What follows belongs to an exercise in optimizing a design on an open flow for small area; a production flow would make more cautious choices. The RTL was checked by simulation tests, not by an equivalence proof against the original design. Some runs may be left out. An edit can pass the tests and still lose a function that they never use.

$ cat config.mk
export PLATFORM = sky130hd
export DESIGN_NAME = dtmf
export DESIGN_NICKNAME = dtmf
export VERILOG_FILES = /design/flow/design.v
export SDC_FILE = /design/flow/constraint.sdc
export NUM_CORES = 4
export LEC_CHECK = 0
export CAP_MARGIN = 20
export CORE_MARGIN = 2
export CORE_UTILIZATION = 40
export SLEW_MARGIN = 20
$ cat run.sh
#!/bin/bash
# synth_recipe.tcl (not shown) runs the flow's synth.tcl, then flattens the netlist and writes it again
# the make line also repeats each setting of config.mk as NAME=value (left out here)
make -C /OpenROAD-flow-scripts/flow DESIGN_CONFIG=/design/flow/config.mk WORK_HOME=/design/flow/orfs CLKGATE_MAP_FILE= SYNTH_SCRIPT=/design/flow/synth_recipe.tcl finish
$ cat design.v
module dtmf
(
	input	wire			clk,
	input	wire			rst,
	input	wire			valid,
	input	wire	[11:0]	data,
	output	reg				newKey,
	output	reg		 [7:0]	theKey,
	output	reg				dtmf_valid,
	output	reg		 [3:0]	dtmf_data
);
reg [7:0] count;
reg first;
reg iir_outs_valid;
reg [19:0] r1_q1_r, r1_q2_r;
reg [19:0] r2_q1_r, r2_q2_r;
reg [19:0] r3_q1_r, r3_q2_r;
reg [19:0] r4_q1_r, r4_q2_r;
reg [19:0] c1_q1_r, c1_q2_r;
reg [19:0] c2_q1_r, c2_q2_r;
reg [19:0] c3_q1_r, c3_q2_r;
reg [19:0] c4_q1_r, c4_q2_r;
wire [19:0] r1_q1, r1_q2;
wire [19:0] r2_q1, r2_q2;
wire [19:0] r3_q1, r3_q2;
wire [19:0] r4_q1, r4_q2;
wire [19:0] c1_q1, c1_q2;
wire [19:0] c2_q1, c2_q2;
wire [19:0] c3_q1, c3_q2;
wire [19:0] c4_q1, c4_q2;
reg [3:0] mag_sq_input_number;
reg [19:0] mag_sq_q1;
reg [19:0] mag_sq_q2;
reg [12:0] mag_sq_coeff;
reg [39:0] p1, p2;
reg [51:0] p3;
reg [41:0] sum;
reg pressed;
reg r1_p, r2_p, r3_p, r4_p;
reg c1_p, c2_p, c3_p, c4_p;
reg evaluate;
reg [7:0] key, lastKey;
always @ (posedge clk)
begin
	if (rst)
	begin
		count <= 0;
		first <= 1;
		iir_outs_valid <= 0;
		r1_q1_r <= 0;
		r1_q2_r <= 0;
		r2_q1_r <= 0;
		r2_q2_r <= 0;
		r3_q1_r <= 0;
		r3_q2_r <= 0;
		r4_q1_r <= 0;
		r4_q2_r <= 0;
		c1_q1_r <= 0;
		c1_q2_r <= 0;
		c2_q1_r <= 0;
		c2_q2_r <= 0;
		c3_q1_r <= 0;
		c3_q2_r <= 0;
		c4_q1_r <= 0;
		c4_q2_r <= 0;
		mag_sq_input_number <= 0;
		mag_sq_q1 <= 0; 
		mag_sq_q2 <= 0; 
		mag_sq_coeff <= 0;
		p1 <= 0;
		p2 <= 0;
		p3 <= 0;
		sum <= 0;
		pressed <= 0;
		r1_p <= 0;
		r2_p <= 0;
		r3_p <= 0;
		r4_p <= 0;
		c1_p <= 0;
		c2_p <= 0;
		c3_p <= 0;
		c4_p <= 0;
		evaluate <= 0;
		newKey <= 0;
		key <= 0;
		theKey <= 0;
		lastKey <= 0;
		dtmf_valid <= 0;
		dtmf_data <= 0;
	end
	else
	begin
		if (valid) 
		begin
			if (count == 204)
			begin
				count <= 0;
				first <= 1;
			end
			else
			begin
				count <= count + 1;
				first <= 0;
			end
		end
		if (valid && first)
		begin
			iir_outs_valid <= 1;
			r1_q1_r <= r1_q1;
			r1_q2_r <= r1_q2;
			r2_q1_r <= r2_q1;
			r2_q2_r <= r2_q2;
			r3_q1_r <= r3_q1;
			r3_q2_r <= r3_q2;
			r4_q1_r <= r4_q1;
			r4_q2_r <= r4_q2;
			c1_q1_r <= c1_q1;
			c1_q2_r <= c1_q2;
			c2_q1_r <= c2_q1;
			c2_q2_r <= c2_q2;
			c3_q1_r <= c3_q1;
			c3_q2_r <= c3_q2;
			c4_q1_r <= c4_q1;
			c4_q2_r <= c4_q2;
		end
		else
		begin
			iir_outs_valid <= 0;
		end
		if (iir_outs_valid)
		begin
			mag_sq_input_number <= 0;
		end
		else if (mag_sq_input_number < 15)
		begin
			mag_sq_input_number <= mag_sq_input_number + 1;
		end
		case (mag_sq_input_number)
			0: begin mag_sq_q1 <= r1_q1_r; mag_sq_q2 <= r1_q2_r; mag_sq_coeff <= 3488; end
			1: begin mag_sq_q1 <= r2_q1_r; mag_sq_q2 <= r2_q2_r; mag_sq_coeff <= 3350; end
			2: begin mag_sq_q1 <= r3_q1_r; mag_sq_q2 <= r3_q2_r; mag_sq_coeff <= 3200; end
			3: begin mag_sq_q1 <= r4_q1_r; mag_sq_q2 <= r4_q2_r; mag_sq_coeff <= 3037; end
			4: begin mag_sq_q1 <= c1_q1_r; mag_sq_q2 <= c1_q2_r; mag_sq_coeff <= 2382; end
			5: begin mag_sq_q1 <= c2_q1_r; mag_sq_q2 <= c2_q2_r; mag_sq_coeff <= 2066; end
			6: begin mag_sq_q1 <= c3_q1_r; mag_sq_q2 <= c3_q2_r; mag_sq_coeff <= 1618; end
			7: begin mag_sq_q1 <= c4_q1_r; mag_sq_q2 <= c4_q2_r; mag_sq_coeff <= 1146; end
			default: begin mag_sq_q1 <= 0; mag_sq_q2 <= 0; end
		endcase
		p1 <= $signed (mag_sq_q1) * $signed (mag_sq_q1);
		p2 <= $signed (mag_sq_q2) * $signed (mag_sq_q2);
		p3 <= $signed (mag_sq_q1) * $signed (mag_sq_q2) * $signed (mag_sq_coeff);
		sum <= { {2{p1[39]}}, p1[39:0] } + 
		       { {2{p2[39]}}, p2[39:0] } - 
			   { {1{p3[51]}}, p3[51:11] };
		pressed <= $signed(sum) > 419430400;
		if (mag_sq_input_number == 4) r1_p <= pressed;
		if (mag_sq_input_number == 5) r2_p <= pressed;
		if (mag_sq_input_number == 6) r3_p <= pressed;
		if (mag_sq_input_number == 7) r4_p <= pressed;
		if (mag_sq_input_number == 8) c1_p <= pressed;
		if (mag_sq_input_number == 9) c2_p <= pressed;
		if (mag_sq_input_number == 10) c3_p <= pressed;
		if (mag_sq_input_number == 11) c4_p <= pressed;
		evaluate <= (mag_sq_input_number == 12);
		if (evaluate) 
		begin
			     if (r1_p && c1_p) begin key <= "1"; dtmf_valid <= 1; dtmf_data <=  1; end
			else if (r1_p && c2_p) begin key <= "2"; dtmf_valid <= 1; dtmf_data <=  2; end
			else if (r1_p && c3_p) begin key <= "3"; dtmf_valid <= 1; dtmf_data <=  3; end
			else if (r1_p && c4_p) begin key <= "A"; dtmf_valid <= 1; dtmf_data <= 13; end
			else if (r2_p && c1_p) begin key <= "4"; dtmf_valid <= 1; dtmf_data <=  4; end
			else if (r2_p && c2_p) begin key <= "5"; dtmf_valid <= 1; dtmf_data <=  5; end
			else if (r2_p && c3_p) begin key <= "6"; dtmf_valid <= 1; dtmf_data <=  6; end
			else if (r2_p && c4_p) begin key <= "B"; dtmf_valid <= 1; dtmf_data <= 14; end
			else if (r3_p && c1_p) begin key <= "7"; dtmf_valid <= 1; dtmf_data <=  7; end
			else if (r3_p && c2_p) begin key <= "8"; dtmf_valid <= 1; dtmf_data <=  8; end
			else if (r3_p && c3_p) begin key <= "9"; dtmf_valid <= 1; dtmf_data <=  9; end
			else if (r3_p && c4_p) begin key <= "C"; dtmf_valid <= 1; dtmf_data <= 15; end
			else if (r4_p && c1_p) begin key <= "*"; dtmf_valid <= 1; dtmf_data <= 11; end
			else if (r4_p && c2_p) begin key <= "0"; dtmf_valid <= 1; dtmf_data <= 10; end
			else if (r4_p && c3_p) begin key <= "#"; dtmf_valid <= 1; dtmf_data <= 12; end
			else if (r4_p && c4_p) begin key <= "D"; dtmf_valid <= 1; dtmf_data <=  0; end
			else begin dtmf_valid <= 0; dtmf_data <= 0; end
		end
		newKey <= (key != lastKey);
		theKey <= key;
		lastKey <= key;
	end
end
dtmf_iir #(3488) dtmf_iir_r1_697_3488
(
	.clk		(clk),
	.rst		(rst),
	.valid		(valid),
	.first		(first),
	.data		(data),
	.q1			(r1_q1),
	.q2			(r1_q2)
);
dtmf_iir #(3350) dtmf_iir_r2_770_3350
(
	.clk		(clk),
	.rst		(rst),
	.valid		(valid),
	.first		(first),
	.data		(data),
	.q1			(r2_q1),
	.q2			(r2_q2)
);
dtmf_iir #(3200) dtmf_iir_r3_852_3200
(
	.clk		(clk),
	.rst		(rst),
	.valid		(valid),
	.first		(first),
	.data		(data),
	.q1			(r3_q1),
	.q2			(r3_q2)
);
dtmf_iir #(3037) dtmf_iir_r4_941_3037
(
	.clk		(clk),
	.rst		(rst),
	.valid		(valid),
	.first		(first),
	.data		(data),
	.q1			(r4_q1),
	.q2			(r4_q2)
);
dtmf_iir #(2382) dtmf_iir_c1_1209_2382
(
	.clk		(clk),
	.rst		(rst),
	.valid		(valid),
	.first		(first),
	.data		(data),
	.q1			(c1_q1),
	.q2			(c1_q2)
);
dtmf_iir #(2066) dtmf_iir_c2_1336_2066
(
	.clk		(clk),
	.rst		(rst),
	.valid		(valid),
	.first		(first),
	.data		(data),
	.q1			(c2_q1),
	.q2			(c2_q2)
);
dtmf_iir #(1618) dtmf_iir_c3_1477_1618
(
	.clk		(clk),
	.rst		(rst),
	.valid		(valid),
	.first		(first),
	.data		(data),
	.q1			(c3_q1),
	.q2			(c3_q2)
);
dtmf_iir #(1146) dtmf_iir_c4_1633_1146
(
	.clk		(clk),
	.rst		(rst),
	.valid		(valid),
	.first		(first),
	.data		(data),
	.q1			(c4_q1),
	.q2			(c4_q2)
);
endmodule
module dtmf_iir
(
	input	wire			clk,
	input	wire			rst,
	input	wire			valid,
	input	wire			first,
	input	wire	[11:0]	data,
	output	reg		[19:0]	q1,
	output	reg		[19:0]	q2
);
parameter coeff = 12'd3200;
wire [32:0] term_pre0 = $signed ( {1'b0,coeff} ) * $signed (q1);
wire [32:0] term_pre1 = term_pre0 - 
						{ {2{q2[19]}}, q2[19:0], 11'b0 } + 
						{ {10{data[11]}}, data[11:0], 11'b0 } +
						11'b1_0000_0000_00;
wire [19:0] term_pre2 =  (term_pre1[32]) ? 
        ((&term_pre1[31:30]) ? (term_pre1[30:11]) : (20'h80000)) :
        ((|term_pre1[31:30]) ? (20'h7ffff) : (term_pre1[30:11])) ;
wire [19:0] next_q1 = first ? { {8{data[11]}}, data[11:0] } : term_pre2;
wire [19:0] next_q2 = first ? 20'b0 : q1;
always @ (posedge clk)
begin
	if (rst)
	begin
		q1 <= 0;
		q2 <= 0;
	end
	else
	begin
		if (valid) 
		begin
			q1 <= next_q1;
			q2 <= next_q2;
		end
	end
end
endmodule
$ cat constraint.sdc
create_clock -name core_clock -period 20.0 [get_ports {clk}]
set_input_delay 4.0000 -clock core_clock [delete_from_list [all_inputs] [get_ports {clk}]]
set_output_delay 4.0000 -clock core_clock [all_outputs]
set_load 0.01 [all_outputs]
### Signal wires on met1, run 1

Drawn at 1 px/micron.
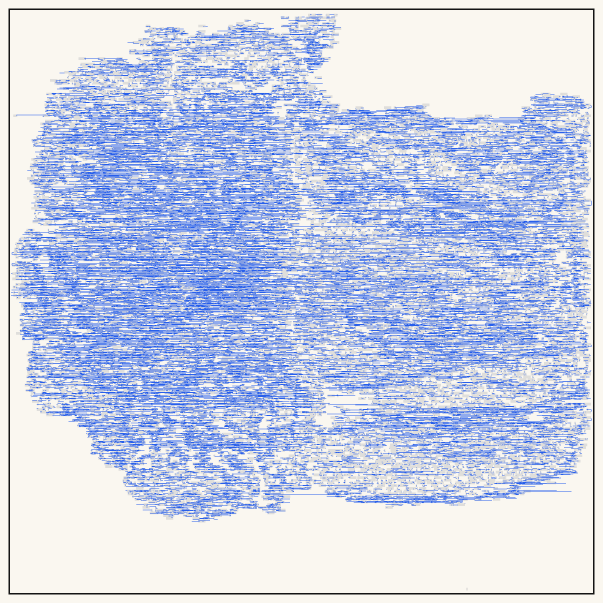
share of all routed wire	41%
longest straight run	118 microns
main direction	horizontal
wire length on this layer	161 mm
GRT met1 Usage: 29.6%
via count: 102k
Routed Wire Length: 395000 microns

### Routed metal per tile, run 1

Drawn at 0.5 px/micron. 29 x 29 tiles, from dark blue (low) to red (high), scaled to the fullest tile. Values are wire area over tile area, all layers added.
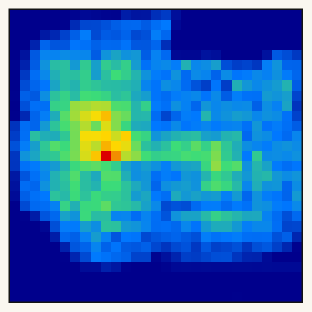
mean over tiles	0.19
nearly empty tiles	26%
emptiest ninth of the die	lower left
drt wl/cell: 20.4 microns
Total Routing Usage GR: 23.6%

### The clock network, run 1

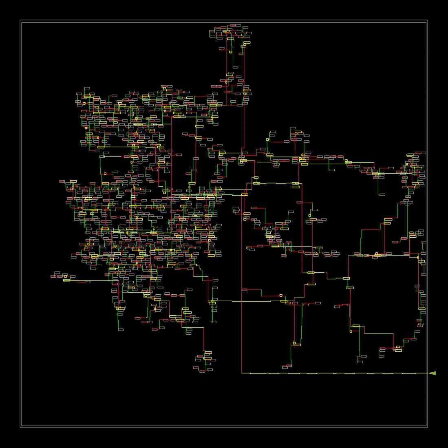
CTS Sinks: 897
Fin Clk Skew: 0.0769 ns
Clock Latency Late Sink: 0.78 ns

## run 1: worst paths after layout
path                            startpoint                        to  cells after the start
setup / recovery   mag_sq_q1[6]$_SDFF_PP0_         p3[49]$_SDFF_PP0_                     46
hold / removal    c2_q2_r[16]$_SDFFE_PP0P_  c2_q2_r[16]$_SDFFE_PP0P_                      2
setup reg to reg   mag_sq_q1[6]$_SDFF_PP0_         p3[49]$_SDFF_PP0_                     46
hold reg to reg   c2_q2_r[16]$_SDFFE_PP0P_  c2_q2_r[16]$_SDFFE_PP0P_                      2
## run 1: metal layers
layer / track usage, % / part of all wire [%]
met5: 0 / 0.010
met4: 12.2 / 6.2
met3: 2.94 / 5.6
met2: 39.6 / 47
met1: 29.6 / 41
## run 1: cells in the mapped netlist (all sizes together), types with 25 or more instances
library cell	number
inv	3166
fa	2318
nand2	1669
ha	1361
a21oi	900
dfxtp	897
nor2	797
and2	531
clkbuf	528
xnor2	405
o21ai	330
a21o	223
xor2	209
a22oi	205
nand3	140
nor3	119
a31oi	104
nand2b	102
nor2b	101
o21a	84
a221oi	76
a211oi	68
and3	68
o21bai	65
buf	43
or3	43
or2	42
o211ai	41
a22o	39
nand4	37
a211o	33
a21boi	32
a2111oi	29
a311oi	26
o31ai	25
## run 1: worst max-delay path: cells and delay by family, from the launching register on
family | cells | cell delay (ns)
adder cells (fa/ha/maj) | 14 | 6.01
AND/OR/NAND/NOR | 8 | 2.25
XOR/XNOR | 1 | 0.15
AO/OA/AOI/OAI | 14 | 3.30
buffers and inverters | 9 | 1.45
flip-flops | 1 | 0.53
## run 1: state kept, by name (all words and copies together) (netlist names), 39 cells and up
register	flops
p1	39
p3	41
sum	42
p2	39
## run 1: kinds of logic after synthesis
logic type / count (synthesis) / share of synthesized area (%)
fa+ha+maj: 3680 / 47.3
xor+xnor: 614 / 4.01
compound gates: 2467 / 11.9
flops: 897 / 13.4
other cells: 1 / 0.00280
mux: 22 / 0.168
simple gates: 3737 / 12.7
buf+inv: 3745 / 10.5
==> impl_metrics.tcl, run 1 <==
set metrics [dict create \
    status "complete, no violations" \
    ctsHtreeMaxLevel 3 \
    seq_area_sq_mm 0.0180 \
    clock_path_buffers 3 \
    ys_warn_count 9 \
    dp_cells 19200 \
    netlist_top_cells_area "fa_1 35%, dfxtp_1 13%, ha_1 13%, inv_1 8.8%, nand2_1 4.7%" \
    synth_cell_types 99 \
    route.detailed.drc 0 \
    ant_nets 0 \
    synth_edf_count 0 \
    grt_pass1_vias 105000 \
    fp-row-count 212 \
    synthFlopType "dfxtp_1" \
    dr.pass1.iters 9 \
    io_pins 29 \
    fin_area_sq_mm 0.143 \
    final_util_pct 42.9 \
    cts_setup_buffers 0 \
    nonClkBufAreaFrac_pct 1.05 \
    seq_share_pct 12.6 \
    layout_common_cells "3158 x inv_1, 2318 x fa_1, 1668 x nand2_1" \
    inv_count 3174 \
    multi_input_area_sq_mm 0.102 \
    cp_data_required_time_ns 20.65 \
    clkCellAreaFrac_pct 2.71 \
    whs_ns 0.453 \
    synth_top_area_share_pct 34.6 \
    hpwl_microns 310000 \
    area_delta_synth_final_pct 6.64 \
    synth-seq-cells 897 \
    netlist_area_sq_mm 0.134 \
    seq_area_frac_synth_pct 13.4 \
    postCtsHoldBufs 0 \
    die_w_microns 583 \
    setup-tns-final_ns 0 \
    crit_path_end_kind "flop" \
    rrSetupSlack_ns 6.13 \
    multi_input_gates 10500 \
    seq_cells 897 \
    cp_slowest_cell "nor2_1" \
    coreArea_sq_mm 0.334 \
    die_h_microns 583 \
    grt_antenna_before_repair 10 \
    cts_root_buf "clkbuf_16" \
    finalNetCount 18600 \
    multi_input_area_share_pct 71.5 \
    worst_pin_slew_ns 1.20 \
    overflow 0 \
    portBuffers 27 \
    largest_class "multi-input combinational cells" \
    fill_cells 33200 \
    grt_pass1_wl_microns 618000 \
    max-cap-violations 0 \
    cp_max_fo 24 \
    final_hold_viol_count 0 \
    dp_slack_ns 6.24 \
    nClkBuffers 143 \
    dpl-instance-area_sq_mm 0.139 \
    cp.arrival_ns 14.52 \
    crit_top_cell "fa_1" \
    clk_pin_slew_worst_paths_ns 0.07 \
    synth_cells 15200 \
    rsz0062_at_grt "no" \
    ys_async_sr_fraction_pct 0 \
    grt_max_degree 171 \
    buffers 189 \
    drive_above_1_share_pct 3.44 \
    initial_core_util_pct 40.2 \
    die-area_sq_mm 0.340 \
    avgSynthCellArea_sq_um 8.85 \
    vias_per_cell 5.26 \
    max_freq_mhz 72.1 \
    final_common_cell "inv_1" \
    setup_viol 0 \
    place.gp.congestion 0.946 \
    cts_tree "built" \
    period_share_pct 69.4 \
    n_antenna_cell 8 \
    drt_iter0_markers 7416 \
    nWellTaps 4387 \
    post_cts_resized 0 \
    critPathLaunchType "flop" \
    synth_top_cell_by_area "fa_1" \
    fin_crit_ns 13.87 \
    slew_headroom_pct 19.3 \
    instances_no_fill 19400 \
    slowest_delay_ns 0.76 \
    crit_type "reg2reg" \
    slew_viol_final 0 \
    numCtsBuffers 108 \
    hp-class "reg2reg" \
    finalWorstSetupSlack_ns 6.13 \
]
--- run 2 (changed files replaced; the others as in run 1) ---
==> design.v <==
module dtmf
(
	input	wire			clk,
	input	wire			rst,
	input	wire			valid,
	input	wire	[11:0]	data,
	output	reg				newKey,
	output	wire	 [7:0]	theKey,
	output	reg				dtmf_valid,
	output	wire	 [3:0]	dtmf_data
);
function [11:0] coef (input [2:0] i);
	case (i)
		3'd0: coef = 12'd3488;
		3'd1: coef = 12'd3350;
		3'd2: coef = 12'd3200;
		3'd3: coef = 12'd3037;
		3'd4: coef = 12'd2382;
		3'd5: coef = 12'd2066;
		3'd6: coef = 12'd1618;
		default: coef = 12'd1146;
	endcase
endfunction
reg [4:0] ph;
wire [1:0] k  = ph[1:0];
wire [2:0] sf = ph[4:2];
wire slot_end = (k == 2'd3);
reg [7:0] cnt;					 
wire vn = valid && (cnt != 8'd0);	 
wire vc = valid && (cnt == 8'd0);	 
reg [11:0] xr;					 
reg [11:0] x0r;					 
reg pend;						 
reg combp;						 
reg sact;						 
reg cmode;						 
reg [2:0] scnt;					 
reg have;						 
always @ (posedge clk)
begin
	if (rst)
	begin
		ph <= 0;
		cnt <= 0;
		pend <= 0;
		combp <= 0;
		sact <= 0;
		cmode <= 0;
		scnt <= 0;
		have <= 0;
	end
	else
	begin
		ph <= ph + 5'd1;
		if (valid)
			cnt <= (cnt == 8'd204) ? 8'd0 : cnt + 8'd1;
		if (vc)
		begin
			combp <= 1'b1;
			have <= 1'b1;
		end
		if (slot_end)
		begin
			if (sact && scnt != 3'd7)
			begin
				scnt <= scnt + 3'd1;
				if (vn) pend <= 1'b1;
			end
			else if (pend || vn)
			begin
				sact <= 1'b1;
				scnt <= 3'd0;
				cmode <= combp;
				combp <= 1'b0;
				pend <= 1'b0;
			end
			else
				sact <= 1'b0;
		end
		else if (vn)
			pend <= 1'b1;
	end
end
always @ (posedge clk)
begin
	if (vn) xr <= data;
	if (vc) x0r <= data;
end
reg [139:0] q1s;				 
reg [159:0] q2s;				 
reg [19:0] res;					 
wire [4:0] q1t = q1s[4:0];
wire [4:0] q2t = q2s[4:0];
wire [19:0] sx0 = {{8{x0r[11]}}, x0r};
reg [4:0] x0d;
always @*
	case (k)
		2'd0: x0d = sx0[4:0];
		2'd1: x0d = sx0[9:5];
		2'd2: x0d = sx0[14:10];
		default: x0d = sx0[19:15];
	endcase
wire [4:0] dq = cmode ? x0d : q1t;		 
wire [4:0] eq = cmode ? 5'd0 : q2t;		 
wire [11:0] Cf = coef(sf);
wire [17:0] C16 = {2'b00, Cf, 4'd0};
wire [16:0] r0 = dq[0] ? {5'd0, Cf}       : 17'd0;
wire [16:0] r1 = dq[1] ? {4'd0, Cf, 1'b0} : 17'd0;
wire [16:0] r2 = dq[2] ? {3'd0, Cf, 2'b0} : 17'd0;
wire [16:0] r3 = dq[3] ? {2'd0, Cf, 3'b0} : 17'd0;
wire [17:0] r4 = dq[4] ? (slot_end ? (18'd0 - C16) : C16) : 18'd0;
wire signed [5:0] ee = {slot_end & eq[4], eq};
reg signed [18:0] accm;
reg [3:0] lowb;
wire signed [23:0] base = (k == 2'd0) ? {xr[11], xr, 11'd1024} : {{5{accm[18]}}, accm};
wire signed [23:0] S = base + $signed({7'd0, r0}) + $signed({7'd0, r1}) + $signed({7'd0, r2})
                     + $signed({7'd0, r3}) + $signed({{6{r4[17]}}, r4}) - $signed({{7{ee[5]}}, ee, 11'd0});
wire ovf = !((&S[19:15]) || !(|S[19:15]));
wire [19:0] q1n = ovf ? (S[23] ? 20'h80000 : 20'h7ffff) : {S[15:0], lowb};
always @ (posedge clk)
begin
	accm <= S[23:5];
	lowb <= S[4:1];
	res <= (sact && slot_end) ? q1n : {q1t, res[19:5]};
	q1s <= {res[4:0], q1s[139:5]};
	q2s <= {(sact ? dq : q2t), q2s[159:5]};
end
reg mpend;
reg mact;
reg [6:0] mt;
reg [2:0] ms;
reg eng;
reg [2:0] mf;
reg [19:0] M1, M2;
reg signed [32:0] V;
reg signed [32:0] ACC;
reg stk;
reg [7:0] pressed;
reg decide;
wire mload = mact && (mt < 7'd64) && (mt[2:0] == (mt[5] ? 3'd4 : 3'd0)) && !(mt == 7'd32);
wire [11:0] mc = coef(mf);
wire [13:0] mcx = {2'b00, mc};
reg [2:0] cw_hi, cw_lo;
always @*
	case (ms)
		3'd0: begin cw_hi = mcx[11:9]; cw_lo = mcx[9:7]; end
		3'd1: begin cw_hi = mcx[7:5];  cw_lo = mcx[5:3]; end
		default: begin cw_hi = mcx[3:1]; cw_lo = {mcx[1:0], 1'b0}; end
	endcase
wire [2:0] mm = ms - 3'd3;
wire [20:0] q1e = {M1, 1'b0};
wire [20:0] q2e = {M2, 1'b0};
reg [4:0] w1, w2;
always @*
	case (mm)
		3'd0: begin w1 = q1e[4:0];   w2 = q2e[4:0];   end
		3'd1: begin w1 = q1e[8:4];   w2 = q2e[8:4];   end
		3'd2: begin w1 = q1e[12:8];  w2 = q2e[12:8];  end
		3'd3: begin w1 = q1e[16:12]; w2 = q2e[16:12]; end
		default: begin w1 = q1e[20:16]; w2 = q2e[20:16]; end
	endcase
wire dph = (ms >= 3'd3);
wire [2:0] wq0 = dph ? w2[2:0] : ~cw_lo;	 
wire [2:0] wq1 = dph ? w2[4:2] : ~cw_hi;
wire [2:0] wv0 = w1[2:0];
wire [2:0] wv1 = w1[4:2];
wire nq0 = wq0[2] & ~(wq0[1] & wq0[0]);
wire oq0 = wq0[1] ^ wq0[0];
wire tq0 = (wq0[2] & ~wq0[1] & ~wq0[0]) | (~wq0[2] & wq0[1] & wq0[0]);
wire nq1 = wq1[2] & ~(wq1[1] & wq1[0]);
wire oq1 = wq1[1] ^ wq1[0];
wire tq1 = (wq1[2] & ~wq1[1] & ~wq1[0]) | (~wq1[2] & wq1[1] & wq1[0]);
wire nv0 = wv0[2] & ~(wv0[1] & wv0[0]);
wire ov0 = wv0[1] ^ wv0[0];
wire tv0 = (wv0[2] & ~wv0[1] & ~wv0[0]) | (~wv0[2] & wv0[1] & wv0[0]);
wire nv1 = wv1[2] & ~(wv1[1] & wv1[0]);
wire ov1 = wv1[1] ^ wv1[0];
wire tv1 = (wv1[2] & ~wv1[1] & ~wv1[0]) | (~wv1[2] & wv1[1] & wv1[0]);
wire [20:0] rq0 = (({21{oq0}} & {M2[19], M2}) | ({21{tq0}} & {M2, 1'b0})) ^ {21{nq0}};
wire [20:0] rq1 = (({21{oq1}} & {M2[19], M2}) | ({21{tq1}} & {M2, 1'b0})) ^ {21{nq1}};
wire [33:0] rv0 = (({34{ov0}} & {V[32], V}) | ({34{tv0}} & {V, 1'b0})) ^ {34{nv0}};
wire [33:0] rv1 = (({34{ov1}} & {V[32], V}) | ({34{tv1}} & {V, 1'b0})) ^ {34{nv1}};
wire signed [23:0] RQ = $signed({{3{rq0[20]}}, rq0}) + $signed({rq1[20], rq1, 2'b00})
                      + $signed({21'd0, nq1, 1'b0, nq0});
wire signed [32:0] vb = (ms == 3'd0) ? ((mc[11]) ? -$signed({{9{M2[19]}}, M2, 4'd0}) : 33'sd0)
                                     : $signed({V[28:0], 4'd0});
wire signed [32:0] vnext = vb + $signed({{9{RQ[23]}}, RQ})
                         + ((ms == 3'd2) ? $signed({{2{M1[19]}}, M1, 11'd0}) : 33'sd0);
wire signed [36:0] asum = ((ms == 3'd3) ? 37'sd0 : $signed({{4{ACC[32]}}, ACC}))
                        + $signed({{3{rv0[33]}}, rv0}) + $signed({rv1[33], rv1, 2'b00})
                        + $signed({{2{RQ[23]}}, RQ, 11'd0})
                        + $signed({34'd0, nv1, 1'b0, nv0});
wire signed [32:0] anext = asum[36:4];
wire snext = stk | (|asum[3:0]);
wire on = (anext > 33'sd819200) || (anext == 33'sd819200 && snext);
always @ (posedge clk)
begin
	if (rst)
	begin
		mpend <= 0;
		mact <= 0;
		mt <= 0;
		eng <= 0;
		decide <= 0;
	end
	else
	begin
		decide <= 0;
		if (vc && have) mpend <= 1'b1;
		if (mact) mt <= mt + 7'd1;
		if (slot_end && (mpend || (vc && have)))
		begin
			mact <= 1'b1;
			mt <= 0;
			mpend <= 1'b0;
		end
		if (mload)
		begin
			eng <= 1'b1;
		end
		else if (eng && ms == 3'd7)
		begin
			eng <= 1'b0;
		end
		if (mact && mt == 7'd68)
		begin
			mact <= 1'b0;
			decide <= 1'b1;
		end
	end
end
always @ (posedge clk)
begin
	if (mload)
	begin
		M1 <= q1s[19:0];
		M2 <= q2s[19:0];
		mf <= sf;
		ms <= 3'd0;
	end
	else if (eng)
		ms <= ms + 3'd1;
	if (eng)
	begin
		if (!dph)
			V <= vnext;
		else
		begin
			ACC <= anext;
			stk <= (ms == 3'd3) ? (|asum[3:0]) : snext;
		end
		if (ms == 3'd7)
			pressed[mf] <= on;
	end
end
wire [3:0] rows = pressed[3:0];
wire [3:0] cols = pressed[7:4];
wire found = (|rows) && (|cols);
wire [1:0] ri = rows[0] ? 2'd0 : rows[1] ? 2'd1 : rows[2] ? 2'd2 : 2'd3;
wire [1:0] ci = cols[0] ? 2'd0 : cols[1] ? 2'd1 : cols[2] ? 2'd2 : 2'd3;
reg [3:0] code;
always @*
	case ({ri, ci})
		4'h0: code = 4'd1;  4'h1: code = 4'd2;  4'h2: code = 4'd3;  4'h3: code = 4'd13;
		4'h4: code = 4'd4;  4'h5: code = 4'd5;  4'h6: code = 4'd6;  4'h7: code = 4'd14;
		4'h8: code = 4'd7;  4'h9: code = 4'd8;  4'ha: code = 4'd9;  4'hb: code = 4'd15;
		4'hc: code = 4'd11; 4'hd: code = 4'd10; 4'he: code = 4'd12; default: code = 4'd0;
	endcase
reg [3:0] kcode;
reg khave;
reg [7:0] ascii;
always @*
	case (kcode)
		4'd0: ascii = "D";
		4'd10: ascii = "0";
		4'd11: ascii = "*";
		4'd12: ascii = "#";
		4'd13: ascii = "A";
		4'd14: ascii = "B";
		4'd15: ascii = "C";
		default: ascii = {4'h3, kcode};
	endcase
assign theKey = khave ? ascii : 8'd0;
assign dtmf_data = dtmf_valid ? kcode : 4'd0;
always @ (posedge clk)
begin
	if (rst)
	begin
		newKey <= 0;
		dtmf_valid <= 0;
		khave <= 0;
	end
	else
	begin
		newKey <= 1'b0;
		if (decide)
		begin
			dtmf_valid <= found;
			if (found)
			begin
				khave <= 1'b1;
				kcode <= code;
				newKey <= !khave || (code != kcode);
			end
		end
	end
end
endmodule
### The clock network, run 2

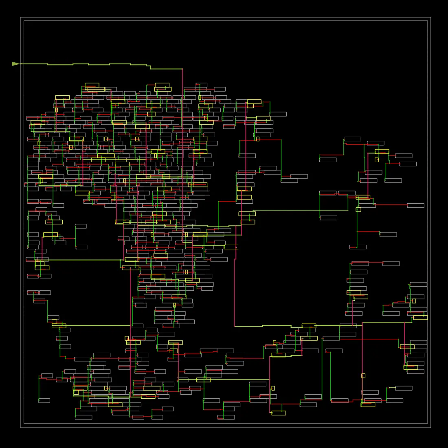
Clock Latency Late Sink: 0.62 ns
Fin Clk Skew: 0.0494 ns
CTS Buf Count: 52
Seq cells: 527

### Signal wires on met1, run 2

Drawn at 2 px/micron.
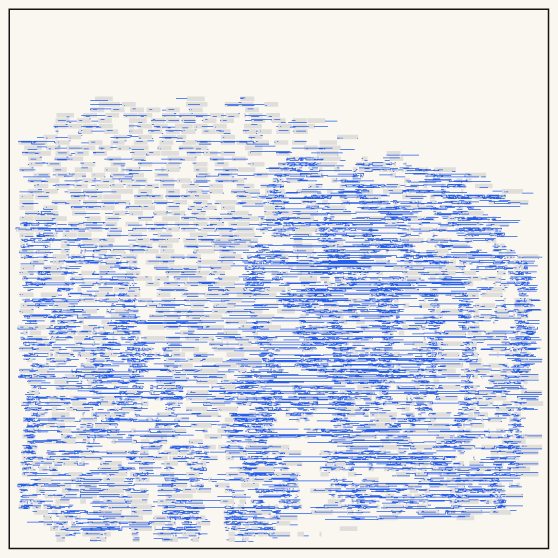
share of all routed wire	47%
nets with wire on the layer	2871

### Wires at chosen ports, followed through buffers, run 2

Drawn at 2 px/micron.
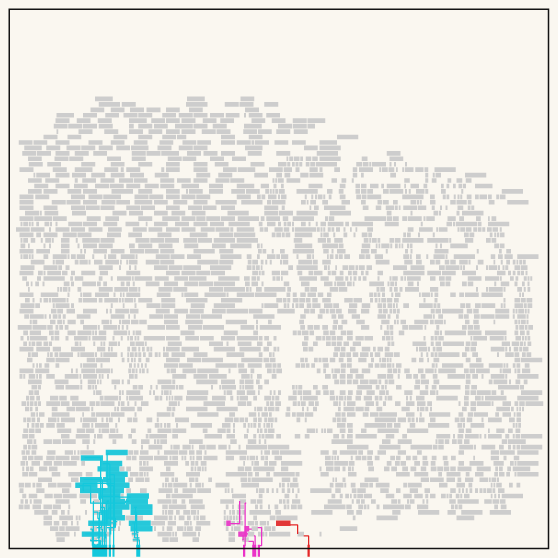
port	color	direction	edge	end cells	buffers	wire
newKey	red	output	bottom	1	1	16.0 microns
data	cyan	input	bottom	24	12	518 microns
dtmf_data	magenta	output	bottom	4	4	67.6 microns

### Sizing map, run 2

Drawn at 2 px/micron.
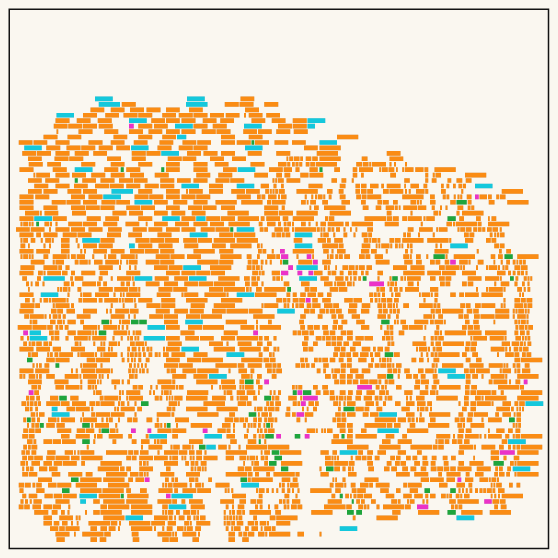
size	color	cells	share	most used
drive 6 and up	cyan	72	2.7%	clkbuf_16
drive 2	green	63	2.4%	mux2_2
drive 1 or less	orange	2506	94%	dfxtp_1
drive 3 to 4	magenta	34	1.3%	buf_4

==> impl_metrics.tcl, run 2 <==
set metrics [dict create \
    instances_no_fill 3615 \
    post_cts_resized 0 \
    finalNetCount 3003 \
    clk_pin_slew_worst_paths_ns 0.07 \
    coreArea_sq_mm 0.0698 \
    setup_viol 0 \
    yosysMostFrequentCell "dfxtp_1" \
    globalRouteTotalUtil_pct 17.0 \
    synth_top_area_share_pct 27.2 \
    dr.pass1.iters 8 \
    cp_max_fo 21 \
    cts_root_buf "clkbuf_16" \
    cts_setup_buffers 0 \
    fill_cells 6508 \
    crit_path_end_kind "flop" \
    dp_cells 3518 \
    crit_top_cell "ha_1" \
    netlist_area_sq_mm 0.0281 \
    top_register "q2s" \
    hp-class "reg2reg" \
    cp.arrival_ns 11.91 \
    dpl-instance-area_sq_mm 0.0292 \
    fin_crit_ns 11.58 \
    ctsHtreeMaxLevel 2 \
    cts.sink_count 527 \
    clock_path_buffers 3 \
    rsz0062_at_grt "no" \
    cp_slowest_cell "ha_1" \
    dr_total_vias 18700 \
    synth-seq-cells 527 \
    critPathLaunchType "flop" \
    place.gp.congestion 0.886 \
    synth_edf_count 146 \
    max_freq_mhz 86.4 \
    slew_viol_final 0 \
    synthFlopType "dfxtp_1" \
    initial_core_util_pct 40.2 \
    whs_ns 0.302 \
    n_antenna_cell 0 \
    overflow 0 \
    portBuffers 27 \
    synth_top_cell_by_area "dfxtp_1" \
    slowest_delay_ns 0.78 \
    drive_above_1_share_pct 6.32 \
    grt_antenna_before_repair 1 \
    die_w_microns 269 \
    synth_cell_types 93 \
    multi_input_area_sq_mm 0.0149 \
    cp_data_required_time_ns 20.33 \
    final_hold_viol_count 0 \
    status "complete, no violations" \
    seq_area_frac_synth_pct 42.8 \
    ys_warn_count 1 \
    die-area_sq_mm 0.0723 \
    cts_tree "built" \
    slew_headroom_pct 36.8 \
    ant_nets 0 \
    seq_area_sq_mm 0.0120 \
    route.detailed.drc 0 \
    crit_type "reg2reg" \
    area_delta_synth_final_pct 10.8 \
    avgSynthCellArea_sq_um 10.6 \
    reg_top3 "q2s: 160 flops, q1s: 140 flops" \
    worst_pin_slew_ns 0.948 \
    hpwl_microns 45600 \
    routed_wl_microns 60700 \
    layout_common_cells "381 x dfxtp_1, 224 x ha_1, 190 x inv_1" \
    setup-tns-final_ns 0 \
    ys_async_sr_fraction_pct 0 \
    wire_per_inst_microns 16.8 \
    netlist_top_cells_area "dfxtp_1 27%, edfxtp_1 16%, ha_1 10%, fa_1 9.4%, xnor2_1 4.7%" \
    grt_max_degree 48 \
    io_pins 29 \
    grt_pass1_vias 18900 \
    final_util_pct 44.6 \
    grt_pass1_wl_microns 99200 \
    vias_per_cell 5.16 \
    period_share_pct 57.9 \
    postCtsHoldBufs 0 \
    drt_iter0_markers 1156 \
    fp-row-count 97 \
    max-cap-violations 0 \
    die_h_microns 269 \
    final_common_cell "dfxtp_1" \
    largest_reg_flops 160 \
    fin_area_sq_mm 0.0311 \
    synth_common_cells "381 x dfxtp_1, 224 x ha_1, 190 x inv_1" \
    synth_cells 2648 \
]
==> run 2: path summary, 6_finish.rpt <==
check / cells after the start / start / to / slack (ns)
worst min-delay path: 0 / q2s[155]$_DFF_P_ / q2s[150]$_DFF_P_ / 0.30
worst min register to register: 0 / q2s[155]$_DFF_P_ / q2s[150]$_DFF_P_ / 0.30
worst max register to register: 36 / ms[0]$_SDFFE_PP0P_ / pressed[4]$_DFFE_PP_ / 8.42
worst max-delay path: 36 / ms[0]$_SDFFE_PP0P_ / pressed[4]$_DFFE_PP_ / 8.42
==> run 2: through the flow <==
stage          worst slack [ns]
2_1_floorplan             10.25
3_3_place_gp               8.80
3_5_place_dp               8.47
4_1_cts                    8.44
5_1_grt                    7.59
6_report                   8.42
==> run 2: routing by layer <==
| layer | vias up | share of wire, % | routed length (microns) | GRT usage [%] |
|---|---|---|---|---|
| met3 | 112 | 4.5 | 2710 | 2.69 |
| met2 | 423 | 46 | 28100 | 28.0 |
| li1 | 9131 | - | - | - |
| met5 | - | 0 | 0 | 0 |
| met4 | 0 | 2.7 | 1630 | 5.32 |
| met1 | 9005 | 47 | 28300 | 22.9 |
==> run 2: layout make-up <==
type	count	area share (%)
Clock buffer	67	4.74
Clock inverter	30	1.25
Inverter	193	2.33
Multi-Input combinational cell	1812	47.9
Sequential cell	527	38.6
Tap cell	940	3.78
Timing Repair Buffer	46	1.33
==> run 2: cell families after synthesis <==
| family | after synthesis | share of synthesized area (%) |
|---|---|---|
| flip-flops | 527 | 42.8 |
| AND/OR/NAND/NOR | 622 | 10.9 |
| other | 1 | 0.0134 |
| buffers and inverters | 309 | 4.20 |
| XOR/XNOR | 251 | 7.96 |
| multiplexers | 27 | 1.04 |
| AO/OA/AOI/OAI | 555 | 13.7 |
| adder cells (fa/ha/maj) | 356 | 19.4 |
==> run 2: critical path: cells and delay by family, from the launching register on <==
family / cells / cell delay (ns)
flops: 1 / 0.46
xor+xnor: 3 / 0.71
mux: 1 / 0.42
buf+inv: 3 / 0.79
simple gates: 4 / 1.26
compound gates: 17 / 3.84
fa+ha+maj: 8 / 3.80
==> run 3: a larger rewrite; changed files in full <==
==> design.v <==
module dtmf
(
	input	wire			clk,
	input	wire			rst,
	input	wire			valid,
	input	wire	[11:0]	data,
	output	reg				newKey,
	output	wire	 [7:0]	theKey,
	output	reg				dtmf_valid,
	output	wire	 [3:0]	dtmf_data
);
function [11:0] coef (input [2:0] i);
	case (i)
		3'd0: coef = 12'd3488;
		3'd1: coef = 12'd3350;
		3'd2: coef = 12'd3200;
		3'd3: coef = 12'd3037;
		3'd4: coef = 12'd2382;
		3'd5: coef = 12'd2066;
		3'd6: coef = 12'd1618;
		default: coef = 12'd1146;
	endcase
endfunction
reg [4:0] ph;
wire [1:0] k  = ph[1:0];
wire [2:0] sf = ph[4:2];
wire slot_end = (k == 2'd3);
reg [7:0] cnt;					 
wire vn = valid && (cnt != 8'd0);	 
wire vc = valid && (cnt == 8'd0);	 
reg [11:0] xr;					 
reg [11:0] x0r;					 
reg pend;						 
reg combp;						 
reg sact;						 
reg cmode;						 
reg [2:0] scnt;					 
reg have;						 
always @ (posedge clk)
begin
	if (rst)
	begin
		ph <= 0;
		cnt <= 0;
		pend <= 0;
		combp <= 0;
		sact <= 0;
		cmode <= 0;
		scnt <= 0;
		have <= 0;
	end
	else
	begin
		ph <= ph + 5'd1;
		if (valid)
			cnt <= (cnt == 8'd204) ? 8'd0 : cnt + 8'd1;
		if (vc)
		begin
			combp <= 1'b1;
			have <= 1'b1;
		end
		if (slot_end)
		begin
			if (sact && scnt != 3'd7)
			begin
				scnt <= scnt + 3'd1;
				if (vn) pend <= 1'b1;
			end
			else if (pend || vn)
			begin
				sact <= 1'b1;
				scnt <= 3'd0;
				cmode <= combp;
				combp <= 1'b0;
				pend <= 1'b0;
			end
			else
				sact <= 1'b0;
		end
		else if (vn)
			pend <= 1'b1;
	end
end
always @ (posedge clk)
begin
	if (vn) xr <= data;
	if (vc) x0r <= data;
end
reg [139:0] q1s;				 
reg [159:0] q2s;				 
reg [19:0] res;					 
wire [4:0] q1t = q1s[4:0];
wire [4:0] q2t = q2s[4:0];
wire [19:0] sx0 = {{8{x0r[11]}}, x0r};
reg [4:0] x0d;
always @*
	case (k)
		2'd0: x0d = sx0[4:0];
		2'd1: x0d = sx0[9:5];
		2'd2: x0d = sx0[14:10];
		default: x0d = sx0[19:15];
	endcase
wire [4:0] dq = cmode ? x0d : q1t;		 
wire [4:0] eq = cmode ? 5'd0 : q2t;		 
wire [11:0] Cf = coef(sf);
wire [17:0] C16 = {2'b00, Cf, 4'd0};
wire [23:0] r0 = dq[0] ? {12'd0, Cf}       : 24'd0;
wire [23:0] r1 = dq[1] ? {11'd0, Cf, 1'b0} : 24'd0;
wire [23:0] r2 = dq[2] ? {10'd0, Cf, 2'b0} : 24'd0;
wire [23:0] r3 = dq[3] ? {9'd0, Cf, 3'b0}  : 24'd0;
wire [17:0] r4 = dq[4] ? (slot_end ? (18'd0 - C16) : C16) : 18'd0;
wire e5 = slot_end & eq[4];
wire [23:0] r4x = {6'd0, ~r4[17], r4[16:0]};			 
wire [23:0] rex = {7'd0, e5, ~eq, 11'd0};				 
localparam [23:0] KM = 24'hFD0800;
reg signed [18:0] accm;
reg [3:0] lowb;
wire [23:0] base = (k == 2'd0) ? {xr[11], xr, 11'd1024} : {{5{accm[18]}}, accm};
wire [23:0] m1s, m1c, m2s, m2c, m3s, m3c, m4s, m4c, m5s, m5c, m6s, m6c;
csa #(24) ma (base, r0, r1, m1s, m1c);
csa #(24) mb (r2, r3, r4x, m2s, m2c);
csa #(24) mc_ (rex, KM, m1s, m3s, m3c);
csa #(24) md (m1c, m2s, m2c, m4s, m4c);
csa #(24) me (m3s, m3c, m4s, m5s, m5c);
csa #(24) mf_ (m5s, m5c, m4c, m6s, m6c);
wire [23:0] S_u;
rca #(24) mz (m6s, m6c, S_u);
wire signed [23:0] S = S_u;
wire ovf = !((&S[19:15]) || !(|S[19:15]));
wire [19:0] q1n = ovf ? (S[23] ? 20'h80000 : 20'h7ffff) : {S[15:0], lowb};
always @ (posedge clk)
begin
	accm <= S[23:5];
	lowb <= S[4:1];
	res <= (sact && slot_end) ? q1n : {q1t, res[19:5]};
	q1s <= {res[4:0], q1s[139:5]};
	q2s <= {(sact ? dq : q2t), q2s[159:5]};
end
reg mpend;
reg mact;
reg [6:0] mt;
reg [2:0] ms;
reg eng;
reg [2:0] mf;
reg [19:0] M1, M2;
reg signed [32:0] V;
reg signed [32:0] ACC;
reg stk;
reg [7:0] pressed;
reg decide;
wire mload = mact && (mt < 7'd64) && (mt[2:0] == (mt[5] ? 3'd4 : 3'd0)) && !(mt == 7'd32);
wire [11:0] mc = coef(mf);
wire [11:0] kn = 12'd0 - mc;
wire [12:0] kx = {kn, 1'b0};
wire vph = (ms < 3'd3);
wire dph = !vph;
reg [2:0] kw_hi, kw_lo;
always @*
	case (ms)
		3'd0: begin kw_hi = kx[12:10]; kw_lo = kx[10:8]; end
		3'd1: begin kw_hi = kx[8:6];   kw_lo = kx[6:4]; end
		default: begin kw_hi = kx[4:2]; kw_lo = kx[2:0]; end
	endcase
wire [2:0] mm = ms - 3'd3;
wire [20:0] q1e = {M1, 1'b0};
wire [20:0] q2e = {M2, 1'b0};
reg [4:0] w1, w2;
always @*
	case (mm)
		3'd0: begin w1 = q1e[4:0];   w2 = q2e[4:0];   end
		3'd1: begin w1 = q1e[8:4];   w2 = q2e[8:4];   end
		3'd2: begin w1 = q1e[12:8];  w2 = q2e[12:8];  end
		3'd3: begin w1 = q1e[16:12]; w2 = q2e[16:12]; end
		default: begin w1 = q1e[20:16]; w2 = q2e[20:16]; end
	endcase
wire [2:0] wv0 = vph ? kw_lo : w1[2:0];
wire [2:0] wv1 = vph ? kw_hi : w1[4:2];
wire [2:0] wq0 = vph ? {(ms == 3'd2) & mc[11], 2'b00} : w2[2:0];
wire [2:0] wq1 = vph ? 3'b000 : w2[4:2];
wire nq0 = wq0[2] & ~(wq0[1] & wq0[0]);
wire oq0 = wq0[1] ^ wq0[0];
wire tq0 = (wq0[2] & ~wq0[1] & ~wq0[0]) | (~wq0[2] & wq0[1] & wq0[0]);
wire nq1 = wq1[2] & ~(wq1[1] & wq1[0]);
wire oq1 = wq1[1] ^ wq1[0];
wire tq1 = (wq1[2] & ~wq1[1] & ~wq1[0]) | (~wq1[2] & wq1[1] & wq1[0]);
wire nv0 = wv0[2] & ~(wv0[1] & wv0[0]);
wire ov0 = wv0[1] ^ wv0[0];
wire tv0 = (wv0[2] & ~wv0[1] & ~wv0[0]) | (~wv0[2] & wv0[1] & wv0[0]);
wire nv1 = wv1[2] & ~(wv1[1] & wv1[0]);
wire ov1 = wv1[1] ^ wv1[0];
wire tv1 = (wv1[2] & ~wv1[1] & ~wv1[0]) | (~wv1[2] & wv1[1] & wv1[0]);
wire [32:0] MV = vph ? {{13{M2[19]}}, M2} : V;
wire [20:0] rq0 = (({21{oq0}} & {M2[19], M2}) | ({21{tq0}} & {M2, 1'b0})) ^ {21{nq0}};
wire [20:0] rq1 = (({21{oq1}} & {M2[19], M2}) | ({21{tq1}} & {M2, 1'b0})) ^ {21{nq1}};
wire [33:0] rv0 = (({34{ov0}} & {MV[32], MV}) | ({34{tv0}} & {MV, 1'b0})) ^ {34{nv0}};
wire [33:0] rv1 = (({34{ov1}} & {MV[32], MV}) | ({34{tv1}} & {MV, 1'b0})) ^ {34{nv1}};
wire [32:0] accg = (ms == 3'd0) ? {{10{M1[19]}}, M1, 3'd0} :
                   vph ? {V[28:0], 4'd0} :
                   (ms == 3'd3) ? 33'd0 : ACC;
wire [36:0] da = {4'd0, ~accg[32], accg[31:0]};
wire [36:0] dv0 = {3'd0, ~rv0[33], rv0[32:0]};
wire [36:0] dv1 = {1'd0, ~rv1[33], rv1[32:0], 2'b00};
wire [36:0] dq0 = {5'd0, ~rq0[20], rq0[19:0], 11'd0};
wire [36:0] dq1 = {3'd0, ~rq1[20], rq1[19:0], 13'd0};
localparam [36:0] KD = 37'h1000000000 | 37'h200000000 | 37'h80000000;
wire [36:0] dx = KD | {23'd0, nq1, 1'b0, nq0, 8'd0, nv1, 1'b0, nv0};
wire [36:0] d1s, d1c, d2s, d2c, d3s, d3c, d4s, d4c;
csa #(37) da_ (da, dv0, dv1, d1s, d1c);
csa #(37) db_ (dq0, dq1, dx, d2s, d2c);
csa #(37) dc_ (d1s, d1c, d2s, d3s, d3c);
csa #(37) dd_ (d3s, d3c, d2c, d4s, d4c);
wire [36:0] asum;
rca #(37) dz (d4s, d4c, asum);
wire signed [32:0] anext = asum[36:4];
wire snext = stk | (|asum[3:0]);
wire on = (anext > 33'sd819200) || (anext == 33'sd819200 && snext);
always @ (posedge clk)
begin
	if (rst)
	begin
		mpend <= 0;
		mact <= 0;
		mt <= 0;
		eng <= 0;
		decide <= 0;
	end
	else
	begin
		decide <= 0;
		if (vc && have) mpend <= 1'b1;
		if (mact) mt <= mt + 7'd1;
		if (slot_end && (mpend || (vc && have)))
		begin
			mact <= 1'b1;
			mt <= 0;
			mpend <= 1'b0;
		end
		if (mload)
		begin
			eng <= 1'b1;
		end
		else if (eng && ms == 3'd7)
		begin
			eng <= 1'b0;
		end
		if (mact && mt == 7'd68)
		begin
			mact <= 1'b0;
			decide <= 1'b1;
		end
	end
end
always @ (posedge clk)
begin
	if (mload)
	begin
		M1 <= q1s[19:0];
		M2 <= q2s[19:0];
		mf <= sf;
		ms <= 3'd0;
	end
	else if (eng)
		ms <= ms + 3'd1;
	if (eng)
	begin
		if (vph)
			V <= asum[32:0];
		else
		begin
			ACC <= anext;
			stk <= (ms == 3'd3) ? (|asum[3:0]) : snext;
		end
		if (ms == 3'd7)
			pressed[mf] <= on;
	end
end
wire [3:0] rows = pressed[3:0];
wire [3:0] cols = pressed[7:4];
wire found = (|rows) && (|cols);
wire [1:0] ri = rows[0] ? 2'd0 : rows[1] ? 2'd1 : rows[2] ? 2'd2 : 2'd3;
wire [1:0] ci = cols[0] ? 2'd0 : cols[1] ? 2'd1 : cols[2] ? 2'd2 : 2'd3;
reg [3:0] code;
always @*
	case ({ri, ci})
		4'h0: code = 4'd1;  4'h1: code = 4'd2;  4'h2: code = 4'd3;  4'h3: code = 4'd13;
		4'h4: code = 4'd4;  4'h5: code = 4'd5;  4'h6: code = 4'd6;  4'h7: code = 4'd14;
		4'h8: code = 4'd7;  4'h9: code = 4'd8;  4'ha: code = 4'd9;  4'hb: code = 4'd15;
		4'hc: code = 4'd11; 4'hd: code = 4'd10; 4'he: code = 4'd12; default: code = 4'd0;
	endcase
reg [3:0] kcode;
reg khave;
reg [7:0] ascii;
always @*
	case (kcode)
		4'd0: ascii = "D";
		4'd10: ascii = "0";
		4'd11: ascii = "*";
		4'd12: ascii = "#";
		4'd13: ascii = "A";
		4'd14: ascii = "B";
		4'd15: ascii = "C";
		default: ascii = {4'h3, kcode};
	endcase
assign theKey = khave ? ascii : 8'd0;
assign dtmf_data = dtmf_valid ? kcode : 4'd0;
always @ (posedge clk)
begin
	if (rst)
	begin
		newKey <= 0;
		dtmf_valid <= 0;
		khave <= 0;
	end
	else
	begin
		newKey <= 1'b0;
		if (decide)
		begin
			dtmf_valid <= found;
			if (found)
			begin
				khave <= 1'b1;
				kcode <= code;
				newKey <= !khave || (code != kcode);
			end
		end
	end
end
endmodule
module csa #(parameter W = 8)
(
	input	wire	[W-1:0]	a,
	input	wire	[W-1:0]	b,
	input	wire	[W-1:0]	c,
	output	wire	[W-1:0]	s,
	output	wire	[W-1:0]	co
);
wire [W-1:0] m = (a & b) | (a & c) | (b & c);
assign s = a ^ b ^ c;
assign co = {m[W-2:0], 1'b0};
endmodule
module rca #(parameter W = 8)
(
	input	wire	[W-1:0]	a,
	input	wire	[W-1:0]	b,
	output	wire	[W-1:0]	s
);
wire [W:0] c;
assign c[0] = 1'b0;
genvar i;
generate for (i = 0; i < W; i = i + 1) begin : bit_
	assign s[i] = a[i] ^ b[i] ^ c[i];
	assign c[i+1] = (a[i] & b[i]) | (a[i] & c[i]) | (b[i] & c[i]);
end endgenerate
endmodule
==> config.mk <==
export PLATFORM = sky130hd
export DESIGN_NAME = dtmf
export DESIGN_NICKNAME = dtmf
export VERILOG_FILES = /design/flow/design.v
export SDC_FILE = /design/flow/constraint.sdc
export NUM_CORES = 4
export LEC_CHECK = 0
export ABC_AREA = 1
export CAP_MARGIN = 20
export CORE_MARGIN = 2
export CORE_UTILIZATION = 40
export SLEW_MARGIN = 20
### The clock network, run 3

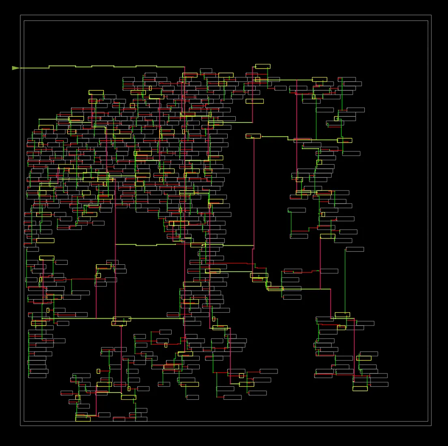
Fin Clk Skew: 0.0254 ns
clock buffer count: 71

### Signal wires on met1, run 3

Drawn at 2 px/micron.
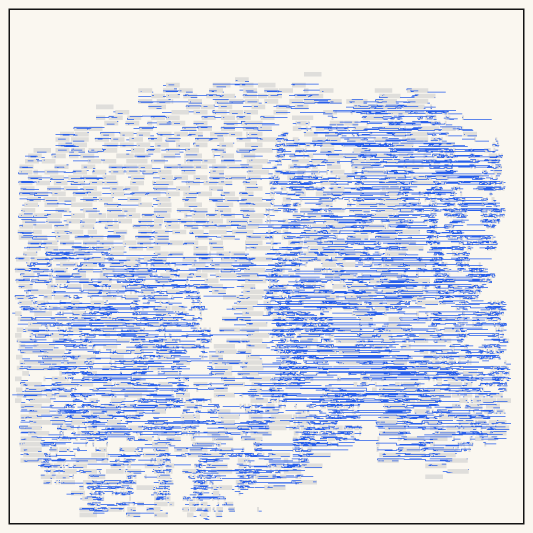
longest straight run	69.7 microns
share of all routed wire	47%
nets with wire on the layer	2838
main direction	horizontal

### Sizing map, run 3

Drawn at 2 px/micron.
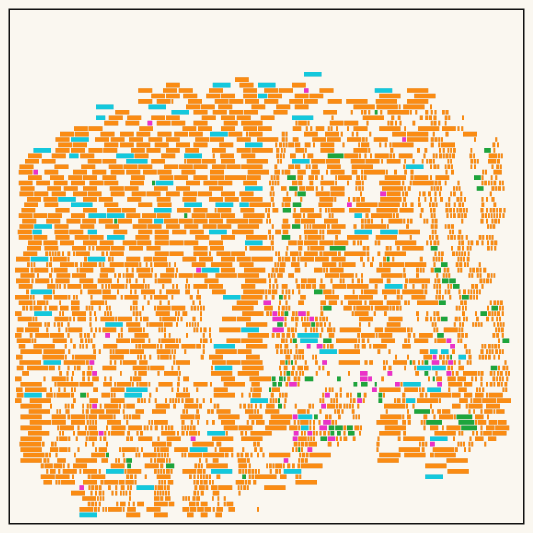
size	color	cells	share	most used
drive 6 and up	cyan	78	2.9%	clkbuf_16
drive 2	green	83	3.0%	nand3_2
drive 1 or less	orange	2517	92%	nand2_1
drive 3 to 4	magenta	50	1.8%	buf_4

### Wires at chosen ports, followed through buffers, run 3

Drawn at 2 px/micron.
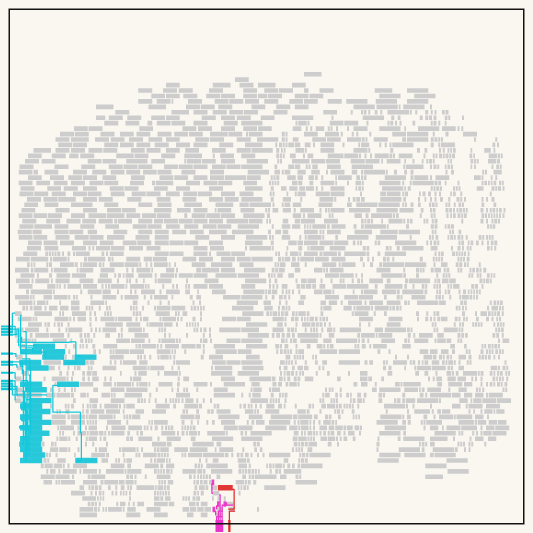
port	color	direction	edge	end cells	buffers	wire
dtmf_data	magenta	output	bottom	4	4	54.8 microns
newKey	red	output	bottom	1	1	21.9 microns
data	cyan	input	left	24	12	551 microns
Top-Level Pins: 29
IO buf count: 27

==> impl_metrics.tcl, run 3 <==
set metrics [dict create \
    top_register "q2s" \
    grt_max_degree 66 \
    status "complete, no violations" \
    ys_async_sr_fraction_pct 0 \
    grt_pass1_vias 17300 \
    clock_path_buffers 3 \
    hpwl_microns 44800 \
    dr.pass1.iters 5 \
    dr_total_vias 17500 \
    numCtsBuffers 52 \
    die_w_microns 257 \
    overflow 0 \
    fp-row-count 92 \
    crit_type "reg2reg" \
    synth_cells 2658 \
    largest_reg_flops 160 \
    globalRouteTotalUtil_pct 18.1 \
    die-area_sq_mm 0.0658 \
    whs_ns 0.319 \
    seq_area_sq_mm 0.0120 \
    worst_pin_slew_ns 1.01 \
    rsz0062_at_grt "no" \
    coreArea_sq_mm 0.0631 \
    fin_crit_ns 19.04 \
    max_freq_mhz 52.5 \
    wire_per_inst_microns 16.5 \
    finalNetCount 2990 \
    route.detailed.drc 0 \
    netlist_area_sq_mm 0.0255 \
    crit_path_end_kind "flop" \
    synth_edf_count 146 \
    routed_wl_microns 58800 \
    synth_common_cells "570 x nand2_1, 399 x inv_1, 381 x dfxtp_1" \
    cp.arrival_ns 19.39 \
    initial_core_util_pct 40.4 \
    avgSynthCellArea_sq_um 9.60 \
    cp_slowest_cell "fa_1" \
    place.gp.congestion 0.911 \
    critical-path-top-delay-family "adder cells" \
    cts_tree "built" \
    multi_input_area_sq_mm 0.0115 \
    drive_above_1_share_pct 7.73 \
    grt_antenna_before_repair 2 \
    vias_per_cell 4.89 \
    slew_headroom_pct 31.8 \
    crit_top_cell "fa_1" \
    seq_area_frac_synth_pct 47.1 \
    cts.sink_count 527 \
    synthFlopType "dfxtp_1" \
    drt_iter0_markers 1448 \
    n_antenna_cell 0 \
    layout_common_cells "568 x nand2_1, 398 x inv_1, 381 x dfxtp_1" \
    slew_viol_final 0 \
    cp_data_required_time_ns 20.35 \
    cts_root_buf "clkbuf_16" \
    path_buf_inv 16 \
    max-cap-violations 0 \
    fill_cells 6041 \
    clk-insertion-delay-late_ns 0.62 \
    synth-seq-cells 527 \
    setup_viol 0 \
    clk_pin_slew_worst_paths_ns 0.06 \
    critPathLaunchType "flop" \
    synth_cell_types 54 \
    period_share_pct 95.2 \
    ant_nets 0 \
    reg_top3 "q2s: 160 flops, q1s: 140 flops" \
    synth_top_cell_by_area "dfxtp_1" \
    cp_max_fo 6 \
    final_common_cell "nand2_1" \
    netlist_top_cells_area "dfxtp_1 30%, edfxtp_1 17%, fa_1 14%, nand2_1 8.4%, inv_1 5.9%" \
    setup-tns-final_ns 0 \
    final_hold_viol_count 0 \
    synth_top_area_share_pct 29.9 \
    postCtsHoldBufs 0 \
    rrSetupSlack_ns 0.96 \
    slowest_delay_ns 0.55 \
    yosysMostFrequentCell "nand2_1" \
    hp-class "reg2reg" \
    die_h_microns 257 \
    ys_warn_count 1 \
    grt_pass1_wl_microns 94900 \
    ctsHtreeMaxLevel 2 \
    area_delta_synth_final_pct 11.7 \
]
## run 3: cell types whose count changed in the layout (fill, tap and decap cells not counted), moves of 40 or more
cell     change
nand2_1    +379
inv_1      +208
nand3_1    +179
xnor2_1    -147
a22oi_1    -125
ha_1       -112
nor2b_1     -51
a21o_1      -50
xor2_1      -50
and2_1      -43
a21oi_1     -40
fa_1        +40
## run 3: metrics by stage
step	setup slack (ns)	instances	util, %	instance area, sq um
floorplan	0.976	2658	-	25500
global placement	0.480	3471	42.1	26600
detailed placement	0.303	3471	42.1	26600
CTS	0.283	3569	45.0	28400
global route	0.00309	3574	45.2	28500
finish	0.962	3574	45.2	28500
## run 3: final timing paths
path / from / endpoint / depth (start not counted)
worst min-delay path: q1s[43]$_DFF_P_ / q1s[38]$_DFF_P_ / 0
worst min register to register: q1s[43]$_DFF_P_ / q1s[38]$_DFF_P_ / 0
worst max-delay path: mf[0]$_DFFE_PP_ / pressed[3]$_DFFE_PP_ / 78
worst max register to register: mf[0]$_DFFE_PP_ / pressed[3]$_DFFE_PP_ / 78
## run 3: layout make-up
type                    count  share of cell area (%)
repair buffers             56                    1.75
inverters                 420                    5.59
clock buffers              71                    5.17
multi-input cells        1627                    40.3
flip-flops and latches    527                    42.2
well taps                 846                    3.72
clock inverters            27                    1.28
## run 3: timing repair
action / CTS / global route
buffers inserted: 0 / 5
gates resized for setup: 0 / 15
endpoints found under the setup margin: 0 / 8
## run 3: worst reg2reg max path, delay by kind of cell (launching register included)
family	cells	cell delay, ns
buf+inv	16	1.20
simple gates	16	1.68
compound gates	5	0.54
fa+ha+maj	41	14.95
flops	1	0.45
## run 3: cells by family (layout without fill, tap and decap cells)
logic type      count (synthesis)  count (layout)  share of synthesized area (%)
fa+ha+maj                     291             291                           19.5
simple gates                 1028            1028                           17.7
xor+xnor                       51              51                           1.75
compound gates                252             252                           5.73
mux                             4               4                          0.157
buf+inv                       504             574                           8.04
other cells                     1               1                         0.0147
flops                         527             527                           47.1
## run 3: layer usage
metal	vias to the layer above	global-route usage, %	part of all wire (%)
met5	-	0	0.043
met4	4	5.77	3.0
met3	116	2.44	5.5
met2	448	28.6	45
met1	8455	25.8	47
li1	8464	-	-
## Run 4: what changed since run 3
--- a/design.v
+++ b/design.v
@@ -21,6 +21,18 @@
 		default: coef = 12'd1146;
 	endcase
 endfunction
+function [11:0] kneg (input [2:0] i);
+	case (i)
+		3'd0: kneg = 12'd608;
+		3'd1: kneg = 12'd746;
+		3'd2: kneg = 12'd896;
+		3'd3: kneg = 12'd1059;
+		3'd4: kneg = 12'd1714;
+		3'd5: kneg = 12'd2030;
+		3'd6: kneg = 12'd2478;
+		default: kneg = 12'd2950;
+	endcase
+endfunction
 reg [4:0] ph;
 wire [1:0] k  = ph[1:0];
 wire [2:0] sf = ph[4:2];
@@ -150,7 +162,7 @@
 reg decide;
 wire mload = mact && (mt < 7'd64) && (mt[2:0] == (mt[5] ? 3'd4 : 3'd0)) && !(mt == 7'd32);
 wire [11:0] mc = coef(mf);
-wire [11:0] kn = 12'd0 - mc;
+wire [11:0] kn = kneg(mf);
 wire [12:0] kx = {kn, 1'b0};
 wire vph = (ms < 3'd3);
 wire dph = !vph;
@@ -257,22 +269,14 @@
 		M1 <= q1s[19:0];
 		M2 <= q2s[19:0];
 		mf <= sf;
-		ms <= 3'd0;
-	end
-	else if (eng)
-		ms <= ms + 3'd1;
-	if (eng)
-	begin
-		if (vph)
-			V <= asum[32:0];
-		else
-		begin
-			ACC <= anext;
-			stk <= (ms == 3'd3) ? (|asum[3:0]) : snext;
-		end
-		if (ms == 3'd7)
-			pressed[mf] <= on;
 	end
+	ms <= mload ? 3'd0 : ms + 3'd1;
+	if (vph)
+		V <= asum[32:0];
+	ACC <= anext;
+	stk <= (ms == 3'd3) ? (|asum[3:0]) : snext;
+	if (eng && ms == 3'd7)
+		pressed[mf] <= on;
 end
 wire [3:0] rows = pressed[3:0];
 wire [3:0] cols = pressed[7:4];
--- a/config.mk
+++ b/config.mk
@@ -9,4 +9,6 @@
 export CAP_MARGIN = 20
 export CORE_MARGIN = 2
 export CORE_UTILIZATION = 40
+export CTS_BUF_LIST = sky130_fd_sc_hd__clkbuf_8
+export CTS_CLUSTER_SIZE = 30
 export SLEW_MARGIN = 20
### Routed metal per tile, run 4

Drawn at 1.5 px/micron. 25 x 25 tiles, from dark blue (low) to red (high), scaled to the fullest tile. Values are wire area over tile area, all layers added.
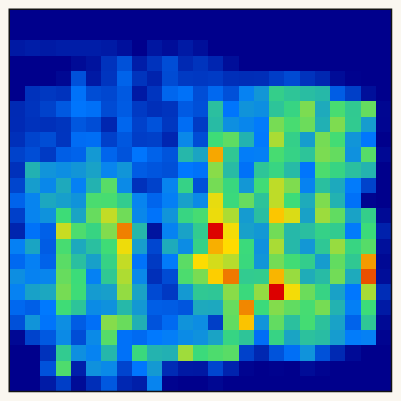
fullest tile	0.55
nearly empty tiles	21%
mean over tiles	0.15
drt wl/cell: 16.1 microns
Total Routing Usage GR: 18.9%
via count: 17.8k
Routed Wire Length: 58900 microns

### Signal wires on met1, run 4

Drawn at 2 px/micron.
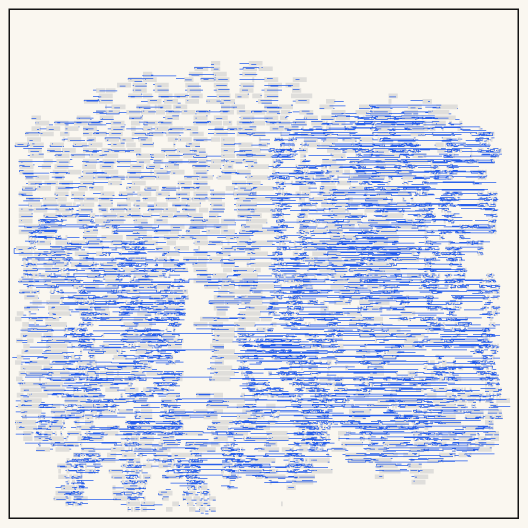
nets with wire on the layer	2884
share of all routed wire	46%

### The clock network, run 4

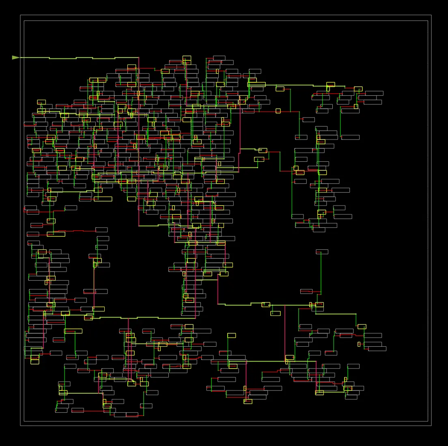
clock buffer count: 101
CTS Buf Count: 82

### Sizing map, run 4

Drawn at 2 px/micron.
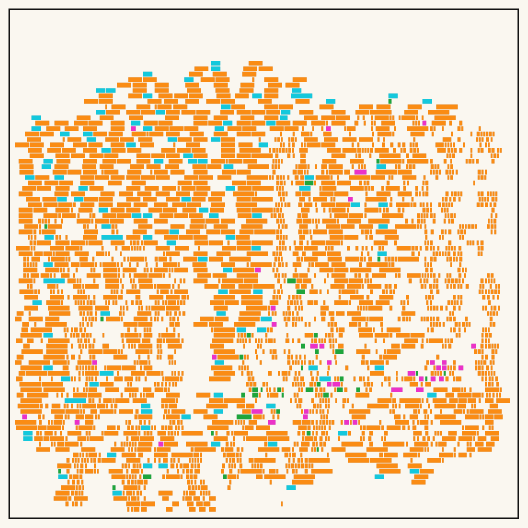
size	color	cells	share	most used
drive 2	green	39	1.4%	clkinv_2
drive 3 to 4	magenta	36	1.3%	buf_4
drive 1 or less	orange	2639	93%	nand2_1
drive 6 and up	cyan	111	3.9%	clkbuf_8
Buffers, non-clock: 49
final std cell area, no fill: 0.0278 sq mm

==> impl_metrics.tcl, run 4 <==
set metrics [dict create \
    max-cap-violations 0 \
    dp_slack_ns 0.734 \
    setup_viol 0 \
    yosysMostFrequentCell "nand2_1" \
    grt_pass1_vias 17700 \
    dp_cells 3510 \
    crit_top_cell "fa_1" \
    yosys.area_share.adder_pct 20.0 \
    synth_common_cells "653 x nand2_1, 415 x dfxtp_1, 397 x inv_1" \
    rsz0062_at_grt "no" \
    ys_async_sr_fraction_pct 0 \
    yosys.area_share.simple_pct 18.9 \
    r2r_start "ms[1]$_SDFF_PP0_" \
    synth_top_family_by_area "adder cells" \
    synth_cell_types 48 \
    grt_max_degree 66 \
    crit_path_end_kind "flop" \
    place.gp.congestion 0.912 \
    reg_top3 "q2s: 160 flops, q1s: 140 flops" \
    synth_top_cell_by_area "dfxtp_1" \
    synth_top_area_share_pct 33.3 \
    drt_iter0_markers 1301 \
    grt_antenna_before_repair 0 \
    netlist_area_sq_mm 0.0250 \
    critical-path-top-delay-family "adder cells" \
    clk_pin_slew_worst_paths_ns 0.06 \
    crit_end "pressed[3]$_DFFE_PP_" \
    synth_xor_area_share_pct 1.16 \
    area_delta_synth_final_pct 11.5 \
    setup-tns-final_ns 0 \
    hp-class "reg2reg" \
    portBuffers 27 \
    ant_nets 0 \
    initial_core_util_pct 40.4 \
    die-area_sq_mm 0.0644 \
    ctsHtreeMaxLevel 3 \
    die_w_microns 254 \
    status "complete, no violations" \
    coreArea_sq_mm 0.0617 \
    worst-path-stages 69 \
    grt.busiest_layer "met2" \
    synth_edf_count 112 \
    synth_cells 2712 \
    fp-row-count 91 \
    ys_warn_count 1 \
    slowest_delay_ns 0.56 \
    fin_crit_ns 18.91 \
    slew_viol_final 0 \
    use_met2_pct 30.6 \
    netlist_top_cells_area "dfxtp_1 33%, fa_1 14%, edfxtp_1 13%, nand2_1 9.8%, inv_1 6.0%" \
    cts_tree "built" \
    r2r-end "pressed[3]$_DFFE_PP_" \
    slew_headroom_pct 44.4 \
    clock_path_buffers 3 \
    rrSetupSlack_ns 1.09 \
    use_met3_pct 3.04 \
    synth_compound_area_share_pct 5.06 \
    gr-usage-met1_pct 25.7 \
    cp_data_required_time_ns 20.43 \
    worst_pin_slew_ns 0.826 \
    path_buf_inv 14 \
]
[run 4: worst min-delay path by stage]
stage | endpoint | cells after the start
after global routing | q1s[43]$_DFF_P_ | 0
after CTS | q1s[52]$_DFF_P_ | 0
final | q1s[86]$_DFF_P_ | 0
after floorplan | q1s[100]$_DFF_P_ | 0
after global placement | q1s[103]$_DFF_P_ | 0
after detailed placement | q1s[34]$_DFF_P_ | 0
[run 4: layout make-up]
class | instances | area [sq um]
clock buffer | 101 | 1390
clock inverter | 51 | 403
fill | 5883 | 33900
inverter | 409 | 1540
multi-input combinational | 1688 | 11300
sequential | 527 | 11700
tap | 837 | 1050
timing repair buffer | 49 | 435
[run 4: logic make-up after synthesis]
logic type	after synthesis
simple gates	1134
flops	527
buf+inv	497
fa+ha+maj	292
compound gates	224
xor+xnor	33
mux	4
other cells	1
[run 4: per-stage QoR]
stage	hold slack (ns)	cell area, sq um
2_1_floorplan	0.310	25000
3_3_place_gp	0.311	26000
3_5_place_dp	0.312	26000
4_1_cts	0.311	27800
5_1_grt	0.320	27800
6_report	0.313	27800
[run 4: what timing repair did]
item | CTS | global route
setup buffers | 0 | 0
setup endpoints to repair | 0 | 8
resized for setup | 0 | 3
[run 4: per-layer routing]
metal  part of all wire [%]  up-vias
met3                    5.2      110
met1                     46     8541
li1                       -     8635
met5                      0        -
met4                    2.9        0
met2                     46      505
## Run 5: what changed since run 4
--- a/config.mk
+++ b/config.mk
@@ -9,6 +9,4 @@
 export CAP_MARGIN = 20
 export CORE_MARGIN = 2
 export CORE_UTILIZATION = 40
-export CTS_BUF_LIST = sky130_fd_sc_hd__clkbuf_8
-export CTS_CLUSTER_SIZE = 30
 export SLEW_MARGIN = 20
### Signal wires on met1, run 5

Drawn at 2 px/micron.
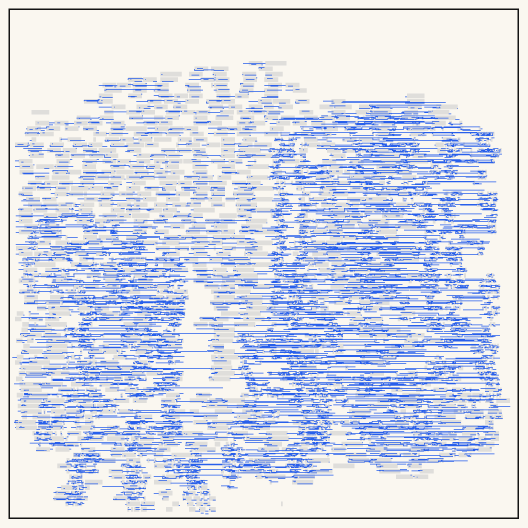
wire length on this layer	26.8 mm
share of all routed wire	46%
Routed Wire Length: 58700 microns
via count: 17.7k
GRT met1 Usage: 25.8%

### Sizing map, run 5

Drawn at 2 px/micron.
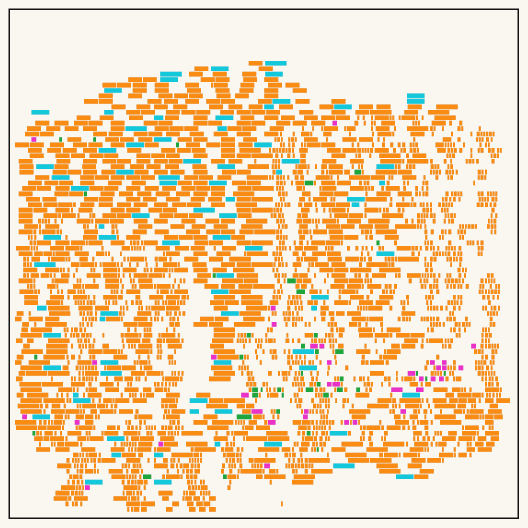
size	color	cells	share
drive 1 or less	orange	2617	94%
drive 6 and up	cyan	80	2.9%
drive 3 to 4	magenta	36	1.3%
drive 2	green	39	1.4%
final std cell area, no fill: 0.0279 sq mm
final worst slack: 1.11 ns
area grow syn2layout: 12.0%

### The clock network, run 5

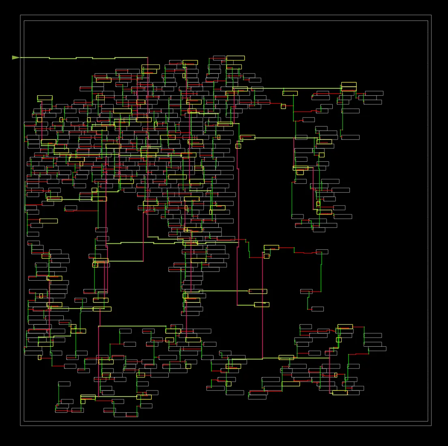
CTS Buf Count: 53

### Routed metal per tile, run 5

Drawn at 1.5 px/micron. 25 x 25 tiles, from dark blue (low) to red (high), scaled to the fullest tile. Values are wire area over tile area, all layers added.
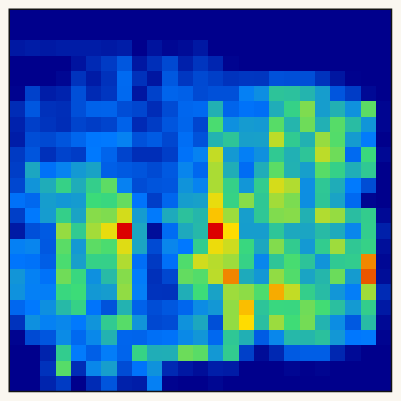
nearly empty tiles	22%
tiles over half the peak	14%
emptiest ninth of the die	upper left
fullest tile	0.58
mean over tiles	0.15

==> impl_metrics.tcl, run 5 <==
set metrics [dict create \
    crit_type "reg2reg" \
    fin_skew_ns 0.0131 \
    clk_pin_slew_worst_paths_ns 0.06 \
    period_share_pct 94.4 \
    clock_path_buffers 3 \
    slew_viol_final 0 \
    crit_path_end_kind "flop" \
    wire_per_inst_microns 16.3 \
    cp_max_fo 12 \
    initial_core_util_pct 40.4 \
    cts_tree "built" \
    cp_slowest_cell "fa_1" \
    setup_viol 0 \
    ys_async_sr_fraction_pct 0 \
    largest_reg_flops 160 \
    top_register "q2s" \
    die_h_microns 254 \
    cts.sink_count 527 \
    hpwl_microns 44900 \
    critical-path-top-delay-family "adder cells" \
    whs_ns 0.322 \
    grt_pass1_wl_microns 94500 \
    netlist_area_sq_mm 0.0250 \
    n_antenna_cell 0 \
    synth_top_cell_by_area "dfxtp_1" \
    max-cap-violations 0 \
    max_freq_mhz 52.9 \
    final_common_cell "nand2_1" \
    yosysMostFrequentCell "nand2_1" \
    synthFlopType "dfxtp_1" \
    portBuffers 27 \
    seq_area_frac_synth_pct 46.8 \
    rrSetupSlack_ns 1.11 \
    final_hold_viol_count 0 \
    coreArea_sq_mm 0.0617 \
    synth_edf_count 112 \
    netlist_top_cells_area "dfxtp_1 33%, fa_1 14%, edfxtp_1 13%, nand2_1 9.8%, inv_1 6.0%" \
    synth-seq-cells 527 \
    setup-tns-final_ns 0 \
    avgSynthCellArea_sq_um 9.20 \
    hp-class "reg2reg" \
    cts_root_buf "clkbuf_16" \
    cp_data_required_time_ns 20.36 \
    route.detailed.drc 0 \
    ctsHtreeMaxLevel 2 \
    layout_common_cells "653 x nand2_1, 414 x dfxtp_1, 397 x inv_1" \
    cts_setup_buffers 0 \
    grt_pass1_vias 17400 \
    path_buf_inv 15 \
    finalNetCount 3035 \
    synth_common_cells "653 x nand2_1, 415 x dfxtp_1, 397 x inv_1" \
    cp.arrival_ns 19.24 \
    slowest_delay_ns 0.56 \
    reg_top3 "q2s: 160 flops, q1s: 140 flops" \
    io_pins 29 \
    slew_headroom_pct 44.4 \
    ant_nets 0 \
    status "complete, no violations" \
    fin_crit_ns 18.89 \
    place.gp.congestion 0.912 \
    worst_pin_slew_ns 0.826 \
    die_w_microns 254 \
    vias_per_cell 4.90 \
    ys_warn_count 1 \
    postCtsHoldBufs 0 \
    critPathLaunchType "flop" \
    final_util_pct 45.3 \
    drive_above_1_share_pct 5.59 \
    globalRouteTotalUtil_pct 18.8 \
    overflow 0 \
    drt_iter0_markers 1280 \
    crit_top_cell "fa_1" \
    synth_cell_types 48 \
    rsz0062_at_grt "no" \
    fp-row-count 91 \
    synth_top_area_share_pct 33.3 \
    clk-insertion-delay-late_ns 0.61 \
    grt_max_degree 66 \
    synth_cells 2712 \
    grt_antenna_before_repair 0 \
    dr.pass1.iters 5 \
    die-area_sq_mm 0.0644 \
]
[run 5: cell count changes in the layout (fill, tap and decap cells not counted), sizes merged]
cell,delta
bufinv,+3
inv,-23
clkinvlp,-1
clkbuf,-33
clkinv,+1
[run 5: worst paths after layout]
kind / startpoint / endpoint / depth (start not counted)
min reg2reg: q2s[112]$_DFF_P_ / q2s[107]$_DFF_P_ / 0
max: ms[2]$_SDFF_PP0_ / pressed[7]$_DFFE_PP_ / 69
max reg2reg: ms[2]$_SDFF_PP0_ / pressed[7]$_DFFE_PP_ / 69
min: q2s[112]$_DFF_P_ / q2s[107]$_DFF_P_ / 0
[run 5: worst register-to-register path, delay by kind of cell (launching register included)]
kind,cells,cell delay (ns)
AOI/OAI and AO/OA,1,0.12
adders and majority gates,39,15.03
buffers and inverters,15,1.24
DFF,1,0.47
and+or+nand+nor,14,1.79
[run 5: metrics by stage]
step	cells	cell area, sq um	setup WS (ns)
global route	3609	27900	0.0424
floorplan	2712	25000	1.80
detailed placement	3510	26000	0.734
CTS	3609	27900	0.702
global placement	3509	26000	0.981
finish	3609	27900	1.11
[run 5: timing repair]
item	in CTS	in global routing
endpoints found under the hold margin	0	0
setup endpoints to repair	0	8
resized for setup	0	3
[run 5: cell type report]
type | count | area [sq um]
Clock buffer | 68 | 1500
Multi-Input combinational cell | 1688 | 11300
Timing Repair Buffer | 49 | 435
Inverter | 409 | 1540
Sequential cell | 527 | 11700
Tap cell | 837 | 1050
Clock inverter | 31 | 430
Fill cell | 5870 | 33800
[run 5: per-layer routing]
layer	part of all wire, %	GRT usage, %	up-vias
li1	-	-	8556
met1	46	25.8	8503
met2	46	30.9	505
met3	5.0	2.03	108
met4	3.0	6.47	0
met5	0	0	-
[run 5: kinds of logic after synthesis]
logic type,after synthesis,synth area share (%)
and+or+nand+nor,1134,18.9
other,1,0.0150
buffers and inverters,497,7.93
xor gates and xnor gates,33,1.16
AOI/OAI and AO/OA,224,5.06
adders and majority gates,292,20.0
muxes,4,0.160
DFF,527,46.8
## Run 6: what changed since run 5
--- a/config.mk
+++ b/config.mk
@@ -8,5 +8,6 @@
 export ABC_AREA = 1
 export CAP_MARGIN = 20
 export CORE_MARGIN = 2
-export CORE_UTILIZATION = 40
+export CORE_UTILIZATION = 70
+export PLACE_DENSITY = 0.8
 export SLEW_MARGIN = 20
### Wires at chosen ports, followed through buffers, run 6

Drawn at 2 px/micron.
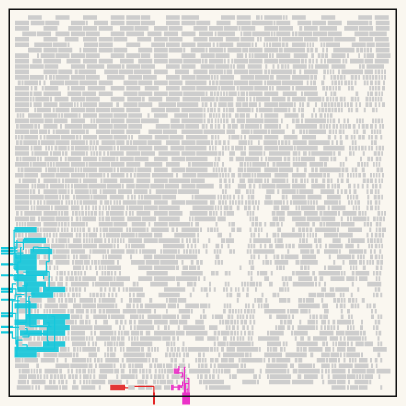
port	color	direction	edge	end cells	buffers	wire
dtmf_data	magenta	output	bottom	4	4	51.8 microns
newKey	red	output	bottom	1	1	16.4 microns
data	cyan	input	left	24	12	402 microns

### The clock network, run 6

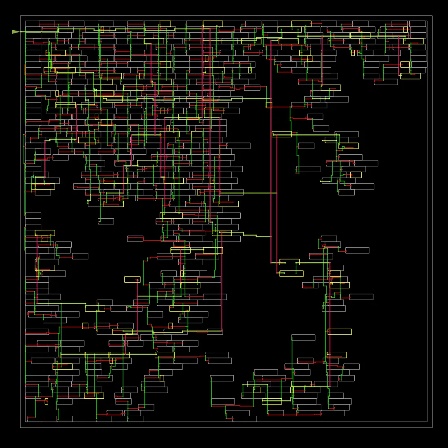
Clock Latency Late Sink: 0.61 ns
CTS Buf Count: 49
CTS Sinks: 527
clock buffer count: 72

### Sizing map, run 6

Drawn at 2 px/micron.
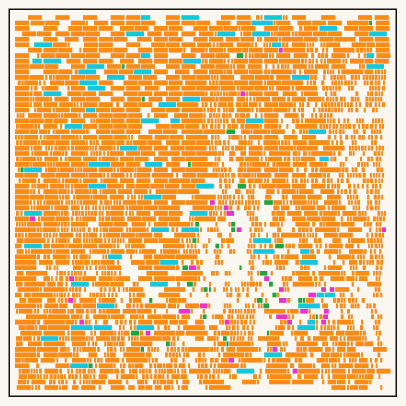
size	color	cells	share	most used
drive 2	green	37	1.3%	clkinv_2
drive 1 or less	orange	2627	95%	nand2_1
drive 3 to 4	magenta	31	1.1%	buf_4
drive 6 and up	cyan	67	2.4%	clkbuf_16

### Signal wires on met1, run 6

Drawn at 2 px/micron.
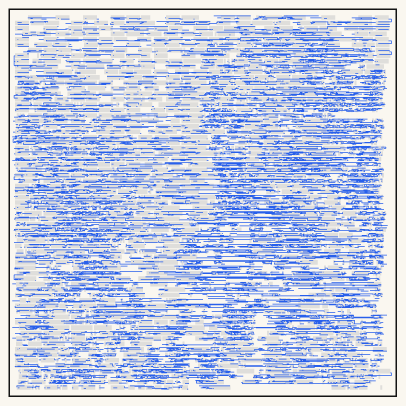
share of all routed wire	38%
wire length on this layer	24.0 mm
nets with wire on the layer	2874

==> impl_metrics.tcl, run 6 <==
set metrics [dict create \
    status "complete, no violations" \
    worstHoldStart "q2s[47]$_DFF_P_" \
    route.detailed.drc 0 \
    synth_top_cell_by_area "dfxtp_1" \
    synth_edf_count 112 \
    rrSetupSlack_ns 0.96 \
    max_freq_mhz 52.5 \
    grt_pass1_vias 18700 \
    fin_crit_ns 19.04 \
    final_common_cell "nand2_1" \
    layout_common_cells "653 x nand2_1, 415 x dfxtp_1, 397 x inv_1" \
    drive_above_1_share_pct 4.89 \
    slew_viol_final 0 \
    die_w_microns 193 \
    coreArea_sq_mm 0.0353 \
    synth_cells 2712 \
    yosysMostFrequentCell "nand2_1" \
    vias_per_cell 5.75 \
    setup-tns-final_ns 0 \
    cp_slowest_cell "fa_1" \
    dr_total_vias 18500 \
    place.gp.congestion 0.979 \
    path_buf_inv 14 \
    ys_warn_count 1 \
    cts_root_buf "clkbuf_16" \
    seq_area_frac_synth_pct 46.8 \
    grt_max_degree 51 \
    crit_type "reg2reg" \
    cts_tree "built" \
    finalNetCount 3029 \
    cp_data_required_time_ns 20.35 \
    synth_cell_types 48 \
    crit_top_cell "fa_1" \
    synthFlopType "dfxtp_1" \
    postCtsHoldBufs 0 \
    cp_max_fo 34 \
    synth_top_area_share_pct 33.3 \
    dpl-instance-area_sq_mm 0.0255 \
    fp-row-count 69 \
    die-area_sq_mm 0.0372 \
    clk_pin_slew_worst_paths_ns 0.07 \
    area_delta_synth_final_pct 9.02 \
    final_hold_viol_count 0 \
    clock_path_buffers 3 \
    grt_antenna_before_repair 0 \
    avgSynthCellArea_sq_um 9.20 \
    cp.arrival_ns 19.40 \
    overflow 0 \
    worstRegToRegCells 69 \
    period_share_pct 95.2 \
    synth-seq-cells 527 \
    dr.pass1.iters 9 \
    crit_path_end_kind "flop" \
    io_pins 29 \
    worst-path-stages 69 \
    hp-class "reg2reg" \
    min_path_cells 0 \
    wire_per_inst_microns 19.5 \
    r2r-end "pressed[7]$_DFFE_PP_" \
    max-cap-violations 0 \
    instances_no_fill 3223 \
    critPathLaunchType "flop" \
    grt_pass1_wl_microns 98600 \
    slew_headroom_pct 38.8 \
    whs_endpoint "q2s[42]$_DFF_P_" \
    fin_skew_ns 0.0229 \
    globalRouteTotalUtil_pct 35.2 \
    ant_nets 0 \
    synth_common_cells "653 x nand2_1, 415 x dfxtp_1, 397 x inv_1" \
    critical-path-top-delay-family "adder cells" \
    largest_reg_flops 160 \
    hpwl_microns 43900 \
    netlist_top_cells_area "dfxtp_1 33%, fa_1 14%, edfxtp_1 13%, nand2_1 9.8%, inv_1 6.0%" \
    routed_wl_microns 62900 \
    n_antenna_cell 0 \
    dp_cells 3132 \
    r2r_start "ms[0]$_SDFF_PP0_" \
    netlist_area_sq_mm 0.0250 \
    portBuffers 27 \
    die_h_microns 193 \
    reg_top3 "q2s: 160 flops, q1s: 140 flops" \
    fin_area_sq_mm 0.0272 \
    slowest_delay_ns 0.58 \
    ctsHtreeMaxLevel 2 \
    top_register "q2s" \
    initial_core_util_pct 70.7 \
    rsz0062_at_grt "no" \
    drt_iter0_markers 2074 \
    worst_pin_slew_ns 0.914 \
    setup_viol 0 \
    ys_async_sr_fraction_pct 0 \
]
-- run 6: cell types whose count changed in the layout (fill, tap and decap cells not counted), moves of 2 or more --
cell	before	now
buf_4	22	17
buf_6	0	2
bufinv_16	7	3
clkbuf_1	4	15
clkbuf_16	54	49
inv_4	0	2
inv_6	7	0
-- run 6: stage by stage --
stage / hold slack, ns / util (%) / setup slack (ns)
floorplan: 0.310 / - / 1.80
global placement: 0.310 / 72.3 / 0.778
detailed placement: 0.312 / 72.3 / 0.434
CTS: 0.322 / 77.0 / 0.371
global route: 0.326 / 77.0 / 0.0451
finish: 0.320 / 77.0 / 0.957
-- run 6: timing repair --
item                       4_1_cts  5_1_grt
gates resized for setup          0        8
setup buffers                    0        0
setup endpoints to repair        0        8
-- run 6: layer usage --
metal	wire length, microns	up-vias	track usage (%)
li1	-	8534	-
met1	24000	8777	42.6
met2	30400	959	59.0
met3	4830	275	7.33
met4	3710	2	19.7
met5	38	-	0.824
-- run 6: cell families after synthesis --
family,Yosys count,share of synthesized area [%]
multiplexers,4,0.160
AND/OR/NAND/NOR,1134,18.9
flip-flops,527,46.8
AO/OA/AOI/OAI,224,5.06
XOR/XNOR,33,1.16
other,1,0.0150
adder cells (fa/ha/maj),292,20.0
buffers and inverters,497,7.93
-- run 6: area by class of cell --
cell class                      instances  area, sq um
Clock buffer                           72         1390
Clock inverter                         19          255
Fill cell                            2256         8110
Inverter                              409         1540
Multi-Input combinational cell       1688        11300
Sequential cell                       527        11700
Tap cell                              461          577
Timing Repair Buffer                   47          435
-- run 6: worst max path at each step --
stage | startpoint | endpoint
after floorplan | ms[0]$_SDFF_PP0_ | pressed[1]$_DFFE_PP_
after global placement | ms[0]$_SDFF_PP0_ | pressed[5]$_DFFE_PP_
after detailed placement | ms[0]$_SDFF_PP0_ | pressed[7]$_DFFE_PP_
after CTS | ms[0]$_SDFF_PP0_ | pressed[7]$_DFFE_PP_
after global routing | ms[0]$_SDFF_PP0_ | pressed[1]$_DFFE_PP_
final | ms[0]$_SDFF_PP0_ | pressed[7]$_DFFE_PP_
## Run 7: what changed since run 6
--- a/config.mk
+++ b/config.mk
@@ -8,6 +8,8 @@
 export ABC_AREA = 1
 export CAP_MARGIN = 20
 export CORE_MARGIN = 2
-export CORE_UTILIZATION = 70
-export PLACE_DENSITY = 0.8
+export CORE_UTILIZATION = 40
+export CTS_BUF_LIST = sky130_fd_sc_hd__clkbuf_16
+export CTS_CLUSTER_DIAMETER = 80
+export CTS_CLUSTER_SIZE = 40
 export SLEW_MARGIN = 20
### Sizing map, run 7

Drawn at 2 px/micron.
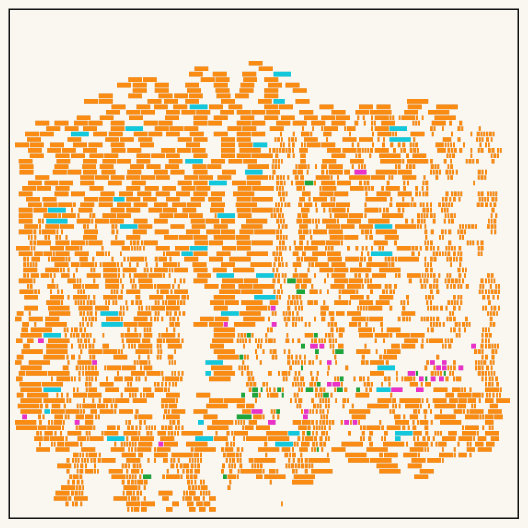
size	color	cells	share
drive 2	green	31	1.1%
drive 3 to 4	magenta	32	1.2%
drive 6 and up	cyan	40	1.5%
drive 1 or less	orange	2613	96%

### Wires at chosen ports, followed through buffers, run 7

Drawn at 2 px/micron.
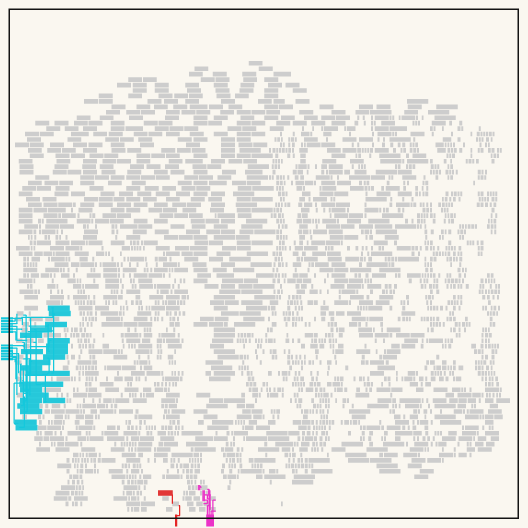
port	color	direction	edge	end cells	buffers	wire
dtmf_data	magenta	output	bottom	4	4	55.8 microns
newKey	red	output	bottom	1	1	12.3 microns
data	cyan	input	left	24	12	514 microns

### Signal wires on met1, run 7

Drawn at 2 px/micron.
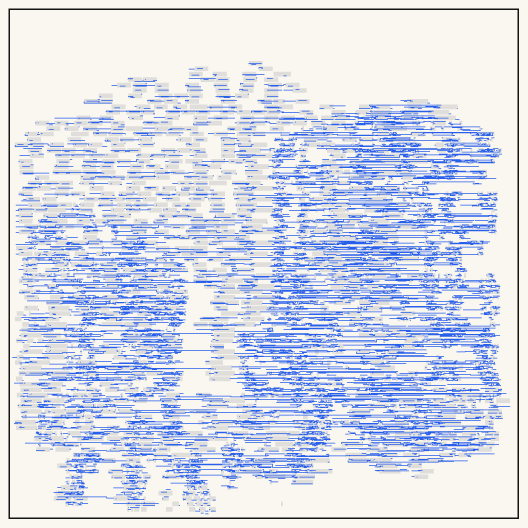
longest straight run	67.6 microns
nets with wire on the layer	2826
wire length on this layer	26.8 mm
share of all routed wire	47%

### The clock network, run 7

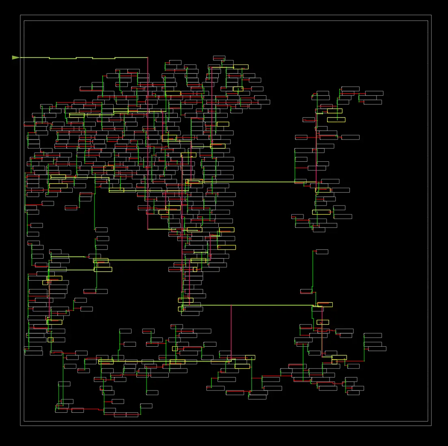
Fin Clk Skew: 0.0368 ns
Clock Latency Late Sink: 0.59 ns
CTS Buf Count: 25
clock buffer count: 25

==> impl_metrics.tcl, run 7 <==
set metrics [dict create \
    die_h_microns 254 \
    final_hold_viol_count 0 \
    synth_common_cells "653 x nand2_1, 415 x dfxtp_1, 397 x inv_1" \
    drt_iter0_markers 1318 \
    grt_max_degree 66 \
    clock_path_buffers 3 \
    crit_top_cell "fa_1" \
    top_register "q2s" \
    seq_area_frac_synth_pct 46.8 \
    slew_viol_final 0 \
    area_delta_synth_final_pct 8.04 \
    fin_crit_ns 18.94 \
    netlist_top_cells_area "dfxtp_1 33%, fa_1 14%, edfxtp_1 13%, nand2_1 9.8%, inv_1 6.0%" \
    synth_edf_count 112 \
    worst_pin_slew_ns 0.773 \
    ys_async_sr_fraction_pct 0 \
    wire_per_inst_microns 16.2 \
    synth_top_area_share_pct 33.3 \
    yosysMostFrequentCell "nand2_1" \
    overflow 0 \
    synth_cells 2712 \
    io_pins 29 \
    clk_pin_slew_worst_paths_ns 0.12 \
    n_antenna_cell 0 \
    crit_type "reg2reg" \
    critPathLaunchType "flop" \
    drive_above_1_share_pct 3.79 \
    cts_setup_buffers 0 \
    r2r-end "pressed[7]$_DFFE_PP_" \
    cts.sink_count 527 \
    rsz0062_at_grt "no" \
    final_common_cell "nand2_1" \
    place.gp.congestion 0.912 \
    slew_headroom_pct 47.9 \
    ant_nets 0 \
    layout_common_cells "653 x nand2_1, 414 x dfxtp_1, 398 x inv_1" \
    synth-seq-cells 527 \
    initial_core_util_pct 40.4 \
    portBuffers 27 \
    avgSynthCellArea_sq_um 9.20 \
    setup_viol 0 \
    rrSetupSlack_ns 1.06 \
    cts_root_buf "clkbuf_16" \
    worstRegToRegCells 69 \
    crit_path_end_kind "flop" \
    route.detailed.drc 0 \
    hpwl_microns 44900 \
    globalRouteTotalUtil_pct 18.3 \
    largest_reg_flops 160 \
    instances_no_fill 3553 \
    max_freq_mhz 52.8 \
    synthFlopType "dfxtp_1" \
    vias_per_cell 4.88 \
    netlist_area_sq_mm 0.0250 \
    cp_slowest_cell "fa_1" \
    finalNetCount 3007 \
    dr_total_vias 17300 \
    grt_antenna_before_repair 0 \
    slowest_delay_ns 0.56 \
    ys_warn_count 1 \
    seq_area_sq_mm 0.0117 \
    period_share_pct 94.7 \
    ctsHtreeMaxLevel 1 \
    min_path_cells 0 \
    hp-class "reg2reg" \
    grt_pass1_vias 17100 \
    fp-row-count 91 \
    multi_input_area_sq_mm 0.0113 \
    grt_pass1_wl_microns 92900 \
    whs_ns 0.324 \
    synth_top_cell_by_area "dfxtp_1" \
    r2r_start "ms[1]$_SDFF_PP0_" \
    cp.arrival_ns 19.28 \
    fill_cells 5955 \
    reg_top3 "q2s: 160 flops, q1s: 140 flops" \
    die-area_sq_mm 0.0644 \
    synth_cell_types 48 \
    coreArea_sq_mm 0.0617 \
    routed_wl_microns 57600 \
    setup-tns-final_ns 0 \
    crit_end "pressed[7]$_DFFE_PP_" \
    max-cap-violations 0 \
    startpoint "ms[1]$_SDFF_PP0_" \
    worstHoldStart "q1s[31]$_DFF_P_" \
    dp_cells 3510 \
    die_w_microns 254 \
    status "complete, no violations" \
    cts_tree "built" \
    cp_max_fo 12 \
    dr.pass1.iters 8 \
    whs_endpoint "q1s[26]$_DFF_P_" \
    cp_data_required_time_ns 20.34 \
]
run 7: cell counts after synthesis:
No cell type changed its count.
run 7: repair_timing:
item,in CTS,in global routing
gates resized for setup,0,3
hold buffers,0,0
setup endpoints to repair,0,8
run 7: cell families after synthesis:
group,count (synthesis),share of synthesized area [%]
simple gates,1134,18.9
flops,527,46.8
buf+inv,497,7.93
fa+ha+maj,292,20.0
compound gates,224,5.06
xor+xnor,33,1.16
mux,4,0.160
other cells,1,0.0150
run 7: routing by layer:
metal  global-route usage [%]  routed length (microns)  vias to the layer above  share of wire (%)
met5                        0                        0                        -                  0
met4                     5.36                     1640                        0                2.8
met3                     1.72                     2730                       80                4.7
met2                     30.1                    26500                      438                 46
met1                     25.7                    26800                     8374                 47
li1                         -                        -                     8450                  -
run 7: through the flow:
step / area [sq um] / util (%) / setup slack, ns
6_report: 27000 / 43.7 / 1.06
4_1_cts: 26900 / 43.7 / 0.718
3_3_place_gp: 26000 / 42.1 / 0.981
3_5_place_dp: 26000 / 42.1 / 0.734
5_1_grt: 27000 / 43.7 / 0.00631
2_1_floorplan: 25000 / - / 1.80
run 7: area by class of cell:
type | instances | area share (%)
Sequential cell | 527 | 43.3
Multi-Input combinational cell | 1688 | 42.0
Inverter | 409 | 5.69
Tap cell | 837 | 3.88
Clock buffer | 25 | 2.32
Timing Repair Buffer | 49 | 1.62
Clock inverter | 18 | 1.15
run 7: worst max-delay path, delay by kind of cell (launching register included):
family / cells / cell delay (ns)
and+or+nand+nor: 14 / 1.83
adders and majority gates: 40 / 15.20
DFF: 1 / 0.45
buffers and inverters: 14 / 1.10
AOI/OAI and AO/OA: 1 / 0.11
## Run 8: what changed since run 7
--- a/config.mk
+++ b/config.mk
@@ -8,8 +8,8 @@
 export ABC_AREA = 1
 export CAP_MARGIN = 20
 export CORE_MARGIN = 2
-export CORE_UTILIZATION = 40
+export CORE_UTILIZATION = 60
 export CTS_BUF_LIST = sky130_fd_sc_hd__clkbuf_16
 export CTS_CLUSTER_DIAMETER = 80
-export CTS_CLUSTER_SIZE = 40
+export CTS_CLUSTER_SIZE = 24
 export SLEW_MARGIN = 20
### The clock network, run 8

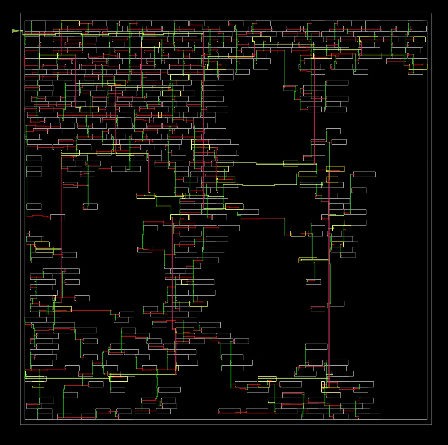
clock buffer count: 31
Fin Clk Skew: 0.0241 ns

### Sizing map, run 8

Drawn at 2 px/micron.
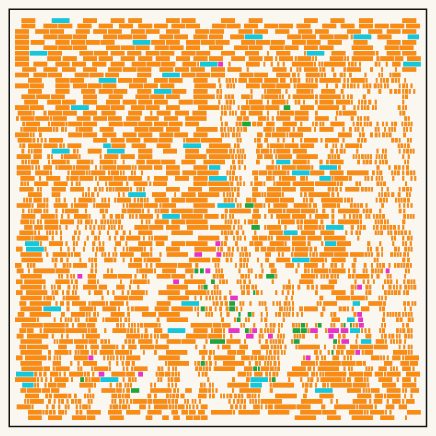
size	color	cells	share	most used
drive 1 or less	orange	2618	96%	nand2_1
drive 2	green	33	1.2%	nor2_2
drive 3 to 4	magenta	27	0.99%	buf_4
drive 6 and up	cyan	45	1.7%	clkbuf_16
final std cell area, no fill: 0.0267 sq mm
area grow syn2layout: 6.82%
Buffers, non-clock: 47
final worst slack: 1.08 ns

### Routed metal per tile, run 8

Drawn at 2 px/micron. 21 x 21 tiles, from dark blue (low) to red (high), scaled to the fullest tile. Values are wire area over tile area, all layers added.
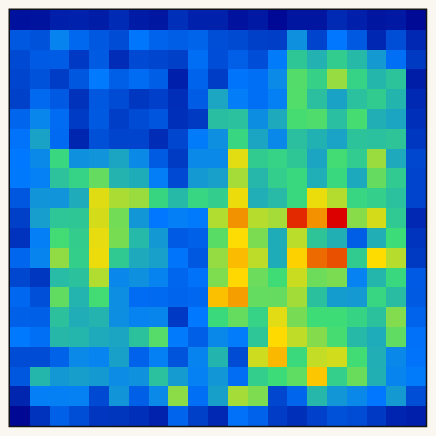
mean over tiles	0.21
nearly empty tiles	0.50%
emptiest ninth of the die	upper left
fullest tile	0.62
Total Routing Usage GR: 26.2%
Routed Wire Length: 55300 microns

### Signal wires on met1, run 8

Drawn at 2 px/micron.
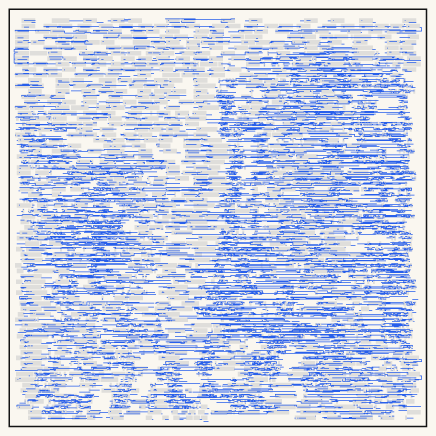
nets with wire on the layer	2834
main direction	horizontal

==> impl_metrics.tcl, run 8 <==
set metrics [dict create \
    status "complete, no violations" \
    top_register "q2s" \
    netlist_top_cells_area "dfxtp_1 33%, fa_1 14%, edfxtp_1 13%, nand2_1 9.8%, inv_1 6.0%" \
    crit_path_end_kind "flop" \
    cts.sink_count 527 \
    setup_viol 0 \
    slew_viol_final 0 \
    cts_tree "built" \
    die_h_microns 208 \
    slew_headroom_pct 46.5 \
    ant_nets 0 \
    hpwl_microns 42400 \
    ctsHtreeMaxLevel 1 \
    synth_common_cells "653 x nand2_1, 415 x dfxtp_1, 397 x inv_1" \
    coreArea_sq_mm 0.0409 \
    layout_common_cells "653 x nand2_1, 414 x dfxtp_1, 406 x inv_1" \
    die-area_sq_mm 0.0432 \
    place.gp.congestion 0.964 \
    avgSynthCellArea_sq_um 9.20 \
    crit_top_cell "fa_1" \
    numCtsBuffers 31 \
    grt_antenna_before_repair 3 \
    drive_above_1_share_pct 3.86 \
    worst_pin_slew_ns 0.802 \
    ys_warn_count 1 \
    wire_per_inst_microns 17.0 \
    whs_ns 0.323 \
    final_common_cell "nand2_1" \
    cts_root_buf "clkbuf_16" \
    postCtsHoldBufs 0 \
    vias_per_cell 5.33 \
    max_freq_mhz 52.9 \
    ys_async_sr_fraction_pct 0 \
    dp_slack_ns 0.488 \
    initial_core_util_pct 61.0 \
    netlist_area_sq_mm 0.0250 \
    period_share_pct 94.6 \
    max-cap-violations 0 \
    synth-seq-cells 527 \
    path_buf_inv 15 \
    grt_max_degree 50 \
    synthFlopType "dfxtp_1" \
    finalNetCount 3011 \
    fill_cells 3380 \
    cp.arrival_ns 19.28 \
    synth_top_area_share_pct 33.3 \
    critPathLaunchType "flop" \
    io_pins 29 \
    dp_cells 3203 \
    cp_max_fo 35 \
    clock_path_buffers 3 \
    final_hold_viol_count 0 \
    synth_edf_count 112 \
    portBuffers 27 \
    clk-insertion-delay-late_ns 0.62 \
    synth_top_cell_by_area "dfxtp_1" \
    instances_no_fill 3256 \
    route.detailed.drc 0 \
    crit_type "reg2reg" \
    reg_top3 "q2s: 160 flops, q1s: 140 flops" \
    hp-class "reg2reg" \
    setup-tns-final_ns 0 \
    dr_total_vias 17400 \
    cp_data_required_time_ns 20.36 \
    synth_cell_types 48 \
    grt_pass1_wl_microns 90200 \
    drt_iter0_markers 1506 \
    rsz0062_at_grt "no" \
    seq_area_frac_synth_pct 46.8 \
    dr.pass1.iters 5 \
    yosysMostFrequentCell "nand2_1" \
    synth_cells 2712 \
    die_w_microns 208 \
    clk_pin_slew_worst_paths_ns 0.10 \
    fp-row-count 74 \
    overflow 0 \
    slowest_delay_ns 0.57 \
    fin_crit_ns 18.92 \
    cp_slowest_cell "fa_1" \
    largest_reg_flops 160 \
    grt_pass1_vias 17100 \
    critical-path-top-delay-family "adder cells" \
]
[run 8: cell counts after synthesis]
Identical to the previous run, type by type.
[run 8: worst paths after layout]
check | cells after the start | from | end | slack [ns]
max | 69 | ms[2]$_SDFF_PP0_ | pressed[7]$_DFFE_PP_ | 1.08
min | 0 | q2s[110]$_DFF_P_ | q2s[105]$_DFF_P_ | 0.32
max reg2reg | 69 | ms[2]$_SDFF_PP0_ | pressed[7]$_DFFE_PP_ | 1.08
min reg2reg | 0 | q2s[110]$_DFF_P_ | q2s[105]$_DFF_P_ | 0.32
[run 8: logic make-up (layout without fill, tap and decap cells)]
| family | count (synthesis) | count (layout) | share of synthesized area (%) |
|---|---|---|---|
| simple gates | 1134 | 1134 | 18.9 |
| buf+inv | 497 | 508 | 7.93 |
| flops | 527 | 527 | 46.8 |
| fa+ha+maj | 292 | 292 | 20.0 |
| other cells | 1 | 2 | 0.0150 |
| mux | 4 | 4 | 0.160 |
| compound gates | 224 | 224 | 5.06 |
| xor+xnor | 33 | 33 | 1.16 |
[run 8: through the flow]
step / cell area [sq um] / util [%]
after floorplan: 25000 / -
after global placement: 25600 / 62.6
after detailed placement: 25600 / 62.6
after CTS: 26600 / 65.0
after global routing: 26700 / 65.1
final: 26700 / 65.1
[run 8: cell type report]
| cell class | instances | area (sq um) | share of cell area [%] |
|---|---|---|---|
| Sequential cell | 527 | 11700 | 43.8 |
| Multi-Input combinational cell | 1688 | 11300 | 42.5 |
| Inverter | 409 | 1540 | 5.77 |
| Clock buffer | 31 | 776 | 2.91 |
| Tap cell | 532 | 666 | 2.50 |
| Timing Repair Buffer | 47 | 443 | 1.66 |
| Clock inverter | 21 | 220 | 0.826 |
| Antenna cell | 1 | 2.50 | 0.00939 |
[run 8: metal layers]
metal	track usage (%)	vias up	part of all wire (%)
met1	36.4	8269	45
met2	42.2	487	46
met4	8.73	4	3.6
li1	-	8483	-
met3	4.27	108	6.0
met5	0	-	0.029
[run 8: what timing repair did]
| item | CTS | global route |
|---|---|---|
| gates resized for setup | 0 | 13 |
| endpoints found under the setup margin | 0 | 8 |
| buffers inserted | 0 | 0 |
[run 8: worst register-to-register path: cells and delay by family (launching register included)]
kind	cells	cell delay, ns
AOI/OAI and AO/OA	1	0.12
DFF	1	0.47
buffers and inverters	15	1.41
adders and majority gates	39	14.99
and+or+nand+nor	14	1.70
## Run 9: what changed since run 8
--- a/config.mk
+++ b/config.mk
@@ -10,6 +10,6 @@
 export CORE_MARGIN = 2
 export CORE_UTILIZATION = 60
 export CTS_BUF_LIST = sky130_fd_sc_hd__clkbuf_16
-export CTS_CLUSTER_DIAMETER = 80
-export CTS_CLUSTER_SIZE = 24
+export CTS_CLUSTER_DIAMETER = 100
+export CTS_CLUSTER_SIZE = 30
 export SLEW_MARGIN = 20
### Routed metal per tile, run 9

Drawn at 2 px/micron. 21 x 21 tiles, from dark blue (low) to red (high), scaled to the fullest tile. Values are wire area over tile area, all layers added.
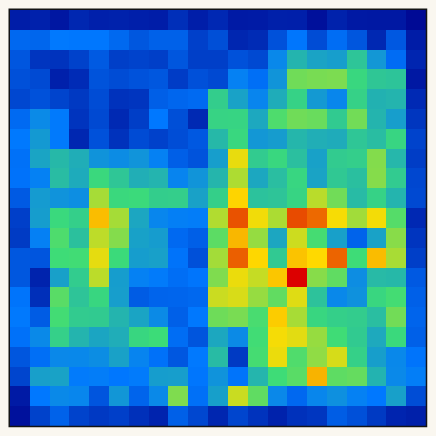
tiles over half the peak	20%
mean over tiles	0.21
emptiest ninth of the die	upper left
fullest tile	0.61
via count: 17.2k
Total Routing Usage GR: 26.1%
drt wl/cell: 17.0 microns
Routed Wire Length: 55000 microns

### The clock network, run 9

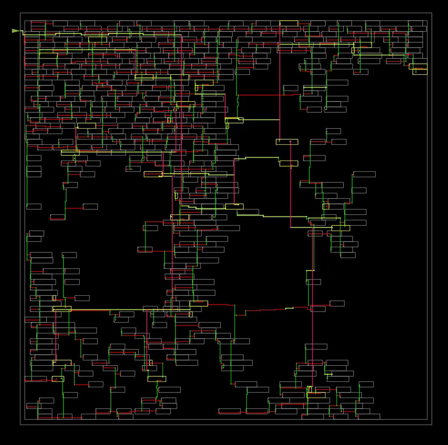
clock buffer count: 22
Fin Clk Skew: 0.0292 ns
CTS Buf Count: 22

### Sizing map, run 9

Drawn at 2 px/micron.
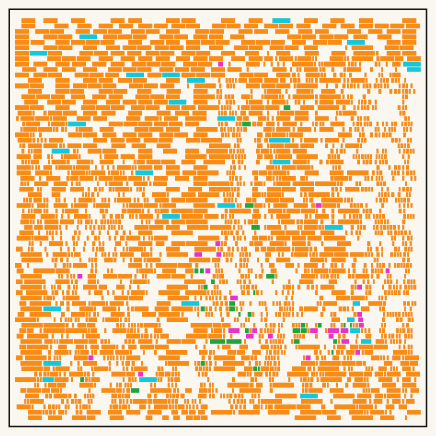
size	color	cells	share
drive 6 and up	cyan	29	1.1%
drive 2	green	32	1.2%
drive 1 or less	orange	2619	97%
drive 3 to 4	magenta	26	0.96%
area grow syn2layout: 5.46%
final std cell area, no fill: 0.0263 sq mm
final worst slack: 1.10 ns

### Wires at chosen ports, followed through buffers, run 9

Drawn at 2 px/micron.
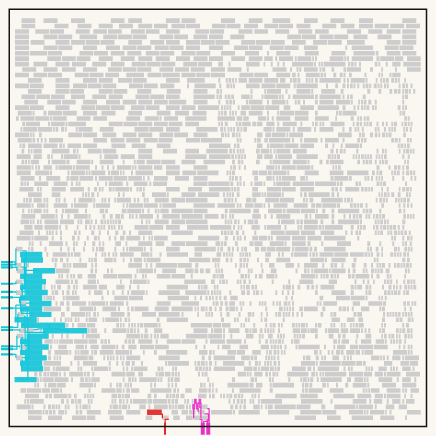
port	color	direction	edge	end cells	buffers	wire
dtmf_data	magenta	output	bottom	4	4	44.9 microns
newKey	red	output	bottom	1	1	7.20 microns
data	cyan	input	left	24	12	307 microns

==> impl_metrics.tcl, run 9 <==
set metrics [dict create \
    synth_cell_types 48 \
    crit_top_cell "fa_1" \
    status "complete, no violations" \
    die-area_sq_mm 0.0432 \
    place.gp.congestion 0.964 \
    layout_common_cells "653 x nand2_1, 413 x dfxtp_1, 406 x inv_1" \
    path_buf_inv 14 \
    grt_pass1_wl_microns 89900 \
    die_h_microns 208 \
    seq_area_frac_synth_pct 46.8 \
    min_path_cells 0 \
    overflow 0 \
    cts_root_buf "clkbuf_16" \
    reg_top3 "q2s: 160 flops, q1s: 140 flops" \
    max-cap-violations 0 \
    cts_setup_buffers 0 \
    period_share_pct 94.5 \
    grt_max_degree 50 \
    route.detailed.drc 0 \
    critPathLaunchType "flop" \
    hp-class "reg2reg" \
    cp_max_fo 35 \
    dr.pass1.iters 5 \
    grt_antenna_before_repair 3 \
    synthFlopType "dfxtp_1" \
    crit_path_end_kind "flop" \
    cp_data_required_time_ns 20.34 \
    avgSynthCellArea_sq_um 9.20 \
    postCtsHoldBufs 0 \
    grt_pass1_vias 17000 \
    hpwl_microns 42400 \
    netlist_area_sq_mm 0.0250 \
    synth-seq-cells 527 \
    finalNetCount 3002 \
    post_cts_resized 0 \
    fp-row-count 74 \
    ctsHtreeMaxLevel 1 \
    slowest_delay_ns 0.57 \
    io_pins 29 \
    drive_above_1_share_pct 3.22 \
    cts_tree "built" \
    clk-insertion-delay-late_ns 0.59 \
    crit_type "reg2reg" \
    cp_slowest_cell "fa_1" \
    setup-tns-final_ns 0 \
    clock_path_buffers 3 \
    worst_pin_slew_ns 0.797 \
    largest_reg_flops 160 \
    cp.arrival_ns 19.25 \
    synth_cells 2712 \
    rrSetupSlack_ns 1.10 \
    synth_top_area_share_pct 33.3 \
    coreArea_sq_mm 0.0409 \
    drt_iter0_markers 1521 \
    top_register "q2s" \
    final_hold_viol_count 0 \
    final_common_cell "nand2_1" \
    fin_crit_ns 18.90 \
    worstRegToRegCells 69 \
    cts.sink_count 527 \
    setup_viol 0 \
    final_util_pct 64.3 \
    portBuffers 27 \
    max_freq_mhz 52.9 \
    netlist_top_cells_area "dfxtp_1 33%, fa_1 14%, edfxtp_1 13%, nand2_1 9.8%, inv_1 6.0%" \
    ant_nets 0 \
    slew_headroom_pct 46.8 \
    rsz0062_at_grt "no" \
    critical-path-top-delay-family "adder cells" \
    initial_core_util_pct 61.0 \
    synth_edf_count 112 \
    yosysMostFrequentCell "nand2_1" \
    ys_warn_count 1 \
    vias_per_cell 5.33 \
    clk_pin_slew_worst_paths_ns 0.12 \
    die_w_microns 208 \
    ys_async_sr_fraction_pct 0 \
    whs_ns 0.325 \
    synth_common_cells "653 x nand2_1, 415 x dfxtp_1, 397 x inv_1" \
    worst-path-stages 69 \
    synth_top_cell_by_area "dfxtp_1" \
    slew_viol_final 0 \
]
-- run 9: worst paths after layout --
check / start / endpoint
worst max-delay path: ms[1]$_SDFF_PP0_ / pressed[7]$_DFFE_PP_
worst min-delay path: q2s[131]$_DFF_P_ / q2s[126]$_DFF_P_
worst max register to register: ms[1]$_SDFF_PP0_ / pressed[7]$_DFFE_PP_
worst min register to register: q2s[131]$_DFF_P_ / q2s[126]$_DFF_P_
-- run 9: final cells by class --
cell class / count / area [sq um]
sequential: 527 / 11700
clock inverter: 13 / 109
clock buffer: 22 / 551
antenna: 1 / 2.50
timing repair buffer: 47 / 443
multi-input combinational: 1688 / 11300
inverter: 409 / 1540
fill: 3419 / 14600
tap: 532 / 666
-- run 9: kinds of logic after synthesis --
family          share of synthesized area [%]
mux                                     0.160
buf+inv                                  7.93
simple gates                             18.9
xor+xnor                                 1.16
fa+ha+maj                                20.0
other cells                            0.0150
compound gates                           5.06
flops                                    46.8
-- run 9: worst reg2reg max path: cells and delay by family, from the launching register on --
| kind | cells | cell delay (ns) |
|---|---|---|
| AO/OA/AOI/OAI | 1 | 0.12 |
| adder cells (fa/ha/maj) | 40 | 15.12 |
| buffers and inverters | 14 | 1.29 |
| flip-flops | 1 | 0.47 |
| AND/OR/NAND/NOR | 14 | 1.67 |
-- run 9: per-layer routing --
metal	GRT usage (%)	part of all wire (%)	up-vias
met2	41.9	46	499
met3	3.92	6.3	104
met5	0	0.042	-
met4	8.49	3.7	4
li1	-	-	8453
met1	36.6	44	8188
-- run 9: stage by stage --
stage / area, sq um / worst slack, ns / instances
global placement: 25600 / 0.768 / 3203
global route: 26300 / 0.0158 / 3238
CTS: 26300 / 0.437 / 3238
floorplan: 25000 / 1.80 / 2712
detailed placement: 25600 / 0.488 / 3203
finish: 26300 / 1.10 / 3239

==> gallery <==
Wires at chosen ports, followed through buffers.
picture 1
Drawn at 2 px/micron.
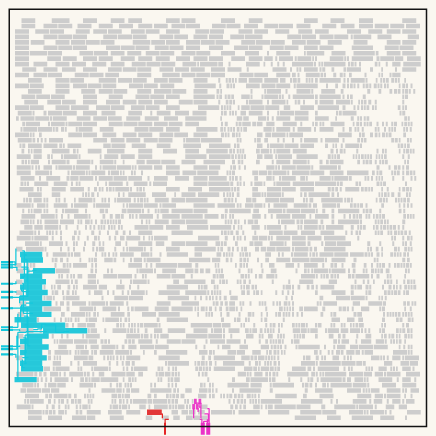
picture 2
Drawn at 1 px/micron.
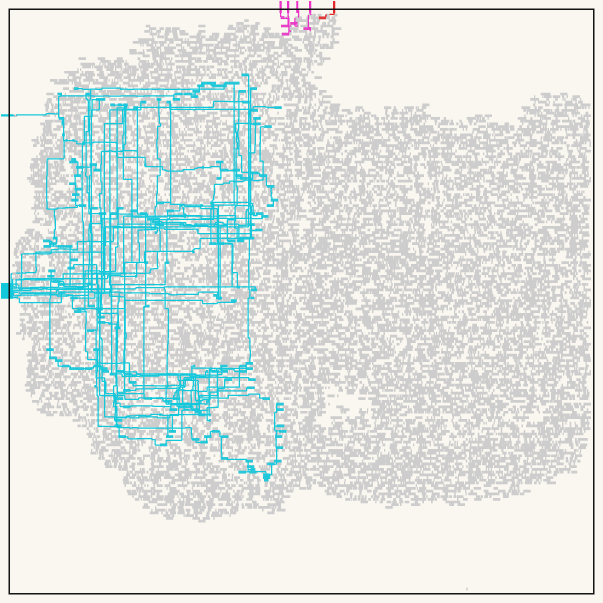
run 1: picture 2
run 8: picture 1
Of these, most cells: picture 2
Of these, largest die: picture 2


==> screenshots <==
Routed metal per tile.
image #1
Drawn at 2 px/micron. 39 x 39 tiles, from dark blue (low) to red (high), scaled to the fullest tile. Values are wire area over tile area, all layers added.
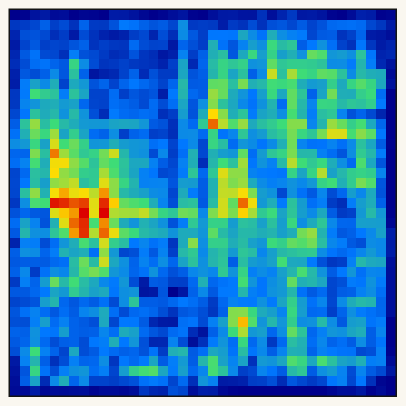
image #2
Drawn at 1.5 px/micron. 25 x 25 tiles, from dark blue (low) to red (high), scaled to the fullest tile. Values are wire area over tile area, all layers added.
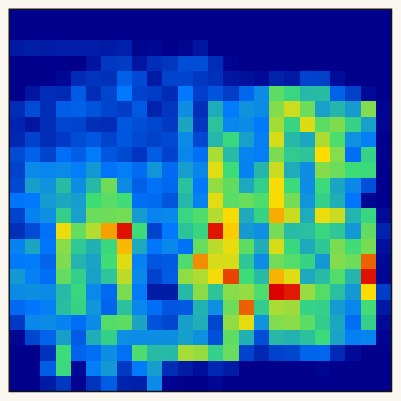
image #3
Drawn at 1.5 px/micron. 27 x 27 tiles, from dark blue (low) to red (high), scaled to the fullest tile. Values are wire area over tile area, all layers added.
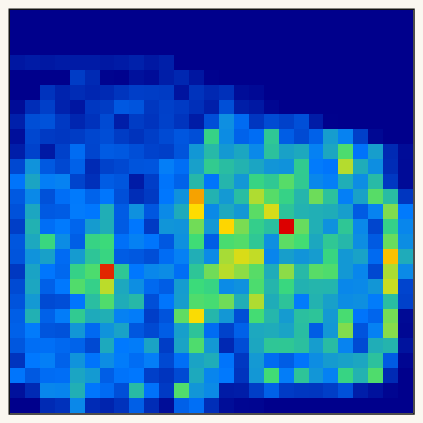
| from | picture |
|---|---|
| run 7 | image #2 |
| run 6 | image #1 |
| run 2 | image #3 |

Key to image #3:
mean over tiles	0.13
tiles over half the peak	7.8%
nearly empty tiles	23%
emptiest ninth of the die	upper right

==> what the ideal ports hide <==
The flow's constraints put no driver on any port. The routed layouts listed below were extracted and timed again, unchanged, in two steps. Step 1: set_driving_cell puts a clkbuf_16 on clk and a buf_2 on each other input, an assumption about the parent block. Step 2 also shifts input and output timing later by t, the mid clock arrival at the registers, as if the neighbouring blocks saw the same clock. a / b / c = no drivers / after step 1 / after step 2; a / b = the first two.
run	t, ns	setup slack, ns	worst setup path after step 2	clock arrival spread, ns
run 1	0.844	6.126 / 6.126 / 6.126	register to register	0.084 / 0.083
run 2	0.656	8.424 / 8.424 / 8.424	register to register	0.050 / 0.050
run 3	0.663	0.962 / 0.962 / 0.962	register to register	0.025 / 0.025
run 4	0.713	1.088 / 1.088 / 1.088	register to register	0.034 / 0.034
run 5	0.656	1.112 / 1.112 / 1.112	register to register	0.014 / 0.014
run 6	0.658	0.957 / 0.957 / 0.957	register to register	0.025 / 0.026
run 7	0.628	1.062 / 1.062 / 1.062	register to register	0.038 / 0.038
run 8	0.659	1.081 / 1.081 / 1.081	register to register	0.025 / 0.025
run 9	0.623	1.095 / 1.095 / 1.095	register to register	0.038 / 0.039
After both steps setup and hold are still met in every run listed.
